What follows belongs to an exercise in optimizing a design on an open flow for small area and a short achievable clock period; a production flow would make more cautious choices.
In this exercise RTL edits were held to simulation tests only and were not proved equivalent to the original.
Some runs may be left out. An edit can pass the tests and still lose a function that they never use.
No activity file was given, so power comes from the tool's default toggle rates.

==> design/flow/design.v <==
module alu(
    input [31:0] a,
    input [31:0] b,
    input [3:0] alu_control,
    output reg [31:0] result,
    output wire zero
);
    localparam ALU_ADD = 4'b0000;
    localparam ALU_SUB = 4'b0001;
    localparam ALU_AND = 4'b0010;
    localparam ALU_OR  = 4'b0011;
    localparam ALU_XOR = 4'b0100;
    localparam ALU_SLL = 4'b0101;
    localparam ALU_SRL = 4'b0110;
    localparam ALU_SRA = 4'b0111;
    localparam ALU_SLT = 4'b1000;
    localparam ALU_SLTU = 4'b1001;
    assign zero = (result == 32'b0);
    always @(*) begin
        case(alu_control)
            ALU_ADD: result = a + b;  
            ALU_SUB: result = a - b;  
            ALU_AND: result = a & b;  
            ALU_OR:  result = a | b;  
            ALU_XOR: result = a ^ b;  
            ALU_SLL: result = a << b[4:0];  
            ALU_SRL: result = a >> b[4:0];  
            ALU_SRA: result = $signed(a) >>> b[4:0];  
            ALU_SLT: result = ($signed(a) < $signed(b)) ? 32'b1 : 32'b0;  
            ALU_SLTU: result = (a < b) ? 32'b1 : 32'b0;  
            default: result = 32'b0;  
        endcase
end
endmodule
module alu_control(
    input [1:0] alu_op,           
    input [2:0] funct3,           
    input [6:0] funct7,           
    output reg [3:0] alu_control  
);
    localparam ALU_ADD = 4'b0000;
    localparam ALU_SUB = 4'b0001;
    localparam ALU_AND = 4'b0010;
    localparam ALU_OR  = 4'b0011;
    localparam ALU_XOR = 4'b0100;
    localparam ALU_SLL = 4'b0101;  
    localparam ALU_SRL = 4'b0110;  
    localparam ALU_SRA = 4'b0111;  
    localparam ALU_SLT = 4'b1000;  
    localparam ALU_SLTU = 4'b1001;  
    localparam ALU_OP_LOAD_STORE = 2'b00;  
    localparam ALU_OP_BRANCH = 2'b01;      
    localparam ALU_OP_R_TYPE = 2'b10;      
    localparam ALU_OP_I_TYPE = 2'b11;      
     always @(*) begin
        case(alu_op)
            ALU_OP_LOAD_STORE: begin
                alu_control = ALU_ADD;
            end
            ALU_OP_BRANCH: begin
                alu_control = ALU_SUB;
            end
            ALU_OP_R_TYPE: begin
                case(funct3)
                    3'b000: begin
                        if (funct7[5]) 
                            alu_control = ALU_SUB;
                        else
                            alu_control = ALU_ADD;
                    end
                    3'b001: alu_control = ALU_SLL;   
                    3'b010: alu_control = ALU_SLT;   
                    3'b011: alu_control = ALU_SLTU;  
                    3'b100: alu_control = ALU_XOR;   
                    3'b101: begin
                        if (funct7[5]) 
                            alu_control = ALU_SRA;
                        else
                            alu_control = ALU_SRL;
                    end
                    3'b110: alu_control = ALU_OR;    
                    3'b111: alu_control = ALU_AND;   
                    default: alu_control = ALU_ADD;  
                endcase
            end
            ALU_OP_I_TYPE: begin
                case(funct3)
                    3'b000: alu_control = ALU_ADD;   
                    3'b001: alu_control = ALU_SLL;   
                    3'b010: alu_control = ALU_SLT;   
                    3'b011: alu_control = ALU_SLTU;  
                    3'b100: alu_control = ALU_XOR;   
                    3'b101: begin
                        if (funct7[5]) 
                            alu_control = ALU_SRA;
                        else
                            alu_control = ALU_SRL;
                    end
                    3'b110: alu_control = ALU_OR;    
                    3'b111: alu_control = ALU_AND;   
                    default: alu_control = ALU_ADD;  
                endcase
            end
            default: alu_control = ALU_ADD;  
        endcase
    end
endmodule
module branch_predictor(
    input clk,
    input reset,
    input [31:0] branch_pc,      
    input branch_outcome,        
    input branch_resolved,       
    output reg branch_prediction  
);
    always @(*) begin
        branch_prediction = (branch_pc[2] == 1'b0) ? 1'b0 : 1'b1;
    end
endmodule
module pipelined_control_unit(
    input [6:0] opcode,
    input [2:0] funct3,
    input [6:0] funct7,
    input stall,
    input flush,
    output reg [1:0] alu_op,
    output reg alu_src,
    output reg reg_write,
    output reg mem_to_reg,
    output reg mem_write,
    output reg mem_read,
    output reg branch,
    output reg jump,
    output reg pc_write
);
    localparam R_TYPE = 7'b0110011;
    localparam I_TYPE_ALU = 7'b0010011;
    localparam I_TYPE_LD = 7'b0000011;
    localparam S_TYPE = 7'b0100011;
    localparam B_TYPE = 7'b1100011;
    localparam J_TYPE_JAL = 7'b1101111;
    localparam I_TYPE_JALR = 7'b1100111;
    reg [1:0] alu_op_temp;
    reg alu_src_temp;
    reg mem_to_reg_temp;
    reg reg_write_temp;
    reg mem_read_temp;
    reg mem_write_temp;
    reg branch_temp;
    reg jump_temp;
    always @(*) begin
        alu_op_temp = 2'b00;
        alu_src_temp = 1'b0;
        mem_to_reg_temp = 1'b0;
        reg_write_temp = 1'b0;
        mem_read_temp = 1'b0;
        mem_write_temp = 1'b0;
        branch_temp = 1'b0;
        jump_temp = 1'b0;
        case(opcode)
            R_TYPE: begin
                alu_op_temp = 2'b10;      
                alu_src_temp = 1'b0;      
                mem_to_reg_temp = 1'b0;   
                reg_write_temp = 1'b1;    
                mem_read_temp = 1'b0;     
                mem_write_temp = 1'b0;    
                branch_temp = 1'b0;       
                jump_temp = 1'b0;         
            end
            I_TYPE_ALU: begin
                alu_op_temp = 2'b11;      
                alu_src_temp = 1'b1;      
                mem_to_reg_temp = 1'b0;   
                reg_write_temp = 1'b1;    
                mem_read_temp = 1'b0;     
                mem_write_temp = 1'b0;    
                branch_temp = 1'b0;       
                jump_temp = 1'b0;         
            end
            I_TYPE_LD: begin
                alu_op_temp = 2'b00;      
                alu_src_temp = 1'b1;      
                mem_to_reg_temp = 1'b1;   
                reg_write_temp = 1'b1;    
                mem_read_temp = 1'b1;     
                mem_write_temp = 1'b0;    
                branch_temp = 1'b0;       
                jump_temp = 1'b0;         
            end
            S_TYPE: begin
                alu_op_temp = 2'b00;      
                alu_src_temp = 1'b1;      
                mem_to_reg_temp = 1'b0;   
                reg_write_temp = 1'b0;    
                mem_read_temp = 1'b0;     
                mem_write_temp = 1'b1;    
                branch_temp = 1'b0;       
                jump_temp = 1'b0;         
            end
            B_TYPE: begin
                alu_op_temp = 2'b01;      
                alu_src_temp = 1'b0;      
                mem_to_reg_temp = 1'b0;   
                reg_write_temp = 1'b0;    
                mem_read_temp = 1'b0;     
                mem_write_temp = 1'b0;    
                branch_temp = 1'b1;       
                jump_temp = 1'b0;         
            end
            J_TYPE_JAL: begin
                alu_op_temp = 2'b00;      
                alu_src_temp = 1'b0;      
                mem_to_reg_temp = 1'b0;   
                reg_write_temp = 1'b1;    
                mem_read_temp = 1'b0;     
                mem_write_temp = 1'b0;    
                branch_temp = 1'b0;       
                jump_temp = 1'b1;         
            end
            I_TYPE_JALR: begin
                alu_op_temp = 2'b00;      
                alu_src_temp = 1'b1;      
                mem_to_reg_temp = 1'b0;   
                reg_write_temp = 1'b1;    
                mem_read_temp = 1'b0;     
                mem_write_temp = 1'b0;    
                branch_temp = 1'b0;       
                jump_temp = 1'b1;         
            end
             default: begin
                alu_op_temp = 2'b00;
                alu_src_temp = 1'b0;
                mem_to_reg_temp = 1'b0;
                reg_write_temp = 1'b0;
                mem_read_temp = 1'b0;
                mem_write_temp = 1'b0;
                branch_temp = 1'b0;
                jump_temp = 1'b0;
            end
        endcase
    end
     always @(*) begin
        if (flush) begin
            alu_op = 2'b00;
            alu_src = 1'b0;
            mem_to_reg = 1'b0;
            reg_write = 1'b0;
            mem_read = 1'b0;
            mem_write = 1'b0;
            branch = 1'b0;
            jump = 1'b0;
            pc_write = 1'b1;
        end
        else if (stall) begin
            alu_op = alu_op_temp;
            alu_src = alu_src_temp;
            mem_to_reg = mem_to_reg_temp;
            reg_write = 1'b0;        
            mem_read = 1'b0;         
            mem_write = 1'b0;        
            branch = branch_temp;
            jump = jump_temp;
            pc_write = 1'b0;         
        end
        else begin
            alu_op = alu_op_temp;
            alu_src = alu_src_temp;
            mem_to_reg = mem_to_reg_temp;
            reg_write = reg_write_temp;
            mem_read = mem_read_temp;
            mem_write = mem_write_temp;
            branch = branch_temp;
            jump = jump_temp;
            pc_write = 1'b1;         
        end
    end
endmodule
module forwarding_unit(
    input [4:0] id_ex_rs1_addr,   
    input [4:0] id_ex_rs2_addr,   
    input [4:0] ex_mem_rd_addr,   
    input [4:0] mem_wb_rd_addr,   
    input ex_mem_reg_write,       
    input mem_wb_reg_write,       
    output reg [1:0] forward_a,   
    output reg [1:0] forward_b,   
    input [4:0] mem_mem_rs2_addr,  
    input mem_mem_write,           
    output reg forward_mem         
);
    localparam NO_FORWARD = 2'b00;     
    localparam FORWARD_FROM_WB = 2'b01;  
    localparam FORWARD_FROM_MEM = 2'b10;  
    always @(*) begin
        forward_a = NO_FORWARD;
        forward_b = NO_FORWARD;
        if (ex_mem_reg_write && ex_mem_rd_addr != 5'b0 && 
            ex_mem_rd_addr == id_ex_rs1_addr) begin
            forward_a = FORWARD_FROM_MEM;
        end
        if (ex_mem_reg_write && ex_mem_rd_addr != 5'b0 && 
            ex_mem_rd_addr == id_ex_rs2_addr) begin
            forward_b = FORWARD_FROM_MEM;
        end
        if (mem_wb_reg_write && mem_wb_rd_addr != 5'b0 && 
            mem_wb_rd_addr == id_ex_rs1_addr && 
            !(ex_mem_reg_write && ex_mem_rd_addr != 5'b0 && ex_mem_rd_addr == id_ex_rs1_addr)) begin
            forward_a = FORWARD_FROM_WB;
        end
        if (mem_wb_reg_write && mem_wb_rd_addr != 5'b0 && 
            mem_wb_rd_addr == id_ex_rs2_addr && 
            !(ex_mem_reg_write && ex_mem_rd_addr != 5'b0 && ex_mem_rd_addr == id_ex_rs2_addr)) begin
            forward_b = FORWARD_FROM_WB;
        end
    end
    always @(*) begin
        forward_mem = 1'b0;  
        if (mem_mem_write && mem_wb_reg_write && mem_wb_rd_addr != 5'b0 && 
            mem_wb_rd_addr == mem_mem_rs2_addr) begin
            forward_mem = 1'b1;
        end
    end
endmodule
module hazard_detection_unit(
    input [4:0] if_id_rs1_addr,       
    input [4:0] if_id_rs2_addr,       
    input [4:0] id_ex_rd_addr,        
    input id_ex_mem_read,             
    input branch_taken,               
    input jump,                       
    output reg stall_pipeline,        
    output reg flush_pipeline         
);
    always @(*) begin
        stall_pipeline = 1'b0;
        flush_pipeline = 1'b0;
        if (id_ex_mem_read && 
            ((id_ex_rd_addr == if_id_rs1_addr && if_id_rs1_addr != 5'b0) || 
             (id_ex_rd_addr == if_id_rs2_addr && if_id_rs2_addr != 5'b0))) begin
            stall_pipeline = 1'b1;    
        end
        if (branch_taken || jump) begin
            flush_pipeline = 1'b1;    
        end
    end
endmodule
module immediate_gen(
    input [31:0] instruction,         
    output reg [31:0] immediate       
);
    wire [6:0] opcode;
    assign opcode = instruction[6:0];
    always @(*) begin
        case(opcode)
            7'b0000011: begin  
                immediate = {{20{instruction[31]}}, instruction[31:20]};
            end
            7'b0010011: begin  
                if (instruction[14:12] == 3'b001 || instruction[14:12] == 3'b101) begin
                    immediate = {27'b0, instruction[24:20]};  
                end else begin
                    immediate = {{20{instruction[31]}}, instruction[31:20]};
                end
            end
            7'b0100011: begin  
                immediate = {{20{instruction[31]}}, instruction[31:25], instruction[11:7]};
            end
            7'b1100011: begin  
                immediate = {{20{instruction[31]}}, instruction[7], instruction[30:25], 
                             instruction[11:8], 1'b0};
            end
            7'b0110111: begin  
                immediate = {instruction[31:12], 12'b0};
            end
            7'b0010111: begin  
                immediate = {instruction[31:12], 12'b0};
            end
            7'b1101111: begin  
                immediate = {{12{instruction[31]}}, instruction[19:12], instruction[20], 
                             instruction[30:21], 1'b0};
            end
            7'b1100111: begin  
                immediate = {{20{instruction[31]}}, instruction[31:20]};
            end
            default: begin
                immediate = 32'b0;  
            end
        endcase
    end
endmodule
module register_file(
    input clk,                     
    input reset,                   
    input [4:0] rs1_addr,          
    input [4:0] rs2_addr,          
    input [4:0] rd_addr,           
    input [31:0] write_data,       
    input reg_write,               
    output [31:0] rs1_data,        
    output [31:0] rs2_data         
);
    reg [31:0] registers [0:31];
    integer i;
    always @(posedge clk) begin
        if (reset) begin
            for (i = 0; i < 32; i = i + 1) begin
                registers[i] <= 32'b0;
            end
        end
        else if (reg_write && rd_addr != 5'b0) begin
            registers[rd_addr] <= write_data;
        end
    end
    assign rs1_data = (rs1_addr == 5'b0) ? 32'b0 : registers[rs1_addr];
    assign rs2_data = (rs2_addr == 5'b0) ? 32'b0 : registers[rs2_addr];
endmodule
module risc_v_pipeline_cpu(
    input clk,                   
    input reset,                 
    output [31:0] instr_addr,    
    input [31:0] instruction,    
    output [31:0] data_addr,     
    output [31:0] data_write,    
    input [31:0] data_read,      
    output mem_write_en,         
    output mem_read_en           
);
    reg [31:0] pc;
    wire [31:0] pc_next;
    wire [31:0] pc_plus4;
    wire [31:0] branch_target;
    wire pc_write;
    wire [31:0] if_instruction;
    reg [31:0] if_id_pc;
    reg [31:0] if_id_instruction;
    wire if_id_write;            
    wire if_id_flush;            
    wire [4:0] id_rs1_addr, id_rs2_addr, id_rd_addr;
    wire [31:0] id_rs1_data, id_rs2_data;
    wire [31:0] id_immediate;
    wire [2:0] id_funct3;
    wire [6:0] id_funct7;
    wire [1:0] id_alu_op;
    wire id_alu_src;
    wire id_mem_to_reg;
    wire id_reg_write;
    wire id_mem_read;
    wire id_mem_write;
    wire id_branch;
    wire id_jump;
    wire stall_pipeline;
    wire flush_pipeline;
    reg [31:0] id_ex_pc;
    reg [31:0] id_ex_rs1_data;
    reg [31:0] id_ex_rs2_data;
    reg [31:0] id_ex_immediate;
    reg [4:0] id_ex_rs1_addr;
    reg [4:0] id_ex_rs2_addr;
    reg [4:0] id_ex_rd_addr;
    reg [2:0] id_ex_funct3;
    reg [6:0] id_ex_funct7;
    reg [1:0] id_ex_alu_op;
    reg id_ex_alu_src;
    reg id_ex_mem_to_reg;
    reg id_ex_reg_write;
    reg id_ex_mem_read;
    reg id_ex_mem_write;
    reg id_ex_branch;
    reg id_ex_jump;
    wire [3:0] ex_alu_control;
    wire [31:0] ex_alu_result;
    wire ex_zero_flag;
    wire ex_branch_taken;
    wire [1:0] forward_a, forward_b;
    reg [31:0] ex_alu_input_a, ex_alu_input_b;
    reg [31:0] ex_alu_input_b_mux_out;
    reg [31:0] ex_mem_pc_plus4;
    reg [31:0] ex_mem_branch_target;
    reg ex_mem_zero_flag;
    reg ex_mem_branch_taken;
    reg [31:0] ex_mem_alu_result;
    reg [31:0] ex_mem_rs2_data;
    reg [4:0] ex_mem_rd_addr;
    reg [2:0] ex_mem_funct3;
    reg ex_mem_mem_to_reg;
    reg ex_mem_reg_write;
    reg ex_mem_mem_read;
    reg ex_mem_mem_write;
    reg ex_mem_branch;
    reg ex_mem_jump;
    wire mem_pc_src;
    wire [31:0] mem_read_data;
    reg [31:0] mem_wb_alu_result;
    reg [31:0] mem_wb_read_data;
    reg [4:0] mem_wb_rd_addr;
    reg mem_wb_mem_to_reg;
    reg mem_wb_reg_write;
    wire [31:0] wb_write_data;
    wire branch_prediction;
    wire branch_resolved;
    wire actual_branch_outcome;
    always @(posedge clk or posedge reset) begin
        if (reset)
            pc <= 32'h00000000;
        else if (pc_write)
            pc <= pc_next;
    end
    assign pc_plus4 = pc + 32'd4;
    assign pc_next = mem_pc_src ? ex_mem_branch_target : pc_plus4;
    assign instr_addr = pc;
    assign if_instruction = instruction;
    branch_predictor branch_pred(
        .clk(clk),
        .reset(reset),
        .branch_pc(id_ex_pc),
        .branch_outcome(actual_branch_outcome),
        .branch_resolved(branch_resolved),
        .branch_prediction(branch_prediction)
    );
    always @(posedge clk or posedge reset) begin
        if (reset) begin
            if_id_pc <= 32'h00000000;
            if_id_instruction <= 32'h00000000;
        end
        else if (if_id_flush) begin
            if_id_pc <= 32'h00000000;
            if_id_instruction <= 32'h00000000;
        end
        else if (if_id_write) begin
            if_id_pc <= pc;
            if_id_instruction <= if_instruction;
        end
    end
    assign id_rs1_addr = if_id_instruction[19:15];
    assign id_rs2_addr = if_id_instruction[24:20];
    assign id_rd_addr = if_id_instruction[11:7];
    assign id_funct3 = if_id_instruction[14:12];
    assign id_funct7 = if_id_instruction[31:25];
    register_file registers(
        .clk(clk),
        .reset(reset),
        .rs1_addr(id_rs1_addr),
        .rs2_addr(id_rs2_addr),
        .rd_addr(mem_wb_rd_addr),
        .write_data(wb_write_data),
        .reg_write(mem_wb_reg_write),
        .rs1_data(id_rs1_data),
        .rs2_data(id_rs2_data)
    );
    immediate_gen imm_gen(
        .instruction(if_id_instruction),
        .immediate(id_immediate)
    );
    pipelined_control_unit control_unit(
        .opcode(if_id_instruction[6:0]),
        .funct3(id_funct3),
        .funct7(id_funct7),
        .stall(stall_pipeline),
        .flush(flush_pipeline),
        .alu_op(id_alu_op),
        .alu_src(id_alu_src),
        .mem_to_reg(id_mem_to_reg),
        .reg_write(id_reg_write),
        .mem_read(id_mem_read),
        .mem_write(id_mem_write),
        .branch(id_branch),
        .jump(id_jump),
        .pc_write(pc_write)
    );
    hazard_detection_unit hazard_detect(
        .if_id_rs1_addr(id_rs1_addr),
        .if_id_rs2_addr(id_rs2_addr),
        .id_ex_rd_addr(id_ex_rd_addr),
        .id_ex_mem_read(id_ex_mem_read),
        .branch_taken(ex_mem_branch_taken),
        .jump(id_ex_jump),
        .stall_pipeline(stall_pipeline),
        .flush_pipeline(flush_pipeline)
    );
    assign if_id_write = ~stall_pipeline;
    assign if_id_flush = flush_pipeline;
    always @(posedge clk or posedge reset) begin
        if (reset) begin
            id_ex_pc <= 32'h00000000;
            id_ex_rs1_data <= 32'h00000000;
            id_ex_rs2_data <= 32'h00000000;
            id_ex_immediate <= 32'h00000000;
            id_ex_rs1_addr <= 5'b00000;
            id_ex_rs2_addr <= 5'b00000;
            id_ex_rd_addr <= 5'b00000;
            id_ex_funct3 <= 3'b000;
            id_ex_funct7 <= 7'b0000000;
            id_ex_alu_op <= 2'b00;
            id_ex_alu_src <= 1'b0;
            id_ex_mem_to_reg <= 1'b0;
            id_ex_reg_write <= 1'b0;
            id_ex_mem_read <= 1'b0;
            id_ex_mem_write <= 1'b0;
            id_ex_branch <= 1'b0;
            id_ex_jump <= 1'b0;
        end
        else if (flush_pipeline) begin
            id_ex_pc <= 32'h00000000;
            id_ex_rs1_data <= 32'h00000000;
            id_ex_rs2_data <= 32'h00000000;
            id_ex_immediate <= 32'h00000000;
            id_ex_rs1_addr <= 5'b00000;
            id_ex_rs2_addr <= 5'b00000;
            id_ex_rd_addr <= 5'b00000;
            id_ex_funct3 <= 3'b000;
            id_ex_funct7 <= 7'b0000000;
            id_ex_alu_op <= 2'b00;
            id_ex_alu_src <= 1'b0;
            id_ex_mem_to_reg <= 1'b0;
            id_ex_reg_write <= 1'b0;
            id_ex_mem_read <= 1'b0;
            id_ex_mem_write <= 1'b0;
            id_ex_branch <= 1'b0;
            id_ex_jump <= 1'b0;
        end
        else begin
            id_ex_pc <= if_id_pc;
            id_ex_rs1_data <= id_rs1_data;
            id_ex_rs2_data <= id_rs2_data;
            id_ex_immediate <= id_immediate;
            id_ex_rs1_addr <= id_rs1_addr;
            id_ex_rs2_addr <= id_rs2_addr;
            id_ex_rd_addr <= id_rd_addr;
            id_ex_funct3 <= id_funct3;
            id_ex_funct7 <= id_funct7;
            id_ex_alu_op <= id_alu_op;
            id_ex_alu_src <= id_alu_src;
            id_ex_mem_to_reg <= id_mem_to_reg;
            id_ex_reg_write <= id_reg_write;
            id_ex_mem_read <= id_mem_read;
            id_ex_mem_write <= id_mem_write;
            id_ex_branch <= id_branch;
            id_ex_jump <= id_jump;
        end
    end
    alu_control alu_ctrl(
        .alu_op(id_ex_alu_op),
        .funct3(id_ex_funct3),
        .funct7(id_ex_funct7),
        .alu_control(ex_alu_control)
    );
    forwarding_unit forwarding(
        .id_ex_rs1_addr(id_ex_rs1_addr),
        .id_ex_rs2_addr(id_ex_rs2_addr),
        .ex_mem_rd_addr(ex_mem_rd_addr),
        .mem_wb_rd_addr(mem_wb_rd_addr),
        .ex_mem_reg_write(ex_mem_reg_write),
        .mem_wb_reg_write(mem_wb_reg_write),
        .forward_a(forward_a),
        .forward_b(forward_b),
        .mem_mem_rs2_addr(5'b00000),
        .mem_mem_write(ex_mem_mem_write),
        .forward_mem()
    );
    always @(*) begin
        case (forward_a)
            2'b00: ex_alu_input_a = id_ex_rs1_data;            
            2'b01: ex_alu_input_a = wb_write_data;             
            2'b10: ex_alu_input_a = ex_mem_alu_result;         
            default: ex_alu_input_a = id_ex_rs1_data;
        endcase
    end
    always @(*) begin
        case (forward_b)
            2'b00: ex_alu_input_b_mux_out = id_ex_rs2_data;    
            2'b01: ex_alu_input_b_mux_out = wb_write_data;     
            2'b10: ex_alu_input_b_mux_out = ex_mem_alu_result;  
            default: ex_alu_input_b_mux_out = id_ex_rs2_data;
        endcase
    end
    always @(*) begin
        ex_alu_input_b = id_ex_alu_src ? id_ex_immediate : ex_alu_input_b_mux_out;
    end
    alu alu_unit(
        .a(ex_alu_input_a),
        .b(ex_alu_input_b),
        .alu_control(ex_alu_control),
        .result(ex_alu_result),
        .zero(ex_zero_flag)
    );
    assign branch_target = id_ex_pc + id_ex_immediate;
    assign ex_branch_taken = (id_ex_branch & ex_zero_flag) | id_ex_jump;
    assign branch_resolved = id_ex_branch | id_ex_jump;
    assign actual_branch_outcome = ex_branch_taken;
    always @(posedge clk or posedge reset) begin
        if (reset) begin
            ex_mem_pc_plus4 <= 32'h00000000;
            ex_mem_branch_target <= 32'h00000000;
            ex_mem_zero_flag <= 1'b0;
            ex_mem_branch_taken <= 1'b0;
            ex_mem_alu_result <= 32'h00000000;
            ex_mem_rs2_data <= 32'h00000000;
            ex_mem_rd_addr <= 5'b00000;
            ex_mem_funct3 <= 3'b000;
            ex_mem_mem_to_reg <= 1'b0;
            ex_mem_reg_write <= 1'b0;
            ex_mem_mem_read <= 1'b0;
            ex_mem_mem_write <= 1'b0;
            ex_mem_branch <= 1'b0;
            ex_mem_jump <= 1'b0;
        end
        else begin
            ex_mem_pc_plus4 <= pc_plus4;
            ex_mem_branch_target <= branch_target;
            ex_mem_zero_flag <= ex_zero_flag;
            ex_mem_branch_taken <= ex_branch_taken;
            ex_mem_alu_result <= ex_alu_result;
            ex_mem_rs2_data <= ex_alu_input_b_mux_out;
            ex_mem_rd_addr <= id_ex_rd_addr;
            ex_mem_funct3 <= id_ex_funct3;
            ex_mem_mem_to_reg <= id_ex_mem_to_reg;
            ex_mem_reg_write <= id_ex_reg_write;
            ex_mem_mem_read <= id_ex_mem_read;
            ex_mem_mem_write <= id_ex_mem_write;
            ex_mem_branch <= id_ex_branch;
            ex_mem_jump <= id_ex_jump;
        end
    end
    assign mem_pc_src = ex_mem_branch_taken;
    assign data_addr = ex_mem_alu_result;
    assign data_write = ex_mem_rs2_data;
    assign mem_write_en = ex_mem_mem_write;
    assign mem_read_en = ex_mem_mem_read;
    assign mem_read_data = data_read;
    always @(posedge clk or posedge reset) begin
        if (reset) begin
            mem_wb_alu_result <= 32'h00000000;
            mem_wb_read_data <= 32'h00000000;
            mem_wb_rd_addr <= 5'b00000;
            mem_wb_mem_to_reg <= 1'b0;
            mem_wb_reg_write <= 1'b0;
        end
        else begin
            mem_wb_alu_result <= ex_mem_alu_result;
            mem_wb_read_data <= mem_read_data;
            mem_wb_rd_addr <= ex_mem_rd_addr;
            mem_wb_mem_to_reg <= ex_mem_mem_to_reg;
            mem_wb_reg_write <= ex_mem_reg_write;
        end
    end
    assign wb_write_data = mem_wb_mem_to_reg ? mem_wb_read_data : mem_wb_alu_result;
endmodule
==> design/flow/run.sh <==
#!/bin/bash
# synth_recipe.tcl (not shown) runs the flow's synth.tcl, then flattens the netlist and writes it again
# the make line also repeats each setting of config.mk as NAME=value (left out here)
make -C /OpenROAD-flow-scripts/flow DESIGN_CONFIG=/design/flow/config.mk WORK_HOME=/design/flow/orfs CLKGATE_MAP_FILE= SYNTH_SCRIPT=/design/flow/synth_recipe.tcl finish
==> design/flow/config.mk <==
export PLATFORM = sky130hd
export DESIGN_NAME = risc_v_pipeline_cpu
export DESIGN_NICKNAME = risc_v_pipeline_cpu
export VERILOG_FILES = /design/flow/design.v
export SDC_FILE = /design/flow/constraint.sdc
export NUM_CORES = 4
export LEC_CHECK = 0
export CAP_MARGIN = 20
export CORE_MARGIN = 2
export CORE_UTILIZATION = 40
export SLEW_MARGIN = 20
==> design/flow/constraint.sdc <==
create_clock -name core_clock -period 9.0 [get_ports {clk}]
set_input_delay 1.8000 -clock core_clock [delete_from_list [all_inputs] [get_ports {clk}]]
set_output_delay 1.8000 -clock core_clock [all_outputs]
set_load 0.01 [all_outputs]
==> impl_results.md, run 1 <==
* Status: no timing/DRC/antenna violations
* # fillers at 17,000
* Non-clk bufs at 358
* Count of flip-flops with a built-in enable after synthesis at 1,024
* Net Sw Frac at 33.9%
* Hold Buf Count CTS at 0
* Post-Synth XOR/XNOR Area at 0.733%
* Most flops, register: registers.registers
* Synthesis-to-layout area growth at 13.4%
* Data buffer area share at 3.70%
* Count leader, synth: nor2_1
* RR Endpoint: ex_mem_branch_taken$_DFF_PP0_
* Synth top cells by count: nor2_1 (1,351), edfxtp_1 (1,024), mux4_2 (643), dfrtp_1 (429), clkbuf_1 (412)
* Min-Delay Endpoint: ex_mem_reg_write$_DFF_PP0_
* Tap Cells at 2,526
* Reg-to-reg slack, setup at 0.98 ns
* Max frequency at 0.125 GHz
* Nonclk inv count at 124
* Pleak at 34.0 nW
* H-tree lvl count at 4
* DRT iter0 DRCs at 7,896
* Die W at 445 um
* First-pass GRT wire length at 402,000 um
* Postcts setup bufs at 0
* Comb power frac at 24.6%
* Share of power burned in registers at 42.0%
* Final Hold Vio Count at 0
* Congestion Overflow GR at 0
* Hold/Removal Path Class: reg -> reg
* Worst EP required at 9.70 ns
* Crit share post-route at 89.1%
* Initial DRT Pass Iterations at 6
* Avg Synthesized Cell Area at 12.8 um2
* Root buffer cell: clkbuf_16
* Clk pwr share at 33.5%
* WL met3 at 30,900 um
* CP Depth at 23
* Critical Path Max Stage Delay at 0.88 ns
* Multi-input combinational area share at 39.0%
* Least-Margin Pin Slew at 1.18 ns
* Most frequent cells in the layout: nor2_1 (1,349), edfxtp_1 (1,024), mux4_2 (643)
* Total GRT Usage at 28.3%
* Synth async-reset ratio at 29.5%
* Met1 wire length at 106,000 um
* Final worst slack at 0.979 ns
* Placement Cell Area at 82,500 um2
* Clock Skew at 0.0935 ns
* CP Launch Type: flop
==> run_1/clocks.png <==
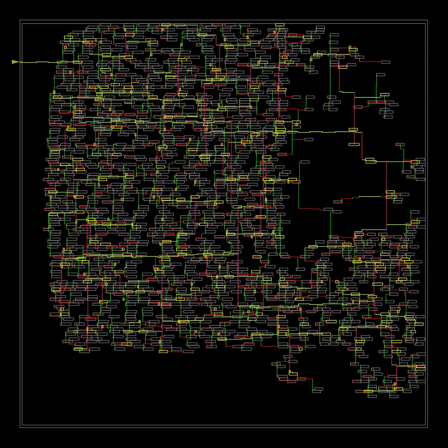
clock sink count: 1,453
# clk buffers: 216
clk latency of the worst-skew pair: 0.86 ns
sequential cell count: 1,453
Clock net power: 0.00664 W

==> run_1/power_grid.png <==
Pins as bars on the die edge.
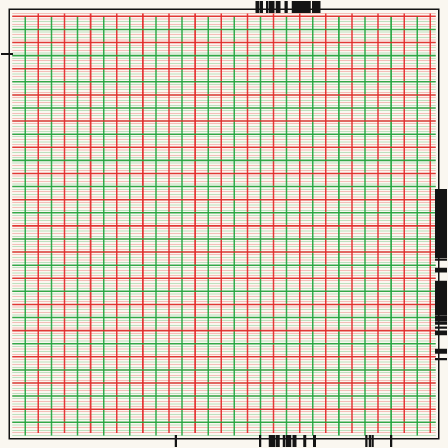
- red: VDD
- green: VSS
- signal pins: 164
- met5 straps: 32
- rows: 161
- met4 straps: 32
- met1 rails: 162

==> run_1/layer_met4.png <==
The bar under the picture is 100 um long. Cells faint in the background.
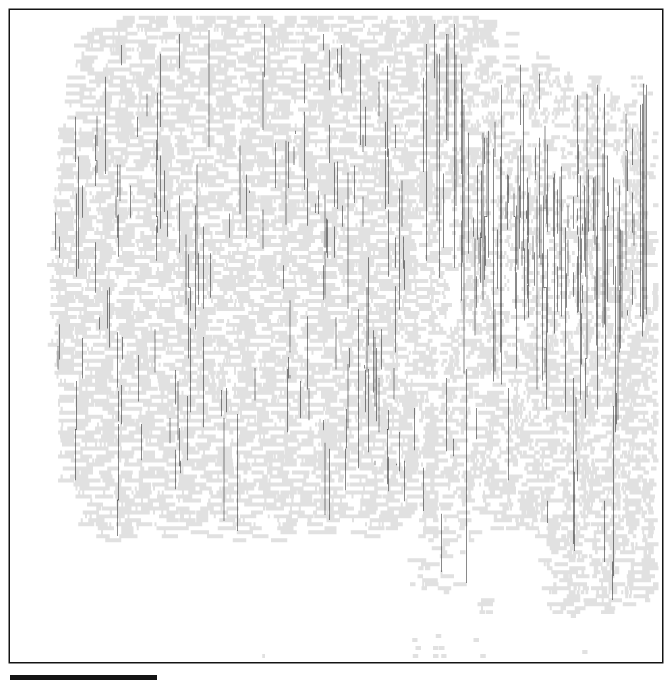
- nets with wire on the layer: 186
- longest straight run: 221 um
drt total wl: 282,000 um
via count: 55,400

==> run_1/io_fan.png <==
The bar under the picture is 100 um long.
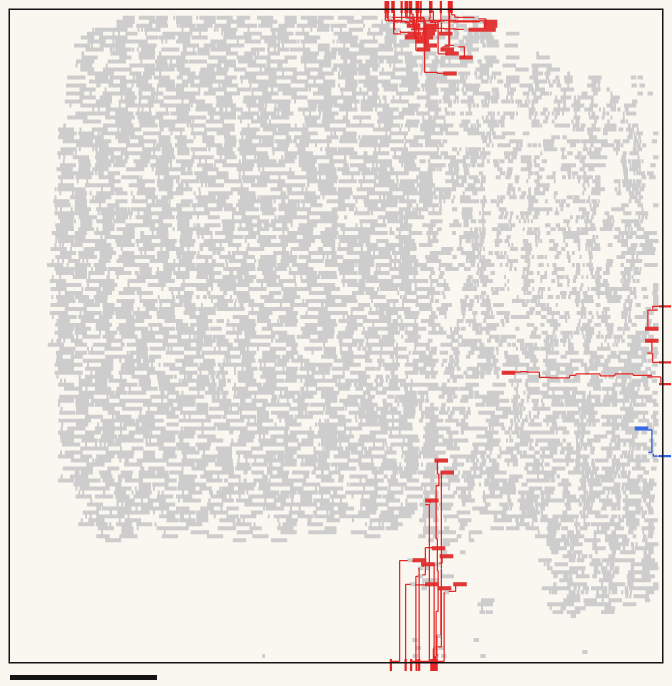
- red: `data_read` (direction input; edge 19 north, 10 south, 3 east; end cells 32; buffers 32; wire 1,730 um)
- blue: `mem_write_en` (direction output; edge east; end cells 1; buffers 1; wire 27.2 um)
buffers added on ports: 163
# IOs: 164

## Run 2: files that changed since run 1, shown whole
==> design/flow/design.v <==
module risc_v_pipeline_cpu(
    input clk,
    input reset,
    output [31:0] instr_addr,
    input [31:0] instruction,
    output [31:0] data_addr,
    output [31:0] data_write,
    input [31:0] data_read,
    output mem_write_en,
    output mem_read_en
);
    reg [31:0] pc;
    reg [31:0] ifid_ins;
    reg        ifid_v;
    reg        ex_rw, ex_mr, ex_mw, ex_br, ex_jp;
    reg        ex_m2r;
    reg [4:0]  ex_rd;
    reg [31:0] ex_a, ex_r2;
    reg [11:0] ex_imm;
    reg [31:0] ex_tgt;
    reg        ex_fa, ex_fs, ex_bM, ex_bI, ex_bR;
    reg        ex_sub, ex_arith, ex_and, ex_or, ex_xor, ex_sl, ex_sh, ex_sra;
    reg        ex_slt, ex_sltu;
    reg        mm_rw, mm_mr, mm_mw, mm_tk;
    reg        mm_m2r;
    reg [4:0]  mm_rd;
    reg [31:0] mm_res, mm_sd, mm_tgt;
    reg        wb_rw;
    reg [4:0]  wb_rd;
    reg [31:0] wb_d;
    reg [32*32-1:0] rf;    
    wire [6:0] op  = ifid_ins[6:0];
    wire [4:0] rs1 = ifid_ins[19:15];
    wire [4:0] rs2 = ifid_ins[24:20];
    wire [4:0] rd  = ifid_ins[11:7];
    wire [2:0] f3  = ifid_ins[14:12];
    wire       f75 = ifid_ins[30];
    wire isR    = (op == 7'b0110011);
    wire isI    = (op == 7'b0010011);
    wire isLD   = (op == 7'b0000011);
    wire isST   = (op == 7'b0100011);
    wire isB    = (op == 7'b1100011);
    wire isJAL  = (op == 7'b1101111);
    wire isJALR = (op == 7'b1100111);
    wire d_rw  = isR | isI | isLD | isJAL | isJALR;
    wire d_src = isI | isLD | isST | isJALR;
    wire flush = mm_tk | ex_jp;
    wire stall = ifid_v & ex_mr &
                 (((ex_rd == rs1) & (rs1 != 5'd0)) | ((ex_rd == rs2) & (rs2 != 5'd0)));
    reg [31:0] rf1, rf2;
    integer k;
    always @(*) begin
        rf1 = 32'd0;
        rf2 = 32'd0;
        for (k = 1; k < 32; k = k + 1) begin
            rf1 = rf1 | ({32{rs1 == k}} & rf[k*32 +: 32]);
            rf2 = rf2 | ({32{rs2 == k}} & rf[k*32 +: 32]);
        end
    end
    wire sel_ld = mm_m2r & ~reset;
    wire sel_al = ~mm_m2r & ~reset;
    wire [31:0] wb_next = ({32{sel_ld}} & data_read) | ({32{sel_al}} & mm_res);
    wire wbh1 = mm_rw & (mm_rd == rs1);
    wire wbh2 = mm_rw & (mm_rd == rs2);
    wire fa_n = ex_rw & (ex_rd == rs1);
    wire fs_n = ex_rw & (ex_rd == rs2);
    wire useF3 = op[4] & ~op[6];
    wire f3_0 = (f3 == 3'b000), f3_1 = (f3 == 3'b001), f3_2 = (f3 == 3'b010),
         f3_3 = (f3 == 3'b011), f3_4 = (f3 == 3'b100), f3_5 = (f3 == 3'b101),
         f3_6 = (f3 == 3'b110), f3_7 = (f3 == 3'b111);
    wire [31:0] immI = {{20{ifid_ins[31]}}, ifid_ins[31:20]};
    wire [31:0] immB = {{20{ifid_ins[31]}}, ifid_ins[7], ifid_ins[30:25], ifid_ins[11:8], 1'b0};
    wire [31:0] immJ = {{12{ifid_ins[31]}}, ifid_ins[19:12], ifid_ins[20], ifid_ins[30:21], 1'b0};
    wire [31:0] timm = op[3] ? immJ : (op[2] ? immI : immB);
    wire [31:0] cs_s = {~(pc[31:2] ^ timm[31:2]), pc[1:0] ^ timm[1:0]};
    wire [31:0] cs_c = {(pc[30:2] | timm[30:2]), pc[1:0] & timm[1:0], 1'b0};
    wire [31:0] tgt  = cs_s + cs_c;
    assign instr_addr = pc;
    always @(posedge clk or posedge reset) begin
        if (reset)
            pc <= 32'd0;
        else if (mm_tk)
            pc <= mm_tgt;
        else if (~stall | ex_jp)
            pc <= pc + 32'd4;
    end
    always @(posedge clk or posedge reset) begin
        if (reset)
            ifid_v <= 1'b0;
        else if (flush)
            ifid_v <= 1'b0;
        else if (~stall)
            ifid_v <= 1'b1;
    end
    always @(posedge clk) begin
        if (~stall)
            ifid_ins <= instruction;
    end
    always @(posedge clk or posedge reset) begin
        if (reset) begin
            ex_rw <= 1'b0; ex_mr <= 1'b0; ex_mw <= 1'b0; ex_br <= 1'b0; ex_jp <= 1'b0;
        end else if (flush) begin
            ex_rw <= 1'b0; ex_mr <= 1'b0; ex_mw <= 1'b0; ex_br <= 1'b0; ex_jp <= 1'b0;
        end else begin
            ex_rw <= ifid_v & ~stall & d_rw & (rd != 5'd0);
            ex_mr <= ifid_v & ~stall & isLD;
            ex_mw <= ifid_v & ~stall & isST;
            ex_br <= ifid_v & isB;
            ex_jp <= ifid_v & (isJAL | isJALR);
        end
    end
    always @(posedge clk) begin
        ex_m2r <= isLD;
        ex_rd  <= rd;
        ex_a   <= wbh1 ? wb_next : rf1;
        ex_r2  <= wbh2 ? wb_next : rf2;
        ex_imm <= isST ? {ifid_ins[31:25], ifid_ins[11:7]} : ifid_ins[31:20];
        ex_tgt <= tgt;
        ex_fa  <= fa_n;
        ex_fs  <= fs_n;
        ex_bM  <= ~d_src & fs_n;
        ex_bI  <= d_src;
        ex_bR  <= ~d_src & ~fs_n;
        ex_sub   <= useF3 & ((f3_0 & f75 & op[5]) | f3_2 | f3_3);
        ex_arith <= ~useF3 | f3_0;
        ex_and   <= useF3 & f3_7;
        ex_or    <= useF3 & f3_6;
        ex_xor   <= useF3 & f3_4;
        ex_sl    <= useF3 & f3_1;
        ex_sh    <= useF3 & (f3_1 | f3_5);
        ex_sra   <= useF3 & f3_5 & f75;
        ex_slt   <= useF3 & f3_2;
        ex_sltu  <= useF3 & f3_3;
    end
    wire [31:0] opA = ex_fa ? mm_res : ex_a;
    wire [31:0] sd  = ex_fs ? mm_res : ex_r2;
    wire [31:0] opB = ({32{ex_bM}} & mm_res) |
                      ({32{ex_bI}} & {{20{ex_imm[11]}}, ex_imm}) |
                      ({32{ex_bR}} & ex_r2);
    wire [31:0] addB = opB ^ {32{ex_sub}};
    wire [32:0] sum  = {1'b0, opA} + {1'b0, addB} + {32'd0, ex_sub};
    wire ltu = ~sum[32];
    wire lt  = (opA[31] ^ opB[31]) ? opA[31] : sum[31];
    function [31:0] rev32(input [31:0] x);
        integer j;
        for (j = 0; j < 32; j = j + 1) rev32[j] = x[31 - j];
    endfunction
    wire [31:0] sh_in  = ex_sl ? rev32(opA) : opA;
    wire        fill   = ex_sra & opA[31];
    wire [63:0] sh_ext = {{32{fill}}, sh_in} >> opB[4:0];
    wire [31:0] sh_out = ex_sl ? rev32(sh_ext[31:0]) : sh_ext[31:0];
    wire [31:0] res = ({32{ex_arith}} & sum[31:0]) |
                      ({32{ex_and}} & (opA & opB)) |
                      ({32{ex_or}}  & (opA | opB)) |
                      ({32{ex_xor}} & (opA ^ opB)) |
                      ({32{ex_sh}}  & sh_out) |
                      {31'd0, (ex_slt & lt) | (ex_sltu & ltu)};
    wire tk = (ex_br & (opA == sd)) | ex_jp;
    always @(posedge clk or posedge reset) begin
        if (reset) begin
            mm_rw <= 1'b0; mm_mr <= 1'b0; mm_mw <= 1'b0; mm_tk <= 1'b0;
        end else begin
            mm_rw <= ex_rw; mm_mr <= ex_mr; mm_mw <= ex_mw; mm_tk <= tk;
        end
    end
    always @(posedge clk) begin
        mm_m2r <= ex_m2r;
        mm_rd  <= ex_rd;
        mm_res <= res;
        mm_sd  <= sd;
        mm_tgt <= ex_tgt;
    end
    assign data_addr    = mm_res;
    assign data_write   = mm_sd;
    assign mem_write_en = mm_mw;
    assign mem_read_en  = mm_mr;
    always @(posedge clk or posedge reset) begin
        if (reset)
            wb_rw <= 1'b0;
        else
            wb_rw <= mm_rw;
    end
    always @(posedge clk) begin
        wb_rd <= mm_rd;
        wb_d  <= wb_next;
    end
    integer w;
    always @(posedge clk) begin
        for (w = 1; w < 32; w = w + 1)
            if (reset | (wb_rw & (wb_rd == w)))
                rf[w*32 +: 32] <= wb_d;
    end
endmodule
==> run 2 against run 1 <==
  * Routed wire length fell by 0.32%
  * Worst hold slack got worse by 0.042 ns
  * Core utilization up 0.82 points
  * Sequential cell count shrank 118
  * Die area is 21% lower
  * Sequential power rose by 14%
  * Sequential share of layout area up 5.6 points
  * Synthesized cell count is 21% lower
  * Area after synthesis shrank 22%
  * Register-to-register slack improved by 2.6 ns
==> impl_results.md, run 2 <==
* Status: no timing/DRC/antenna violations
* Synth Area in Compound Gates at 19.3%
* Multi-Input Combinational at 2,933
* CP Depth at 18 (-22%)
* Worst EP required at 9.68 ns (-0.02 ns)
* Clk buf depth at 3
* Synth Register Bits at 1,335
* Root buffer cell: clkbuf_16
* Clk pwr share at 29.9% (-3.6 points)
* Crit share post-route at 59.8% (-29 points)
* Hold Buf Count CTS at 0 (unchanged)
* Clk latency of the worst-skew pair at 0.81 ns (-0.05 ns)
* Initial DRT Pass Iterations at 14 (+8)
* Post-Synth XOR/XNOR Area at 1.93% (+1.2 points)
* Buffers added on ports at 163 (unchanged)
* Crit. End Element: flop
* Congestion Overflow GR at 0 (unchanged)
* Pleak at 25.1 nW (-26%)
* Synthesized area at 60,900 um2
* Comb power at 0.00451 W
* Layout cells sized above 1 at 12.4%
* Buf+Inv Stages, Crit Path at 5
* Synth Area in Simple Gates at 7.24%
* Pwr Density at 284 nW/um2
* RR Endpoint: mm_res[26]$_DFF_P_
* Seq pwr at 0.00951 W
* Crit-path most repeated cell: buf_4
* # fillers at 13,300 (-21%)
* Final Hold Vio Count at 0 (unchanged)
* Most frequent cells in the layout: edfxtp_1 (1,024), a22oi_1 (441), a221oi_1 (263), dfxtp_1 (263), a22o_1 (236)
* Postcts setup bufs at 0 (unchanged)
* Clock net power at 0.00599 W (-9.8%)
* Count of flip-flops with a built-in enable after synthesis at 1,024 (unchanged)
* Placed cell count at 6,799
* Sequential cell count at 1,335 (-8.1%)
* Clk slew on worst S/H paths at 0.07 ns
* Die Footprint at 155,000 um2
* TritonCTS buffer count at 139
* Count leader, synth: edfxtp_1
* Post-route ant nets at 0
* DRT iter0 DRCs at 11,100 (+40%)
* Most used DFF post-synth: edfxtp_1
* Worst Reg2Reg Path Length in Cells at 18
* CP Launch Type: flop
* Min-Delay Endpoint: mm_tgt[4]$_DFF_P_
* Placement Cell Area at 65,700 um2 (-20%)
* Critical Path Max Stage Delay at 0.91 ns (+0.03 ns)
* Worst R2R Start: ex_bR$_DFF_P_
* Met3 GRT Util at 14.8%
* Final min period at 5.38 ns
* Avg Synthesized Cell Area at 12.8 um2 (-0.44%)
* Slew headroom at 12.2%
* Vias in the first global route at 47,300
* PostCTS Resize Cnt at 0
* Grt met2 use at 50.1%
* Final TNS setup at 0 ns
* Net Sw Frac at 33.4% (-0.57 points)
* Power consumption at 0.0200 W
* Sequential cell area fraction in the yosys report at 61.1%
* Synth async-reset ratio at 3.22% (-26 points)
* Top class by area: registers
* Post-synth top area cell: edfxtp_1
* Met1 wire length at 94,400 um (-10%)
* Cells after synthesis at 4,767
* Data buffer area share at 3.98% (+0.28 points)
* WL met3 at 45,500 um (+47%)
* Multi-input combinational area share at 31.9% (-7.0 points)
* # clk buffers at 181 (-16%)
* # IOs at 164 (unchanged)
* Least-Margin Pin Slew at 1.31 ns (+0.125 ns)
* Busiest grt layer: met2
* Non-clk bufs at 320 (-11%)
* Share of power burned in registers at 47.5% (+5.5 points)
* Reg-to-reg slack, setup at 3.62 ns (+2.64 ns)
* Synth area leaders: edfxtp_1 (51%), dfxtp_1 (8.8%), a22oi_1 (5.4%)
* Commonest non-fill, non-tap cell in the layout: edfxtp_1
* Max frequency at 0.186 GHz (+49%)
* CTS tree: done
* Crit path max-delay family: compound AO/OA/AOI/OAI gates
* Post-synthesis adder-cell area fraction at 3.29%
* Pre-CTS WS at 3.78 ns
* Routed met2 length at 116,000 um
* Area occupied by registers at 37,200 um2
* Tap Cells at 2,030 (-20%)
* Synth Warn # at 1
* Synth top cells by count: edfxtp_1 (1,024), a22oi_1 (441), nor2_1 (280), clkbuf_1 (270), dfxtp_1 (268)
* Nonclk inv count at 182 (+47%)
* Initial antenna violation count at 16
* Drt wl/cell at 39.8 um
* Most flops, register: rf
* Area of the multi-input gates at 22,500 um2
* Comb power frac at 22.6% (-2.0 points)
* DPL Wire Length at 164,000 um
* Min-Delay Path Depth at 0
* First-pass GRT wire length at 380,000 um (-5.5%)
* Critical path, cell by cell: buf_4 -> a22oi_1 -> nand2_1 -> buf_4 -> inv_1 -> buf_4 -> xnor2_1 -> inv_1 -> fa_1 -> nor2b_1 -> o311ai_1 -> a2111oi_1 -> o21ai_1 -> a211oi_1 -> or2_1 -> a41o_1 -> xor2_1 -> a221o_1
* Hold_sp: ex_tgt[4]$_DFF_P_
* Critical path class: reg -> reg
* Clock sink count at 1,335 (-8.1%)
* Clock Skew at 0.0424 ns (-0.0510 ns)
* Total GRT Usage at 34.9% (+6.6 points)
* M1 GR Usage at 42.1%
* Synthesis-to-layout area growth at 15.8%
* Hold/Removal Path Class: reg -> reg
* H-tree lvl count at 4 (unchanged)
* Final worst slack at 3.62 ns (+2.64 ns)
==> run_2/layer_met4.png <==
The bar under the picture is 100 um long. Cells faint in the background.
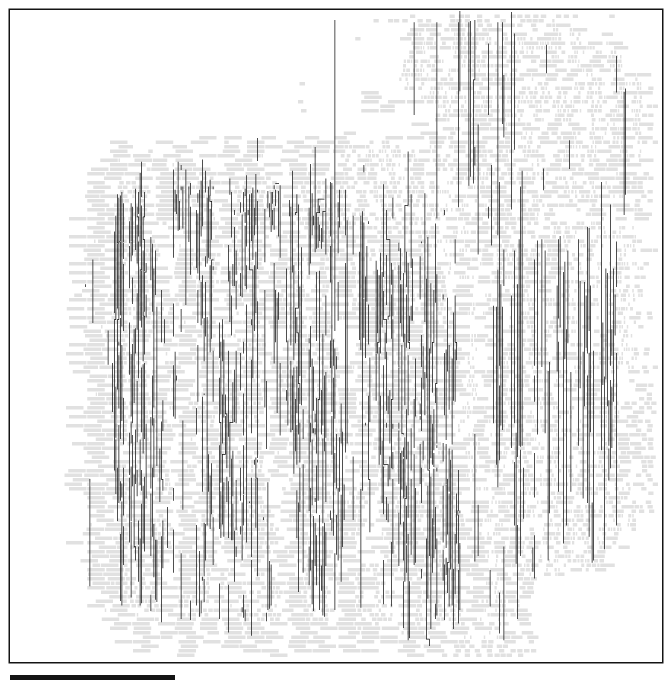
- wire length on this layer: 24.5 mm
- share of all routed wire: 8.7%
- longest straight run: 188 um
via count: 50,500
drt total wl: 281,000 um

==> run_2/power_grid.png <==
Pins as bars on the die edge.
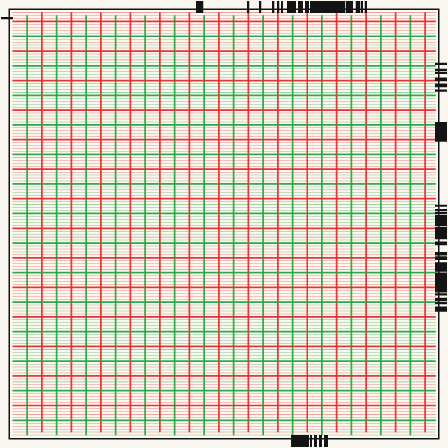
maximum vdd drop: 0.182 mV
die span in y: 394 um
CORE AREA: 152,000 um2
Die W: 394 um

## Run 3: files that changed since run 2, shown whole
removed: design/flow/run.sh
==> design/flow/design.v <==
module risc_v_pipeline_cpu(
    input clk,
    input reset,
    output [31:0] instr_addr,
    input [31:0] instruction,
    output [31:0] data_addr,
    output [31:0] data_write,
    input [31:0] data_read,
    output mem_write_en,
    output mem_read_en
);
    reg [31:0] pc;
    reg [31:0] ifid_ins;
    reg        ifid_v;
    reg        ex_rw, ex_mr, ex_mw, ex_br, ex_jp;
    reg        ex_m2r;
    reg [4:0]  ex_rd;
    reg [31:0] ex_a, ex_r2;
    reg [20:0] ex_imm;
    reg        ex_bub;
    reg        ex_fa, ex_fs, ex_bMp, ex_bMn, ex_bI, ex_bR;
    reg        ex_fa_n, ex_fs_n, ex_bMp_n, ex_bMn_n, ex_bI_n, ex_bR_n;
    reg        ex_sub, ex_arith, ex_and, ex_or, ex_xor, ex_sl, ex_sr, ex_sra;
    reg        ex_sltx, ex_slts;
    reg        ex_shM;
    reg [4:0]  ex_shX;
    reg        mm_rw, mm_mr, mm_mw, mm_tk;
    reg        mm_m2r;
    reg [4:0]  mm_rd;
    reg [31:0] mm_res, mm_sd, mm_tgt;
    reg        wb_rw;
    reg [4:0]  wb_rd;
    reg [31:0] wb_d;
    reg [32*32-1:0] rf;    
    reg        rst_q;      
    wire [6:0] op  = ifid_ins[6:0];
    wire [4:0] rs1 = ifid_ins[19:15];
    wire [4:0] rs2 = ifid_ins[24:20];
    wire [4:0] rd  = ifid_ins[11:7];
    wire [2:0] f3  = ifid_ins[14:12];
    wire       f75 = ifid_ins[30];
    wire isR    = (op == 7'b0110011);
    wire isI    = (op == 7'b0010011);
    wire isLD   = (op == 7'b0000011);
    wire isST   = (op == 7'b0100011);
    wire isB    = (op == 7'b1100011);
    wire isJAL  = (op == 7'b1101111);
    wire isJALR = (op == 7'b1100111);
    wire d_rw  = isR | isI | isLD | isJAL | isJALR;
    wire d_src = isI | isLD | isST | isJALR;
    wire flush = mm_tk | ex_jp;
    wire stall = ifid_v & ex_mr &
                 (((ex_rd == rs1) & (rs1 != 5'd0)) | ((ex_rd == rs2) & (rs2 != 5'd0)));
    reg [31:0] rf1, rf2;
    integer k;
    always @(*) begin
        rf1 = 32'd0;
        rf2 = 32'd0;
        for (k = 1; k < 32; k = k + 1) begin
            rf1 = rf1 | ({32{rs1 == k}} & rf[k*32 +: 32]);
            rf2 = rf2 | ({32{rs2 == k}} & rf[k*32 +: 32]);
        end
    end
    wire sel_ld = mm_m2r & ~reset;
    wire sel_al = ~mm_m2r & ~reset;
    wire [31:0] wb_next = ({32{sel_ld}} & data_read) | ({32{sel_al}} & mm_res);
    wire wbh1 = mm_rw & (mm_rd == rs1);
    wire wbh2 = mm_rw & (mm_rd == rs2);
    wire fa_n = ex_rw & (ex_rd == rs1);
    wire fs_n = ex_rw & (ex_rd == rs2);
    wire useF3 = op[4] & ~op[6];
    wire f3_0 = (f3 == 3'b000), f3_1 = (f3 == 3'b001), f3_2 = (f3 == 3'b010),
         f3_3 = (f3 == 3'b011), f3_4 = (f3 == 3'b100), f3_5 = (f3 == 3'b101),
         f3_6 = (f3 == 3'b110), f3_7 = (f3 == 3'b111);
    wire sub_n = useF3 & ((f3_0 & f75 & op[5]) | f3_2 | f3_3);
    wire [20:0] immI = {{9{ifid_ins[31]}}, ifid_ins[31:20]};
    wire [20:0] immS = {{9{ifid_ins[31]}}, ifid_ins[31:25], ifid_ins[11:7]};
    wire [20:0] immB = {{9{ifid_ins[31]}}, ifid_ins[7], ifid_ins[30:25], ifid_ins[11:8], 1'b0};
    wire [20:0] immJ = {ifid_ins[31], ifid_ins[19:12], ifid_ins[20], ifid_ins[30:21], 1'b0};
    wire [20:0] imm_n = isJAL ? immJ : isB ? immB : ((isST ? immS : immI) ^ {21{sub_n}});
    assign instr_addr = pc;
    always @(posedge clk or posedge reset) begin
        if (reset)
            pc <= 32'd0;
        else if (mm_tk)
            pc <= mm_tgt;
        else if (~stall | ex_jp)
            pc <= pc + 32'd4;
    end
    always @(posedge clk or posedge reset) begin
        if (reset)
            ifid_v <= 1'b0;
        else if (flush)
            ifid_v <= 1'b0;
        else if (~stall)
            ifid_v <= 1'b1;
    end
    always @(posedge clk) begin
        if (~stall)
            ifid_ins <= instruction;
    end
    always @(posedge clk or posedge reset) begin
        if (reset) begin
            ex_rw <= 1'b0; ex_mr <= 1'b0; ex_mw <= 1'b0; ex_br <= 1'b0; ex_jp <= 1'b0;
        end else if (flush) begin
            ex_rw <= 1'b0; ex_mr <= 1'b0; ex_mw <= 1'b0; ex_br <= 1'b0; ex_jp <= 1'b0;
        end else begin
            ex_rw <= ifid_v & ~stall & d_rw & (rd != 5'd0);
            ex_mr <= ifid_v & ~stall & isLD;
            ex_mw <= ifid_v & ~stall & isST;
            ex_br <= ifid_v & isB;
            ex_jp <= ifid_v & (isJAL | isJALR);
        end
    end
    always @(posedge clk) begin
        ex_m2r <= isLD;
        ex_rd  <= rd;
        ex_a   <= wbh1 ? wb_next : rf1;
        ex_r2  <= (wbh2 ? wb_next : rf2) ^ {32{sub_n}};
        ex_imm <= imm_n;
        ex_bub <= stall;
        ex_fa  <= fa_n;
        ex_fs  <= fs_n;
        ex_bMp <= ~d_src & fs_n & ~sub_n;
        ex_bMn <= ~d_src & fs_n & sub_n;
        ex_bI  <= d_src;
        ex_bR  <= ~d_src & ~fs_n;
        ex_fa_n  <= ~fa_n;
        ex_fs_n  <= ~fs_n;
        ex_bMp_n <= ~(~d_src & fs_n & ~sub_n);
        ex_bMn_n <= ~(~d_src & fs_n & sub_n);
        ex_bI_n  <= ~d_src;
        ex_bR_n  <= ~(~d_src & ~fs_n);
        ex_sub   <= sub_n;
        ex_arith <= ~useF3 | f3_0;
        ex_and   <= useF3 & f3_7;
        ex_or    <= useF3 & f3_6;
        ex_xor   <= useF3 & f3_4;
        ex_sl    <= useF3 & f3_1;
        ex_sr    <= useF3 & f3_5;
        ex_sra   <= useF3 & f3_5 & f75;
        ex_sltx  <= useF3 & (f3_2 | f3_3);
        ex_slts  <= useF3 & f3_2;
        ex_shM   <= ~d_src & fs_n;
        ex_shX   <= d_src ? ifid_ins[24:20] : (wbh2 ? wb_next[4:0] : rf2[4:0]);
    end
    wire [31:0] immA = {{20{ex_imm[11]}}, ex_imm[11:0]};
    wire [31:0] opA, sd, opB;
    assign opA[15:0]  = ex_fa ? mm_res[15:0] : ex_a[15:0];
    assign opA[31:16] = ex_fa_n ? ex_a[31:16] : mm_res[31:16];
    assign sd[15:0]   = ex_fs ? mm_res[15:0] : ex_r2[15:0];
    assign sd[31:16]  = ex_fs_n ? ex_r2[31:16] : mm_res[31:16];
    assign opB[15:0]  = ({16{ex_bMp}} & mm_res[15:0]) |
                        ({16{ex_bMn}} & ~mm_res[15:0]) |
                        ({16{ex_bI}}  & immA[15:0]) |
                        ({16{ex_bR}}  & ex_r2[15:0]);
    assign opB[31:16] = ~(({16{ex_bMp_n}} | ~mm_res[31:16]) &
                          ({16{ex_bMn_n}} | mm_res[31:16]) &
                          ({16{ex_bI_n}}  | ~immA[31:16]) &
                          ({16{ex_bR_n}}  | ~ex_r2[31:16]));
    wire ea = ex_slts & opA[31];
    wire eb = ex_slts ? opB[31] : 1'b1;
    wire [32:0] sum  = {ea, opA} + {eb, opB} + {32'd0, ex_sub};
    wire [4:0]  shamt = ex_shM ? mm_res[4:0] : ex_shX;
    wire [31:0] shl = opA << shamt;
    wire        fill = ex_sra & opA[31];
    wire [63:0] shr = {{32{fill}}, opA} >> shamt;
    wire [31:0] other = ({32{ex_and}} & (opA & opB)) |
                        ({32{ex_or}}  & (opA | opB)) |
                        ({32{ex_xor}} & (opA ^ opB)) |
                        ({32{ex_sl}}  & shl) |
                        ({32{ex_sr}}  & shr[31:0]);
    wire [31:0] res = ({32{ex_arith}} & sum[31:0]) | other |
                      {31'd0, ex_sltx & sum[32]};
    wire tk = (ex_br & (opA == sd)) | ex_jp;
    wire [31:0] t_y = {{11{ex_imm[20]}}, ex_imm};
    wire [31:0] t_z = ex_bub ? 32'hFFFFFFFC : 32'hFFFFFFF8;
    wire [31:0] t_s = pc ^ t_y ^ t_z;
    wire [31:0] t_c = {(pc[30:0] & t_y[30:0]) | (pc[30:0] & t_z[30:0]) | (t_y[30:0] & t_z[30:0]), 1'b0};
    wire [31:0] tgt = t_s + t_c;
    always @(posedge clk or posedge reset) begin
        if (reset) begin
            mm_rw <= 1'b0; mm_mr <= 1'b0; mm_mw <= 1'b0; mm_tk <= 1'b0;
        end else begin
            mm_rw <= ex_rw; mm_mr <= ex_mr; mm_mw <= ex_mw; mm_tk <= tk;
        end
    end
    always @(posedge clk) begin
        mm_m2r <= ex_m2r;
        mm_rd  <= ex_rd;
        mm_res <= res;
        mm_sd  <= sd;
        mm_tgt <= tgt;
    end
    assign data_addr    = mm_res;
    assign data_write   = mm_sd;
    assign mem_write_en = mm_mw;
    assign mem_read_en  = mm_mr;
    always @(posedge clk or posedge reset) begin
        if (reset)
            wb_rw <= 1'b0;
        else
            wb_rw <= mm_rw;
    end
    always @(posedge clk) begin
        wb_rd <= mm_rd;
        wb_d  <= wb_next;
        rst_q <= reset;
    end
    integer w;
    always @(posedge clk) begin
        for (w = 1; w < 32; w = w + 1)
            if (rst_q | (wb_rw & (wb_rd == w)))
                rf[w*32 +: 32] <= wb_d;
    end
endmodule
==> design/flow/flow/run.sh <==
#!/bin/bash
# Standard ORFS layout, with a stronger setup target for repair_timing.
# The SDC (clock period, I/O delays) is the standard flow's and is not changed.
set -euo pipefail
bash standard.sh SETUP_SLACK_MARGIN=6 finish > make_finish.log 2>&1
==> design/flow/standard.sh <==
#!/bin/bash
# synth_recipe.tcl (not shown) runs the flow's synth.tcl, then flattens the netlist and writes it again
# the make line also repeats each setting of config.mk as NAME=value (left out here)
make -C /OpenROAD-flow-scripts/flow DESIGN_CONFIG=/design/flow/config.mk WORK_HOME=/design/flow/orfs CLKGATE_MAP_FILE= SYNTH_SCRIPT=/design/flow/synth_recipe.tcl "${@:-finish}"
==> design/flow/config.mk <==
export PLATFORM = sky130hd
export DESIGN_NAME = risc_v_pipeline_cpu
export DESIGN_NICKNAME = risc_v_pipeline_cpu
export VERILOG_FILES = /design/flow/design.v
export SDC_FILE = /design/flow/constraint.sdc
export NUM_CORES = 4
export LEC_CHECK = 0
export CAP_MARGIN = 20
export CORE_MARGIN = 2
export CORE_UTILIZATION = 55
export CTS_CLUSTER_DIAMETER = 60
export CTS_CLUSTER_SIZE = 20
export SLEW_MARGIN = 20
export TNS_END_PERCENT = 10
==> run 3 against run 2 <==
  * Core utilization grew 18 points
  * Critical endpoint is now data_addr[2]
  * Highest routed layer unchanged
  * Cell count shrank 0.61%
  * Clock skew grew 0.0044 ns
  * Worst hold slack gained 0.020 ns
  * Non-clock buffer count grew 162
  * Critical path type is now reg -> out
  * Design area grew 3.7%
  * Setup slack gained 2.0 ns
  * Synthesized cell count grew 8.3%
  * Global-route usage grew 14 points
  * Maximum frequency grew 61%
  * Sequential share of layout area shrank 1.9 points
==> impl_results.md, run 3 <==
* Status: no timing/DRC/antenna violations
* Most used DFF post-synth: edfxtp_1
* Buffers added on ports at 163 (unchanged)
* Congestion Overflow GR at 0 (unchanged)
* Layout cells sized above 1 at 16.8% (+4.4 points)
* Placed cell count at 6,625 (-2.6%)
* Top class by area: registers
* Commonest non-fill, non-tap cell in the layout: edfxtp_1
* Final worst slack at 5.66 ns (+2.04 ns)
* Clk pwr share at 26.4% (-3.5 points)
* Non-clk bufs at 482 (+51%)
* Vias in the first global route at 49,800 (+5.3%)
* Maximum vdd drop at 0.216 mV (+19%)
* CTS tree: done
* Sequential cell count at 1,327 (-0.60%)
* Final min period at 3.34 ns (-2.04 ns)
* Max frequency at 0.299 GHz (+61%)
* Crit. End Element: output pin
* Synth Area in Compound Gates at 18.9% (-0.33 points)
* Synth Warn # at 1 (unchanged)
* RR Endpoint: mm_res[14]$_DFF_P_
* DPL Wire Length at 160,000 um (-2.3%)
* CP Depth at 1 (-17)
* Multi-input combinational area share at 34.2% (+2.2 points)
* Buf+Inv Stages, Crit Path at 1 (-4)
* M1 GR Usage at 60.4% (+18 points)
* Least-Margin Pin Slew at 1.23 ns (-0.0749 ns)
* Pwr Density at 275 nW/um2 (-3.2%)
* Total GRT Usage at 48.5% (+14 points)
* Synth Register Bits at 1,327 (-0.60%)
* Clock sink count at 1,327 (-0.60%)
* # fillers at 8,610 (-35%)
* Busiest grt layer: met2
* Worst EP required at 7.20 ns (-2.48 ns)
* Drt wl/cell at 41.3 um (+3.8%)
* Die span in y at 341 um (-14%)
* Sequential cell area fraction in the yosys report at 59.4% (-1.7 points)
* Post-synth top area cell: edfxtp_1
* WL met3 at 50,100 um (+10%)
* Share of power burned in registers at 47.3% (-0.2 points)
* Pre-CTS WS at 4.75 ns (+0.976 ns)
* TritonCTS buffer count at 111 (-20%)
* Area occupied by registers at 37,200 um2 (about the same)
* Die Footprint at 116,000 um2 (-25%)
* Cells after synthesis at 5,161 (+8.3%)
* Seq pwr at 0.00951 W (about the same)
* Clk latency of the worst-skew pair at 0.76 ns (-0.05 ns)
* Initial DRT Pass Iterations at 12 (-2)
* # clk buffers at 125 (-31%)
* Power consumption at 0.0201 W (+0.47%)
* Post-Synth XOR/XNOR Area at 1.76% (-0.17 points)
* First-pass GRT wire length at 392,000 um (+3.3%)
* CP Launch Type: flop
* Worst R2R Start: ex_fa_n$_DFF_P_
* Synth area leaders: edfxtp_1 (49%), dfxtp_1 (8.4%), a22oi_1 (8.0%)
* Critical Path Max Stage Delay at 0.49 ns (-0.42 ns)
* Die W at 341 um (-14%)
* Synthesized area at 62,300 um2 (+2.4%)
* Final Hold Vio Count at 0 (unchanged)
* Hold_sp: ex_m2r$_DFF_P_
* Multi-Input Combinational at 3,271 (+12%)
* Worst Reg2Reg Path Length in Cells at 10 (-8)
* Synth top cells by count: edfxtp_1 (1,024), a22oi_1 (665), nand2_1 (371), nor2_1 (307), dfxtp_1 (260)
* Most frequent cells in the layout: edfxtp_1 (1,024), a22oi_1 (661), nand2_1 (354)
* Crit share post-route at 37.1% (-23 points)
* Grt met2 use at 69.3% (+19 points)
* Clk buf depth at 3 (unchanged)
==> run_3/power_grid.png <==
Pins as bars on the die edge.
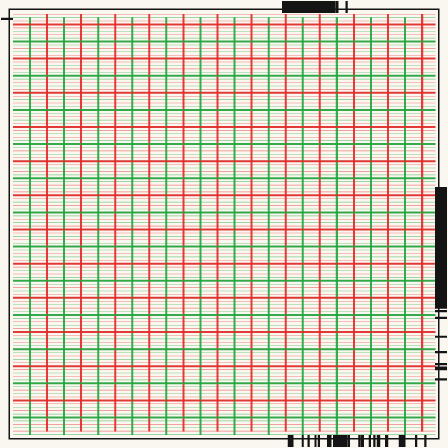
- green: VSS
- red: VDD
- met4 straps: 24
- met5 straps: 24
- met1 rails: 124
- rows: 123
- signal pins: 164

==> run_3/cell_density.png <==
The bar under the picture is 100 um long. The die is cut into 34 by 34 equal tiles; dark purple is low, yellow is high, 0 to 100% covered.
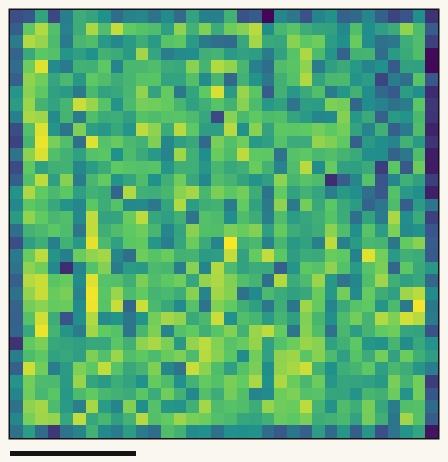
- tiles over 75% full: 24%
- fullest tile: 99%
- nearly empty tiles: 0.10%
- mean over tiles: 61%
final core occ: 65.0%
CORE AREA: 112,000 um2
starting density of the core: 55.4%

==> inputs of run 4 (changes only) <==
--- a/design/flow/config.mk
+++ b/design/flow/config.mk
@@ -7,8 +7,8 @@
 export LEC_CHECK = 0
 export CAP_MARGIN = 20
 export CORE_MARGIN = 2
-export CORE_UTILIZATION = 55
+export CORE_UTILIZATION = 60
 export CTS_CLUSTER_DIAMETER = 60
-export CTS_CLUSTER_SIZE = 20
+export CTS_CLUSTER_SIZE = 24
 export SLEW_MARGIN = 20
 export TNS_END_PERCENT = 10
==> run 4 against run 3 <==
  * Global-route usage increased by 3.1 points
  * Sequential cell count unchanged
  * Setup slack got worse by 0.016 ns
  * Non-clock buffer count up 13
  * Worst hold slack worse by 0.0032 ns
  * Total power grew 0.12%
  * Die area shrank 8.2%
  * Clock-buffer cell count decreased by 12
  * Clock skew grew 0.015 ns
  * Sequential power about the same
  * Synthesized cell count stayed put
==> impl_results.md, run 4 <==
* Status: no timing/DRC/antenna violations
* Layout cells sized above 1 at 17.1% (+0.32 points)
* Clk buf depth at 3 (unchanged)
* Final min period at 3.36 ns (+0.0164 ns)
* Drt wl/cell at 41.1 um (-0.48%)
* Hold_sp: ex_m2r$_DFF_P_
* Crit. End Element: output pin
* Synth Warn # at 1 (unchanged)
* Crit share post-route at 37.3% (+0.18 points)
* Pre-CTS WS at 4.75 ns (-0.00458 ns)
* Congestion Overflow GR at 0 (unchanged)
* Vias in the first global route at 50,000 (+0.46%)
* Least-Margin Pin Slew at 1.19 ns (-0.0452 ns)
* Final Hold Vio Count at 0 (unchanged)
* Post-Synth XOR/XNOR Area at 1.76% (unchanged)
* TritonCTS buffer count at 106 (-4.5%)
* DPL Wire Length at 157,000 um (-1.9%)
* Clock sink count at 1,327 (unchanged)
* M1 GR Usage at 63.2% (+2.8 points)
* Busiest grt layer: met2
* Cells after synthesis at 5,161 (unchanged)
* Clk pwr share at 26.3% (about the same)
* CORE AREA at 103,000 um2 (-8.3%)
* Starting density of the core at 60.4% (+5.0 points)
* Non-clk bufs at 495 (+2.7%)
* Pwr Density at 275 nW/um2 (+0.12%)
* Maximum vdd drop at 0.236 mV (+8.9%)
* Power consumption at 0.0201 W (+0.12%)
* Most used DFF post-synth: edfxtp_1
* Final worst slack at 5.64 ns (-0.0164 ns)
* Total GRT Usage at 51.5% (+3.1 points)
* Post-synth top area cell: edfxtp_1
* Synth Area in Compound Gates at 18.9% (unchanged)
* Grt met2 use at 71.4% (+2.1 points)
* Top class by area: registers
* Clk latency of the worst-skew pair at 0.76 ns (about the same)
* Placed cell count at 6,512 (-1.7%)
* Final core occ at 70.9% (+5.9 points)
* Max frequency at 0.298 GHz (-0.49%)
* Critical Path Max Stage Delay at 0.49 ns (about the same)
==> run_4/layer_met4.png <==
The bar under the picture is 100 um long. Cells faint in the background.
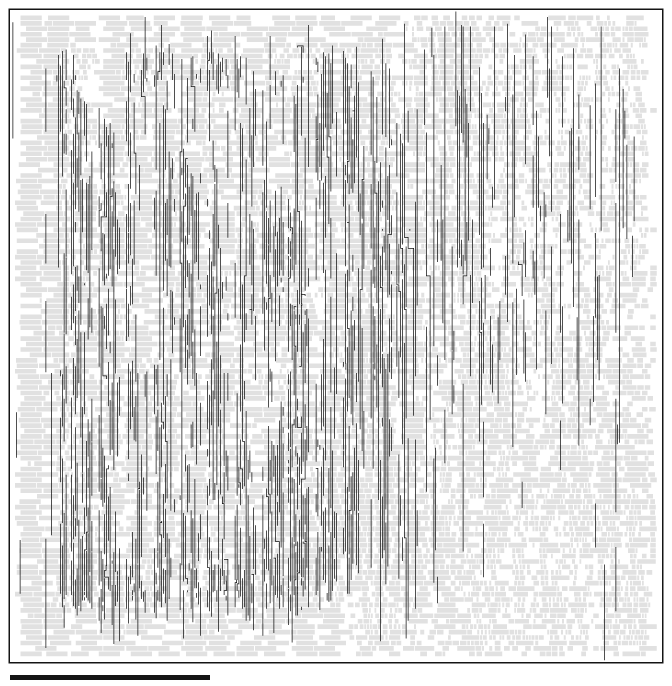
- wire length on this layer: 26.3 mm
- longest straight run: 187 um
- share of all routed wire: 9.2%

==> run_4/io_fan.png <==
The bar under the picture is 100 um long.
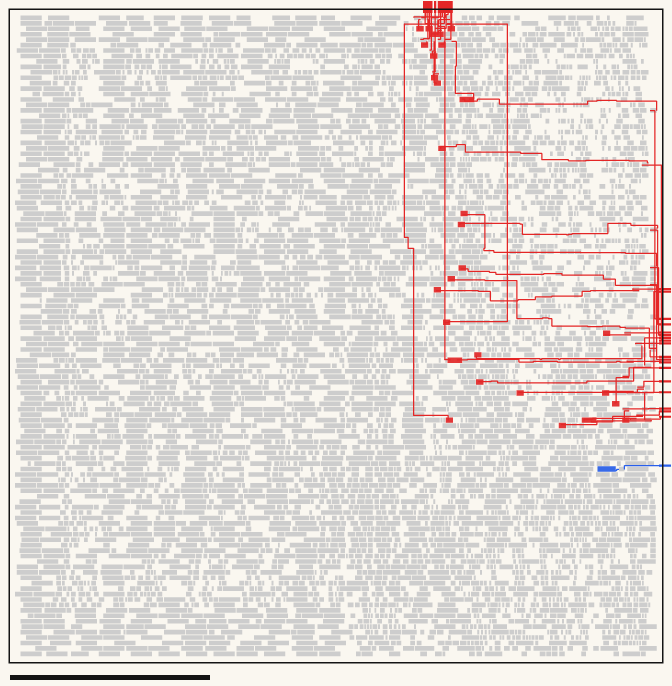
- blue: `mem_write_en` (direction output; edge east; end cells 1; buffers 1; wire 22.8 um)
- red: `data_read` (direction input; edge 18 east, 14 north; end cells 32; buffers 32; wire 2,880 um)

==> inputs of run 5 (changes only) <==
--- a/design/flow/config.mk
+++ b/design/flow/config.mk
@@ -7,8 +7,8 @@
 export LEC_CHECK = 0
 export CAP_MARGIN = 20
 export CORE_MARGIN = 2
-export CORE_UTILIZATION = 60
-export CTS_CLUSTER_DIAMETER = 60
-export CTS_CLUSTER_SIZE = 24
+export CORE_UTILIZATION = 55
+export CTS_CLUSTER_DIAMETER = 100
+export CTS_CLUSTER_SIZE = 25
 export SLEW_MARGIN = 20
 export TNS_END_PERCENT = 10
==> run 5 against run 4 <==
  * Global-route usage down 3.0 points
  * Core utilization fell by 7.5 points
  * Sequential power is essentially flat
  * Worst hold slack improved by 0.0016 ns
  * Still clean
  * Maximum frequency increased by 0.93%
  * Critical path depth increased by 8
  * Area after synthesis is the same
  * Clock-buffer cell count shrank 8
  * Sequential share of layout area increased by 1.3 points
  * Routed wire length grew 2.0%
  * Via count fell by 2.1%
  * Die area grew 9.0%
==> impl_results.md, run 5 <==
* Placed cell count at 6,625 (+1.7%)
* Synth Area in Compound Gates at 18.9% (unchanged)
* CTS tree: done
* M1 GR Usage at 60.7% (-2.5 points)
* Nonclk inv count at 228
* Vias in the first global route at 49,300 (-1.5%)
* Top class by area: registers
* DPL Wire Length at 160,000 um (+2.0%)
* Synth Warn # at 1 (unchanged)
* Library cells used by synthesis at 92
* Congestion Overflow GR at 0 (unchanged)
* Max frequency at 0.300 GHz (+0.93%)
* Crit share post-route at 37.0% (-0.35 points)
* Power consumption at 0.0184 W (-8.8%)
* Seq pwr at 0.00947 W
* Post-synth top area cell: edfxtp_1
* Commonest non-fill, non-tap cell in the layout: edfxtp_1
* Busiest grt layer: met2
* Crit. End Element: flop
* Post-Synth XOR/XNOR Area at 1.76% (unchanged)
* Pre-CTS WS at 4.75 ns (+0.00458 ns)
* Total GRT Usage at 48.5% (-3.0 points)
* Critical Path Max Stage Delay at 0.60 ns (+0.11 ns)
* Maximum vdd drop at 0.221 mV (-6.1%)
* Hold_sp: ex_m2r$_DFF_P_
* Cells after synthesis at 5,161 (unchanged)
* Min-Delay Path Depth at 0
* Grt met2 use at 69.2% (-2.2 points)
* Final Hold Vio Count at 0 (unchanged)
* Drt wl/cell at 41.7 um (+1.6%)
* Status: no timing/DRC/antenna violations
* Mux share of post-synthesis cell area at 4.80%
* Via count at 53,700
* Worst EP required at 9.58 ns
* First-pass GRT wire length at 392,000 um
* Clk pwr share at 19.4% (-6.9 points)
* Starting density of the core at 55.4% (-5.0 points)
* TritonCTS buffer count at 66 (-38%)
* Most used DFF post-synth: edfxtp_1
* Non-clk bufs at 495 (unchanged)
* Sequential cell area fraction in the yosys report at 59.4%
* Layout cells sized above 1 at 15.1% (-2.0 points)
* Final worst slack at 5.67 ns (+0.0311 ns)
* Cell with the largest stage delay on the worst path: nor3_1
* Final min period at 3.33 ns (-0.0311 ns)
* Pwr Density at 257 nW/um2 (-6.5%)
* Worst hold margin at 0.333 ns
* Clk buf depth at 3 (unchanged)
* CORE AREA at 112,000 um2 (+9.0%)
* Least-Margin Pin Slew at 1.21 ns (+0.0275 ns)
==> run_5/clocks.png <==
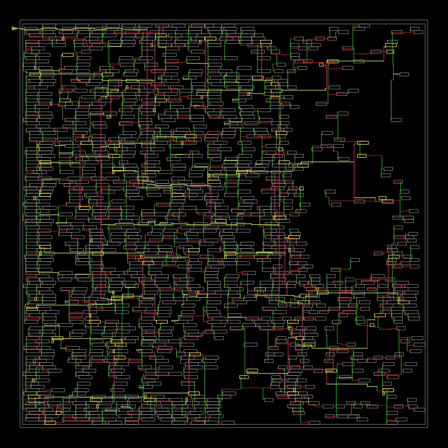
clk latency of the worst-skew pair: 0.72 ns
clock sink count: 1,327

==> run_5/cell_density.png <==
The bar under the picture is 100 um long. The die is cut into 34 by 34 equal tiles; dark purple is low, yellow is high, 0 to 100% covered.
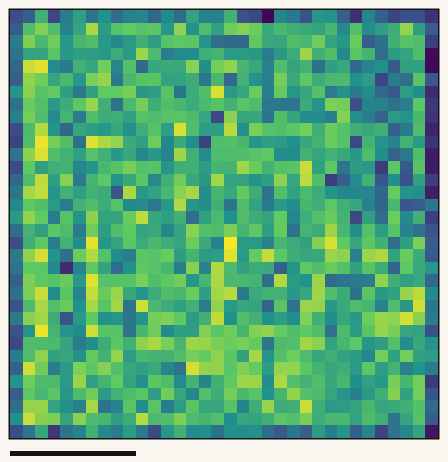
final core occ: 63.4%

==> inputs of run 6 (changes only) <==
--- a/design/flow/design.v
+++ b/design/flow/design.v
@@ -160,16 +160,21 @@
                           ({16{ex_bR_n}}  | ~ex_r2[31:16]));
     wire ea = ex_slts & opA[31];
     wire eb = ex_slts ? opB[31] : 1'b1;
-    wire [32:0] sum  = {ea, opA} + {eb, opB} + {32'd0, ex_sub};
+    wire [33:0] sumx = {ea, opA, 1'b1} + {eb, opB, ex_sub};
+    wire [32:0] sum  = sumx[33:1];
     wire [4:0]  shamt = ex_shM ? mm_res[4:0] : ex_shX;
-    wire [31:0] shl = opA << shamt;
-    wire        fill = ex_sra & opA[31];
-    wire [63:0] shr = {{32{fill}}, opA} >> shamt;
+    function [31:0] rev32(input [31:0] x);
+        integer j;
+        for (j = 0; j < 32; j = j + 1) rev32[j] = x[31 - j];
+    endfunction
+    wire [31:0] sh_in = ex_sl ? rev32(opA) : opA;
+    wire        fill  = ex_sra & opA[31];
+    wire [63:0] shr   = {{32{fill}}, sh_in} >> shamt;
+    wire [31:0] sh_out = ex_sl ? rev32(shr[31:0]) : shr[31:0];
     wire [31:0] other = ({32{ex_and}} & (opA & opB)) |
                         ({32{ex_or}}  & (opA | opB)) |
                         ({32{ex_xor}} & (opA ^ opB)) |
-                        ({32{ex_sl}}  & shl) |
-                        ({32{ex_sr}}  & shr[31:0]);
+                        ({32{ex_sl | ex_sr}} & sh_out);
     wire [31:0] res = ({32{ex_arith}} & sum[31:0]) | other |
                       {31'd0, ex_sltx & sum[32]};
     wire tk = (ex_br & (opA == sd)) | ex_jp;
--- a/design/flow/config.mk
+++ b/design/flow/config.mk
@@ -8,7 +8,7 @@
 export CAP_MARGIN = 20
 export CORE_MARGIN = 2
 export CORE_UTILIZATION = 55
-export CTS_CLUSTER_DIAMETER = 100
-export CTS_CLUSTER_SIZE = 25
+export CTS_CLUSTER_DIAMETER = 60
+export CTS_CLUSTER_SIZE = 20
 export SLEW_MARGIN = 20
 export TNS_END_PERCENT = 10
==> run 6 against run 5 <==
  * Still clean on timing, DRC and antenna
  * Combinational power fell by 0.9%
  * Sequential share of layout area fell by 1.1 points
  * Clock-buffer cell count rose by 22
  * Routed wire length fell by 1.1%
  * Via count fell by 0.70%
  * Clock power rose by about 50%
  * Clock skew rose by 0.037 ns
  * Die area fell by 1.3%
  * Synthesized cell count fell by 5.1%
  * Critical path type unchanged
  * Critical endpoint is now ex_a[15]$_DFF_P_
  * Largest cell class unchanged
==> impl_results.md, run 6 <==
* Status: no timing/DRC/antenna violations
* DR top layer: met5
* Net Sw Frac at 35.3%
* Synth Area in Simple Gates at 7.72%
* Internal power at 0.0130 W
* Cells after synthesis at 4,900 (-5.1%)
* Non-clk bufs at 506 (+2.2%)
* # fillers at 8,304
* Die Footprint at 114,000 um2
* Synth area leaders: edfxtp_1 (50%), dfxtp_1 (8.5%), a22oi_1 (5.7%)
* Busiest grt layer: met2
* Final core occ at 65.8% (+2.4 points)
* Synth Warn # at 1 (unchanged)
* Least-Margin Pin Slew at 1.23 ns (+0.0148 ns)
* Data buffer area share at 6.49%
* Mux share of post-synthesis cell area at 5.10% (+0.30 points)
* Worst hold margin at 0.329 ns (-0.00395 ns)
* Synth Area in Compound Gates at 19.3% (+0.38 points)
* Power consumption at 0.0202 W (+9.8%)
* First-pass GRT wire length at 386,000 um (-1.5%)
* Buffers added on ports at 163
* Die W at 338 um
* Crit. End Element: flop
* Count leader, synth: edfxtp_1
* Placement Cell Area at 65,700 um2
* Critical path class: reg -> reg
* M1 GR Usage at 60.1% (-0.63 points)
* Final Cell Area at 72,900 um2
* Drt wl/cell at 42.3 um (+1.4%)
* Root buffer cell: clkbuf_16
* Largest register FFs at 992
* Initial DRT Pass Iterations at 13
* Worst EP required at 9.68 ns (+0.10 ns)
* Critical Path Max Stage Delay at 0.89 ns (+0.29 ns)
* Worst Reg2Reg Path Length in Cells at 8
* Tap Cells at 1,488
* Most used DFF post-synth: edfxtp_1
* Post-synth top area cell: edfxtp_1
* Postcts setup bufs at 107
* Total GRT Usage at 48.1% (-0.45 points)
* Congestion Overflow GR at 0 (unchanged)
* Final Non-Filler Cells at 6,781
* Starting density of the core at 55.5% (+0.082 points)
* Placed cell count at 6,375 (-3.8%)
* Hold_sp: ex_m2r$_DFF_P_
* Nonclk inv count at 206 (-9.6%)
* Initial antenna violation count at 11
* Critical path, cell by cell: nand2b_2 -> nor2_4 -> buf_4 -> a22o_1 -> a221oi_1 -> nand4_1 -> nor3_1 -> a21oi_1
* Post-route ant nets at 0
* DPL Wire Length at 159,000 um (-0.60%)
* Cell with the largest stage delay on the worst path: nor2_4
* Grt met2 use at 67.2% (-2.0 points)
* Clk latency of the worst-skew pair at 0.78 ns (+0.06 ns)
* Sequential cell area fraction in the yosys report at 60.2% (+0.81 points)
* Slew headroom at 17.8%
* CTS tree: done
* Commonest non-fill, non-tap cell in the layout: edfxtp_1
* PostCTS Resize Cnt at 394
* Layout cells sized above 1 at 19.3% (+4.1 points)
* Vias in the first global route at 48,800 (-0.97%)
* Pwr Density at 277 nW/um2 (+7.4%)
* WL met3 at 50,000 um
* Final worst slack at 5.52 ns (-0.152 ns)
* Reg-to-reg slack, setup at 5.52 ns
* Clock sink count at 1,327 (unchanged)
* Synthesis-to-layout area growth at 18.6%
* Ant. Diodes at 7
* Largest family of logic cells by synthesized area: compound AO/OA/AOI/OAI gates
* RSZ-0062 raised after global routing: yes
* Largest net degree at the start of global routing at 65
* CORE AREA at 111,000 um2 (-1.5%)
* Pre-CTS WS at 4.75 ns (-0.00125 ns)
* Buf+Inv Stages, Crit Path at 1
* Clk buf depth at 3 (unchanged)
* Library cells used by synthesis at 82 (-11%)
* Via count at 53,300 (-0.70%)
* CP Launch Point: ifid_ins[16]$_DFFE_PN_
* Clock Skew at 0.0780 ns
* Crit share post-route at 38.7% (+1.7 points)
* Hold Buf Count CTS at 0
* Clk slew on worst S/H paths at 0.08 ns
* # IOs at 164
* H-tree lvl count at 3
* Seq/total area at 51.0%
* Clk pwr share at 26.4% (+7.0 points)
* CP Max Fanout at 19
* Multi-input combinational area share at 33.4%
* Top class by area: registers
* Max frequency at 0.287 GHz (-4.4%)
* Most frequent cells in the layout: edfxtp_1 (1,024), a22oi_1 (463), buf_4 (270)
* Final Hold Vio Count at 0 (unchanged)
* Maximum vdd drop at 0.199 mV (-10%)
* Pleak at 26.7 nW
* Seq pwr at 0.00955 W (+0.8%)
* Final min period at 3.48 ns (+0.152 ns)
* Post-Synth XOR/XNOR Area at 1.58% (-0.18 points)
* Min-Delay Path Depth at 0 (unchanged)
* Post-synth top area share at 50.0%
==> run_6/io_fan.png <==
The bar under the picture is 100 um long.
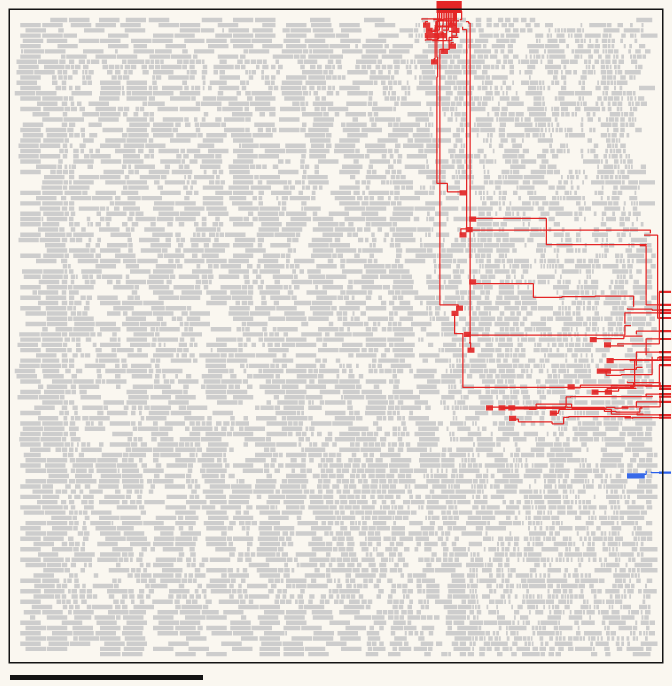
- red: `data_read` (direction input; edge 18 east, 14 north; end cells 32; buffers 32; wire 2,330 um)
- blue: `mem_write_en` (direction output; edge east; end cells 1; buffers 1; wire 8.10 um)

==> run_6/clocks.png <==
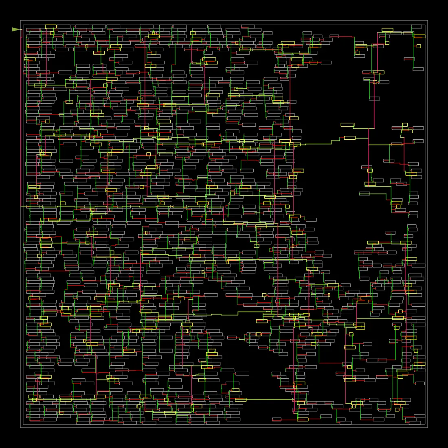
TritonCTS buffer count: 111
sequential cell count: 1,327
Clock net power: 0.00533 W

==> inputs of run 7 (changes only) <==
--- a/design/flow/design.v
+++ b/design/flow/design.v
@@ -16,8 +16,8 @@
     reg        ex_m2r;
     reg [4:0]  ex_rd;
     reg [31:0] ex_a, ex_r2;
-    reg [20:0] ex_imm;
-    reg        ex_bub;
+    reg [11:0] ex_imm;     
+    reg [21:0] ex_toff;    
     reg        ex_fa, ex_fs, ex_bMp, ex_bMn, ex_bI, ex_bR;
     reg        ex_fa_n, ex_fs_n, ex_bMp_n, ex_bMn_n, ex_bI_n, ex_bR_n;
     reg        ex_sub, ex_arith, ex_and, ex_or, ex_xor, ex_sl, ex_sr, ex_sra;
@@ -77,7 +77,11 @@
     wire [20:0] immS = {{9{ifid_ins[31]}}, ifid_ins[31:25], ifid_ins[11:7]};
     wire [20:0] immB = {{9{ifid_ins[31]}}, ifid_ins[7], ifid_ins[30:25], ifid_ins[11:8], 1'b0};
     wire [20:0] immJ = {ifid_ins[31], ifid_ins[19:12], ifid_ins[20], ifid_ins[30:21], 1'b0};
-    wire [20:0] imm_n = isJAL ? immJ : isB ? immB : ((isST ? immS : immI) ^ {21{sub_n}});
+    wire [11:0] imm_n = (isST ? immS[11:0] : immI[11:0]) ^ {12{sub_n}};
+    wire [21:0] timm  = isJAL ? {immJ[20], immJ} : isB ? {immB[20], immB} : {immI[20], immI};
+    wire [21:0] toff8 = timm - 22'd8;
+    wire [21:0] toff4 = timm - 22'd4;
+    wire [21:0] toff  = stall ? toff4 : toff8;
     assign instr_addr = pc;
     always @(posedge clk or posedge reset) begin
         if (reset)
@@ -117,8 +121,8 @@
         ex_rd  <= rd;
         ex_a   <= wbh1 ? wb_next : rf1;
         ex_r2  <= (wbh2 ? wb_next : rf2) ^ {32{sub_n}};
-        ex_imm <= imm_n;
-        ex_bub <= stall;
+        ex_imm  <= imm_n;
+        ex_toff <= toff;
         ex_fa  <= fa_n;
         ex_fs  <= fs_n;
         ex_bMp <= ~d_src & fs_n & ~sub_n;
@@ -178,11 +182,7 @@
     wire [31:0] res = ({32{ex_arith}} & sum[31:0]) | other |
                       {31'd0, ex_sltx & sum[32]};
     wire tk = (ex_br & (opA == sd)) | ex_jp;
-    wire [31:0] t_y = {{11{ex_imm[20]}}, ex_imm};
-    wire [31:0] t_z = ex_bub ? 32'hFFFFFFFC : 32'hFFFFFFF8;
-    wire [31:0] t_s = pc ^ t_y ^ t_z;
-    wire [31:0] t_c = {(pc[30:0] & t_y[30:0]) | (pc[30:0] & t_z[30:0]) | (t_y[30:0] & t_z[30:0]), 1'b0};
-    wire [31:0] tgt = t_s + t_c;
+    wire [31:0] tgt = pc + {{10{ex_toff[21]}}, ex_toff};
     always @(posedge clk or posedge reset) begin
         if (reset) begin
             mm_rw <= 1'b0; mm_mr <= 1'b0; mm_mw <= 1'b0; mm_tk <= 1'b0;
==> run 7 against run 6 <==
  * Still clean on timing, DRC and antenna
  * Register-to-register slack gained 0.05 ns
  * Total power down 3.0%
  * Sequential cell count increased by 12
  * Cell count barely moved
  * Maximum frequency grew 1.3%
  * Synthesized cell count rose by 0.12%
  * Clock power is 4.5% lower
  * Via count rose by 0.18%
  * Design area barely moved
  * Sequential power hardly changed
  * Clock-buffer cell count unchanged
  * Largest cell class unchanged
==> impl_results.md, run 7 <==
* CP Launch Point: ifid_ins[22]$_DFFE_PN_
* Root buffer cell: clkbuf_16
* Power consumption at 0.0196 W (-3.0%)
* Clock sink count at 1,339 (+0.90%)
* Postcts setup bufs at 130 (+21%)
* Initial antenna violation count at 13 (+2)
* Final Hold Vio Count at 0 (unchanged)
* Min-Delay Path Depth at 0 (unchanged)
* Ant. Diodes at 8 (+1)
* Maximum vdd drop at 0.220 mV (+11%)
* DR top layer: met5
* Internal power at 0.0127 W (-2.4%)
* Post-synthesis adder-cell area fraction at 2.07%
* Crit. End Element: flop
* Hold/Removal Path Class: reg -> reg
* Pre-CTS WS at 4.35 ns (-0.402 ns)
* Data buffer area share at 6.37% (-0.11 points)
* Most frequent cells in the layout: edfxtp_1 (1,024), a22oi_1 (421), buf_4 (271)
* PostCTS Resize Cnt at 396 (+0.51%)
* Sequential cell count at 1,339 (+0.90%)
* Worst Reg2Reg Path Length in Cells at 10 (+2)
* Clk latency of the worst-skew pair at 0.77 ns (about the same)
* Final Cell Area at 72,900 um2 (about the same)
* Placed cell count at 6,369 (-0.094%)
* M1 GR Usage at 60.1% (about the same)
* Clk buf depth at 3 (unchanged)
* CP Max Fanout at 19 (unchanged)
* Seq/total area at 51.4% (+0.35 points)
* Worst EP required at 9.61 ns (-0.07 ns)
* Sequential cell area fraction in the yosys report at 60.4% (+0.16 points)
* Critical Path Max Stage Delay at 0.68 ns (-0.21 ns)
* Reg-to-reg slack, setup at 5.57 ns (+0.05 ns)
* Congestion Overflow GR at 0 (unchanged)
* Post-synth top area share at 49.8% (-0.19 points)
* Slew headroom at 13.2% (-4.6 points)
* Grt met2 use at 67.4% (+0.13 points)
* Slew Limit Fails at 0
* Clk slew on worst S/H paths at 0.09 ns (about the same)
* Top class by area: registers
* CORE AREA at 111,000 um2 (+0.14%)
* Crit path max-delay family: simple AND/OR/NAND/NOR gates
* Final core occ at 65.7% (-0.15 points)
* Mux share of post-synthesis cell area at 5.12% (+0.019 points)
* Post-Synth XOR/XNOR Area at 2.00% (+0.42 points)
* Pwr Density at 268 nW/um2 (-3.0%)
* Hold Buf Count CTS at 0 (unchanged)
* Least-Margin Pin Slew at 1.30 ns (+0.0668 ns)
* Worst hold margin at 0.326 ns (-0.00325 ns)
* Library cells used by synthesis at 84 (+2.4%)
* Buffers added on ports at 163 (unchanged)
* DPL Wire Length at 159,000 um (-0.41%)
* Status: no timing/DRC/antenna violations
* Largest net degree at the start of global routing at 65 (unchanged)
* Layout cells sized above 1 at 19.0% (-0.29 points)
* Placement Cell Area at 65,800 um2 (+0.16%)
* Busiest grt layer: met2
* Non-clk bufs at 513 (+1.4%)
* # fillers at 8,364 (+0.72%)
* CTS tree: done
* Starting density of the core at 55.6% (+0.14 points)
* Die W at 339 um (+0.19%)
* Max frequency at 0.291 GHz (+1.3%)
* Synth area leaders: edfxtp_1 (50%), dfxtp_1 (8.8%), a22oi_1 (5.1%)
* Final worst slack at 5.57 ns (+0.0458 ns)
* Total GRT Usage at 48.4% (+0.30 points)
* Most used DFF post-synth: edfxtp_1
* Pleak at 26.2 nW (-1.8%)
* Seq pwr at 0.00958 W (about the same)
* Synth Area in Compound Gates at 19.3% (-0.022 points)
* Synthesis-to-layout area growth at 18.1%
* Net Sw Frac at 34.9% (-0.43 points)
* Max power group: registers
* Vias in the first global route at 49,100 (+0.65%)
* Clock Skew at 0.0710 ns (-0.00702 ns)
* Initial DRT Pass Iterations at 14 (+1)
* Buf+Inv Stages, Crit Path at 2 (+1)
* Tap Cells at 1,488 (unchanged)
* Critical path class: reg -> reg
* Multi-input combinational area share at 33.9% (+0.58 points)
* Cells after synthesis at 4,906 (+0.12%)
* MaxCap Viol Count at 0
* Nonclk inv count at 113 (-45%)
* Critical path, cell by cell: or3b_2 -> nor2_4 -> buf_8 -> buf_6 -> a22o_1 -> a221oi_1 -> nand4_1 -> or3_1 -> o21ai_0 -> xnor2_1
* Crit share post-route at 38.2% (-0.51 points)
* Cell with the largest stage delay on the worst path: or3b_2
* First-pass GRT wire length at 388,000 um (+0.63%)
* # IOs at 164 (unchanged)
* TritonCTS buffer count at 106 (-4.5%)
* Commonest non-fill, non-tap cell in the layout: edfxtp_1
* Largest family of logic cells by synthesized area: compound AO/OA/AOI/OAI gates
* Post-synth top area cell: edfxtp_1
* Count leader, synth: edfxtp_1
* Post-route ant nets at 0 (unchanged)
* H-tree lvl count at 3 (unchanged)
* WL met3 at 51,400 um (+2.7%)
* Final Non-Filler Cells at 6,783 (+0.029%)
==> run_7/io_fan.png <==
The bar under the picture is 100 um long.
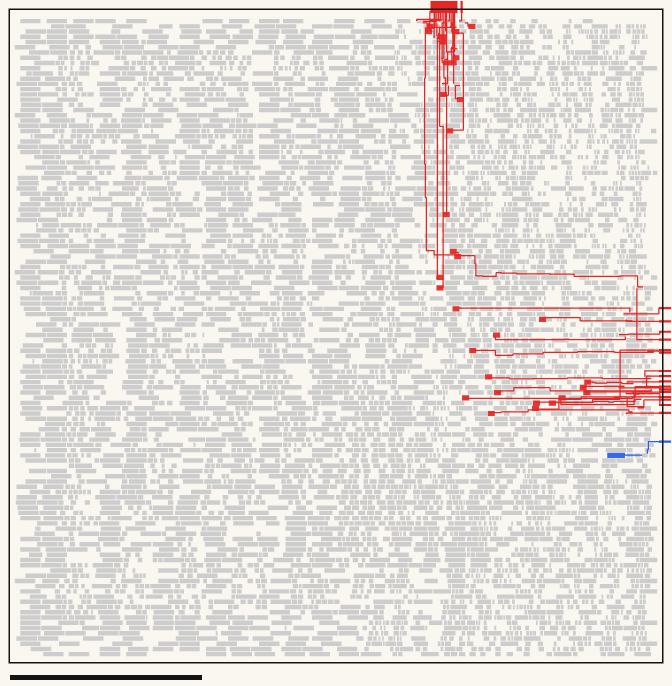
- blue: `mem_write_en` (direction output; edge east; end cells 1; buffers 1; wire 22.6 um)
- red: `data_read` (direction input; edge 16 east, 16 north; end cells 32; buffers 32; wire 2,330 um)

==> run_7/cell_density.png <==
The bar under the picture is 100 um long. The die is cut into 34 by 34 equal tiles; dark purple is low, yellow is high, 0 to 100% covered.
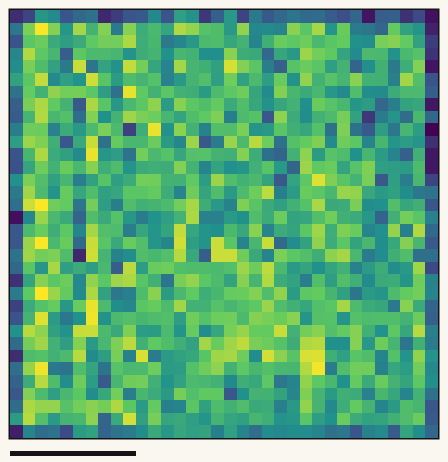
- mean over tiles: 62%
- fullest tile: 100%
- emptiest ninth of the die: north-east
- tiles over 75% full: 25%
- nearly empty tiles: 0.10%

==> inputs of run 8 (changes only) <==
--- a/design/flow/config.mk
+++ b/design/flow/config.mk
@@ -9,6 +9,6 @@
 export CORE_MARGIN = 2
 export CORE_UTILIZATION = 55
 export CTS_CLUSTER_DIAMETER = 60
-export CTS_CLUSTER_SIZE = 20
+export CTS_CLUSTER_SIZE = 24
 export SLEW_MARGIN = 20
 export TNS_END_PERCENT = 10
==> run 8 against run 7 <==
  * Critical path depth increased by 1
  * Total power increased by 0.86%
  * Synthesized cell count unchanged
  * Register-to-register slack got worse by 0.04 ns
  * Still clean on timing, DRC and antenna
  * Sequential power about the same
  * Critical path type unchanged
  * Combinational power increased by 0.8%
  * Clock power increased by 3%
  * Global-route usage about the same
  * Sequential cell count unchanged
  * Routed wire length increased by 0.12%
==> impl_results.md, run 8 <==
* Min-Delay Path Depth at 0 (unchanged)
* Post-route ant nets at 0 (unchanged)
* Switching Power at 0.00694 W
* Mux share of post-synthesis cell area at 5.12% (unchanged)
* Cells after synthesis at 4,906 (unchanged)
* Final worst slack at 5.52 ns (-0.0445 ns)
* Critical path class: reg -> reg
* RSZ-0062 raised after global routing: yes
* Commonest non-fill, non-tap cell in the layout: edfxtp_1
* Crit path max-delay family: simple AND/OR/NAND/NOR gates
* Cell with the largest stage delay on the worst path: or3b_2
* CP Max Fanout at 19 (unchanged)
* Congestion Overflow GR at 0 (unchanged)
* Placement Cell Area at 65,800 um2 (unchanged)
* Least-Margin Pin Slew at 1.24 ns (-0.0600 ns)
* Buf+Inv Stages, Crit Path at 3 (+1)
* Hold_sp: ex_m2r$_DFF_P_
* Max power group: registers
* Final Non-Filler Cells at 6,794 (+0.16%)
* DPL Wire Length at 159,000 um (unchanged)
* Final TNS setup at 0 ns
* First-pass GRT wire length at 389,000 um (about the same)
* Multi-input combinational area share at 33.9% (about the same)
* CP Launch Point: ifid_ins[23]$_DFFE_PN_
* Status: no timing/DRC/antenna violations
* CP Depth at 11
* DR top layer: met5
* Grt met2 use at 67.6% (+0.25 points)
* Most frequent cells in the layout: edfxtp_1 (1,024), a22oi_1 (421), buf_4 (281)
* PostCTS Resize Cnt at 393 (-0.76%)
* Nonclk inv count at 113 (unchanged)
* Crit. End Element: flop
* Pwr Density at 270 nW/um2 (+0.53%)
* Post-synthesis adder-cell area fraction at 2.07% (unchanged)
* Slew headroom at 17.3% (+4.0 points)
* Hold/Removal Path Class: reg -> reg
* Top class by area: registers
* Largest net degree at the start of global routing at 65 (unchanged)
* # fillers at 8,346 (-0.22%)
* Tap Cells at 1,488 (unchanged)
* Synthesis-to-layout area growth at 18.4%
* Seq/total area at 51.2% (-0.17 points)
* Pre-CTS WS at 4.35 ns (unchanged)
* Net Sw Frac at 35.2% (+0.34 points)
* Clk slew on worst S/H paths at 0.09 ns (about the same)
* Starting density of the core at 55.6% (unchanged)
* Synth Area in Compound Gates at 19.3% (unchanged)
* Data buffer area share at 6.38% (about the same)
* Count leader, synth: edfxtp_1
* CORE AREA at 111,000 um2 (unchanged)
* Postcts setup bufs at 128 (-1.5%)
* Busiest grt layer: met2
* Crit share post-route at 38.6% (+0.49 points)
* WL met3 at 50,800 um (-1.2%)
* Die W at 339 um (unchanged)
* Post-synth top area cell: edfxtp_1
* Hold Buf Count CTS at 0 (unchanged)
* Ant. Diodes at 13 (+5)
* Via count at 53,600
* Reg-to-reg slack, setup at 5.52 ns (-0.04 ns)
* Most used DFF post-synth: edfxtp_1
* Initial antenna violation count at 12 (-1)
* Final core occ at 65.9% (+0.21 points)
* Worst Reg2Reg Path Length in Cells at 11 (+1)
* CTS tree: done
* Library cells used by synthesis at 84 (unchanged)
* Synth area leaders: edfxtp_1 (50%), dfxtp_1 (8.8%), a22oi_1 (5.1%)
* Largest family of logic cells by synthesized area: compound AO/OA/AOI/OAI gates
* Final Cell Area at 73,100 um2 (+0.33%)
* Placed cell count at 6,369 (unchanged)
* Critical Path Max Stage Delay at 0.60 ns (-0.08 ns)
* Clock Skew at 0.0780 ns (+0.00704 ns)
* Post-Synth XOR/XNOR Area at 2.00% (unchanged)
* Vias in the first global route at 49,100 (-0.083%)
* Power consumption at 0.0197 W (+0.86%)
* Worst hold margin at 0.322 ns (-0.00379 ns)
* Sequential cell area fraction in the yosys report at 60.4% (unchanged)
* Maximum vdd drop at 0.250 mV (+13%)
* Area of the multi-input gates at 24,800 um2
* Critical path, cell by cell: buf_2 -> or3b_2 -> nor2_4 -> buf_8 -> buf_6 -> a22o_1 -> a221oi_1 -> nand4_1 -> or3_1 -> o21ai_0 -> xnor2_1
* Layout cells sized above 1 at 19.4% (+0.39 points)
* M1 GR Usage at 60.5% (+0.37 points)
* Post-synth top area share at 49.8% (unchanged)
* Slew Limit Fails at 0 (unchanged)
* Buffers added on ports at 163 (unchanged)
* Comb power at 0.00492 W
* Sequential cell count at 1,339 (unchanged)
* MaxCap Viol Count at 0 (unchanged)
* Endpoints failing setup at 0
* Synth Warn # at 1
* Root buffer cell: clkbuf_16
* Seq pwr at 0.00958 W (about the same)
* Clk buf depth at 3 (unchanged)
* Drt total wl at 288,000 um
* Clock net power at 0.00522 W
* Non-clk bufs at 519 (+1.2%)
* Initial DRT Pass Iterations at 14 (unchanged)
* Worst EP required at 9.62 ns (about the same)
* Max frequency at 0.287 GHz (-1.3%)
* Internal power at 0.0128 W (+0.33%)
* Pleak at 26.3 nW (+0.31%)
* Total GRT Usage at 48.4% (about the same)
* # IOs at 164 (unchanged)
* H-tree lvl count at 3 (unchanged)
* Final min period at 3.48 ns
* Final Hold Vio Count at 0 (unchanged)
==> run_8/power_grid.png <==
Pins as bars on the die edge.
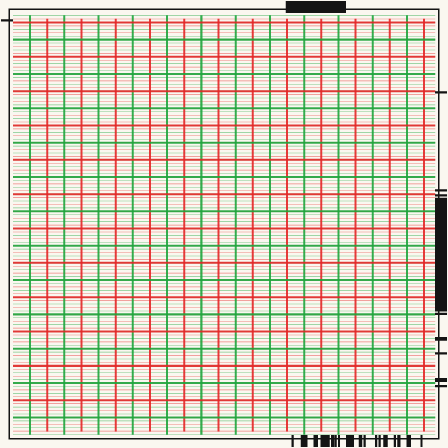
- green: VSS
- red: VDD
- met5 straps: 24
- met1 rails: 123
- met4 straps: 24

==> run_8/clocks.png <==
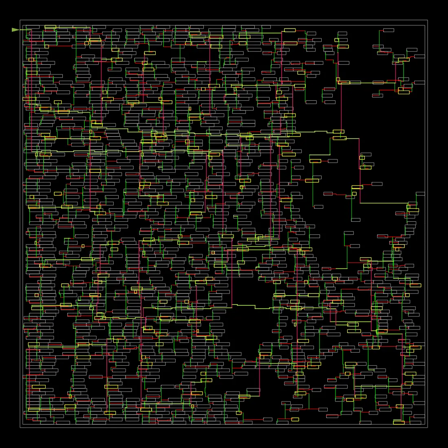
# clk buffers: 111
clock sink count: 1,339
TritonCTS buffer count: 105
clk latency of the worst-skew pair: 0.78 ns


## Gallery

Port wiring.
The bar under the picture is 100 um long.
panel A
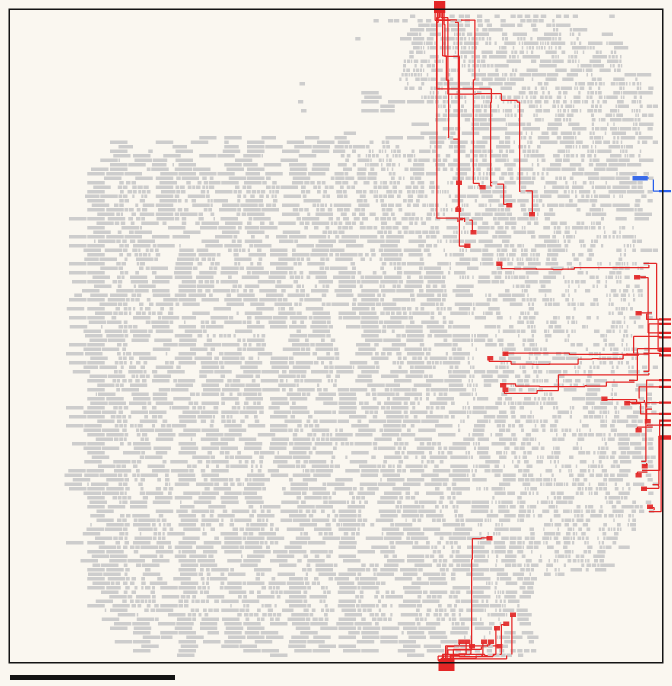
panel B
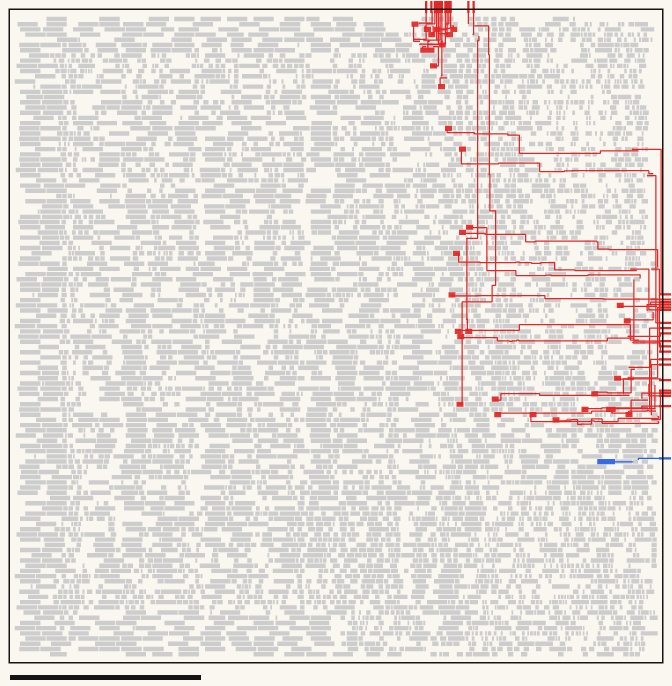
panel A: run 2
panel B: run 5

Key to panel B:
- red: `data_read` (direction input; edge 19 east, 13 north; end cells 32; buffers 32; wire 2,650 um)
- blue: `mem_write_en` (direction output; edge east; end cells 1; buffers 1; wire 22.2 um)

[static timing again, ports no longer ideal]
The flow's constraints put no driver on any port. The routed layouts listed below were extracted and timed again, unchanged, in two steps. Step 1 (the two cells are an assumption about what drives the block):
set clk [get_ports {clk}]
set_driving_cell -lib_cell sky130_fd_sc_hd__clkbuf_16 $clk
set_driving_cell -lib_cell sky130_fd_sc_hd__buf_2 [delete_from_list [all_inputs] $clk]
Step 2 times the ports against the registers' clock, not the clock port: input delays grow and output delays shrink by t, the midpoint of the rising clock arrivals with the driver on. a / b / c = ideal / step 1 / step 2; a / b = the first two.
run	t (ns)	slack for setup (ns)	worst setup path after step 2	latest minus earliest clock arrival (ns)	slew at the worst register clock pin (ns)
run 1	0.901	0.979 / 0.979 / 0.979	register to register	0.094 / 0.094	0.07 / 0.07
run 2	0.871	3.617 / 3.617 / 3.617	register to register	0.059 / 0.059	0.07 / 0.07
run 3	0.810	5.657 / 5.584 / 4.988	input to register	0.051 / 0.051	0.09 / 0.09
run 4	0.803	5.641 / 5.565 / 5.040	input to register	0.065 / 0.066	0.10 / 0.10
run 5	0.777	5.672 / 5.636 / 5.109	input to register	0.052 / 0.052	0.11 / 0.11
run 6	0.813	5.520 / 5.520 / 5.107	input to register	0.086 / 0.086	0.09 / 0.09
run 7	0.814	5.566 / 5.509 / 4.857	input to register	0.080 / 0.079	0.09 / 0.09
run 8	0.830	5.522 / 5.518 / 4.921	input to register	0.085 / 0.085	0.09 / 0.09
After both steps every run listed still meets setup and hold. For run 7, which loses most, drivers alone change the setup slack by -0.057 ns; drivers and shift together by -0.709 ns.
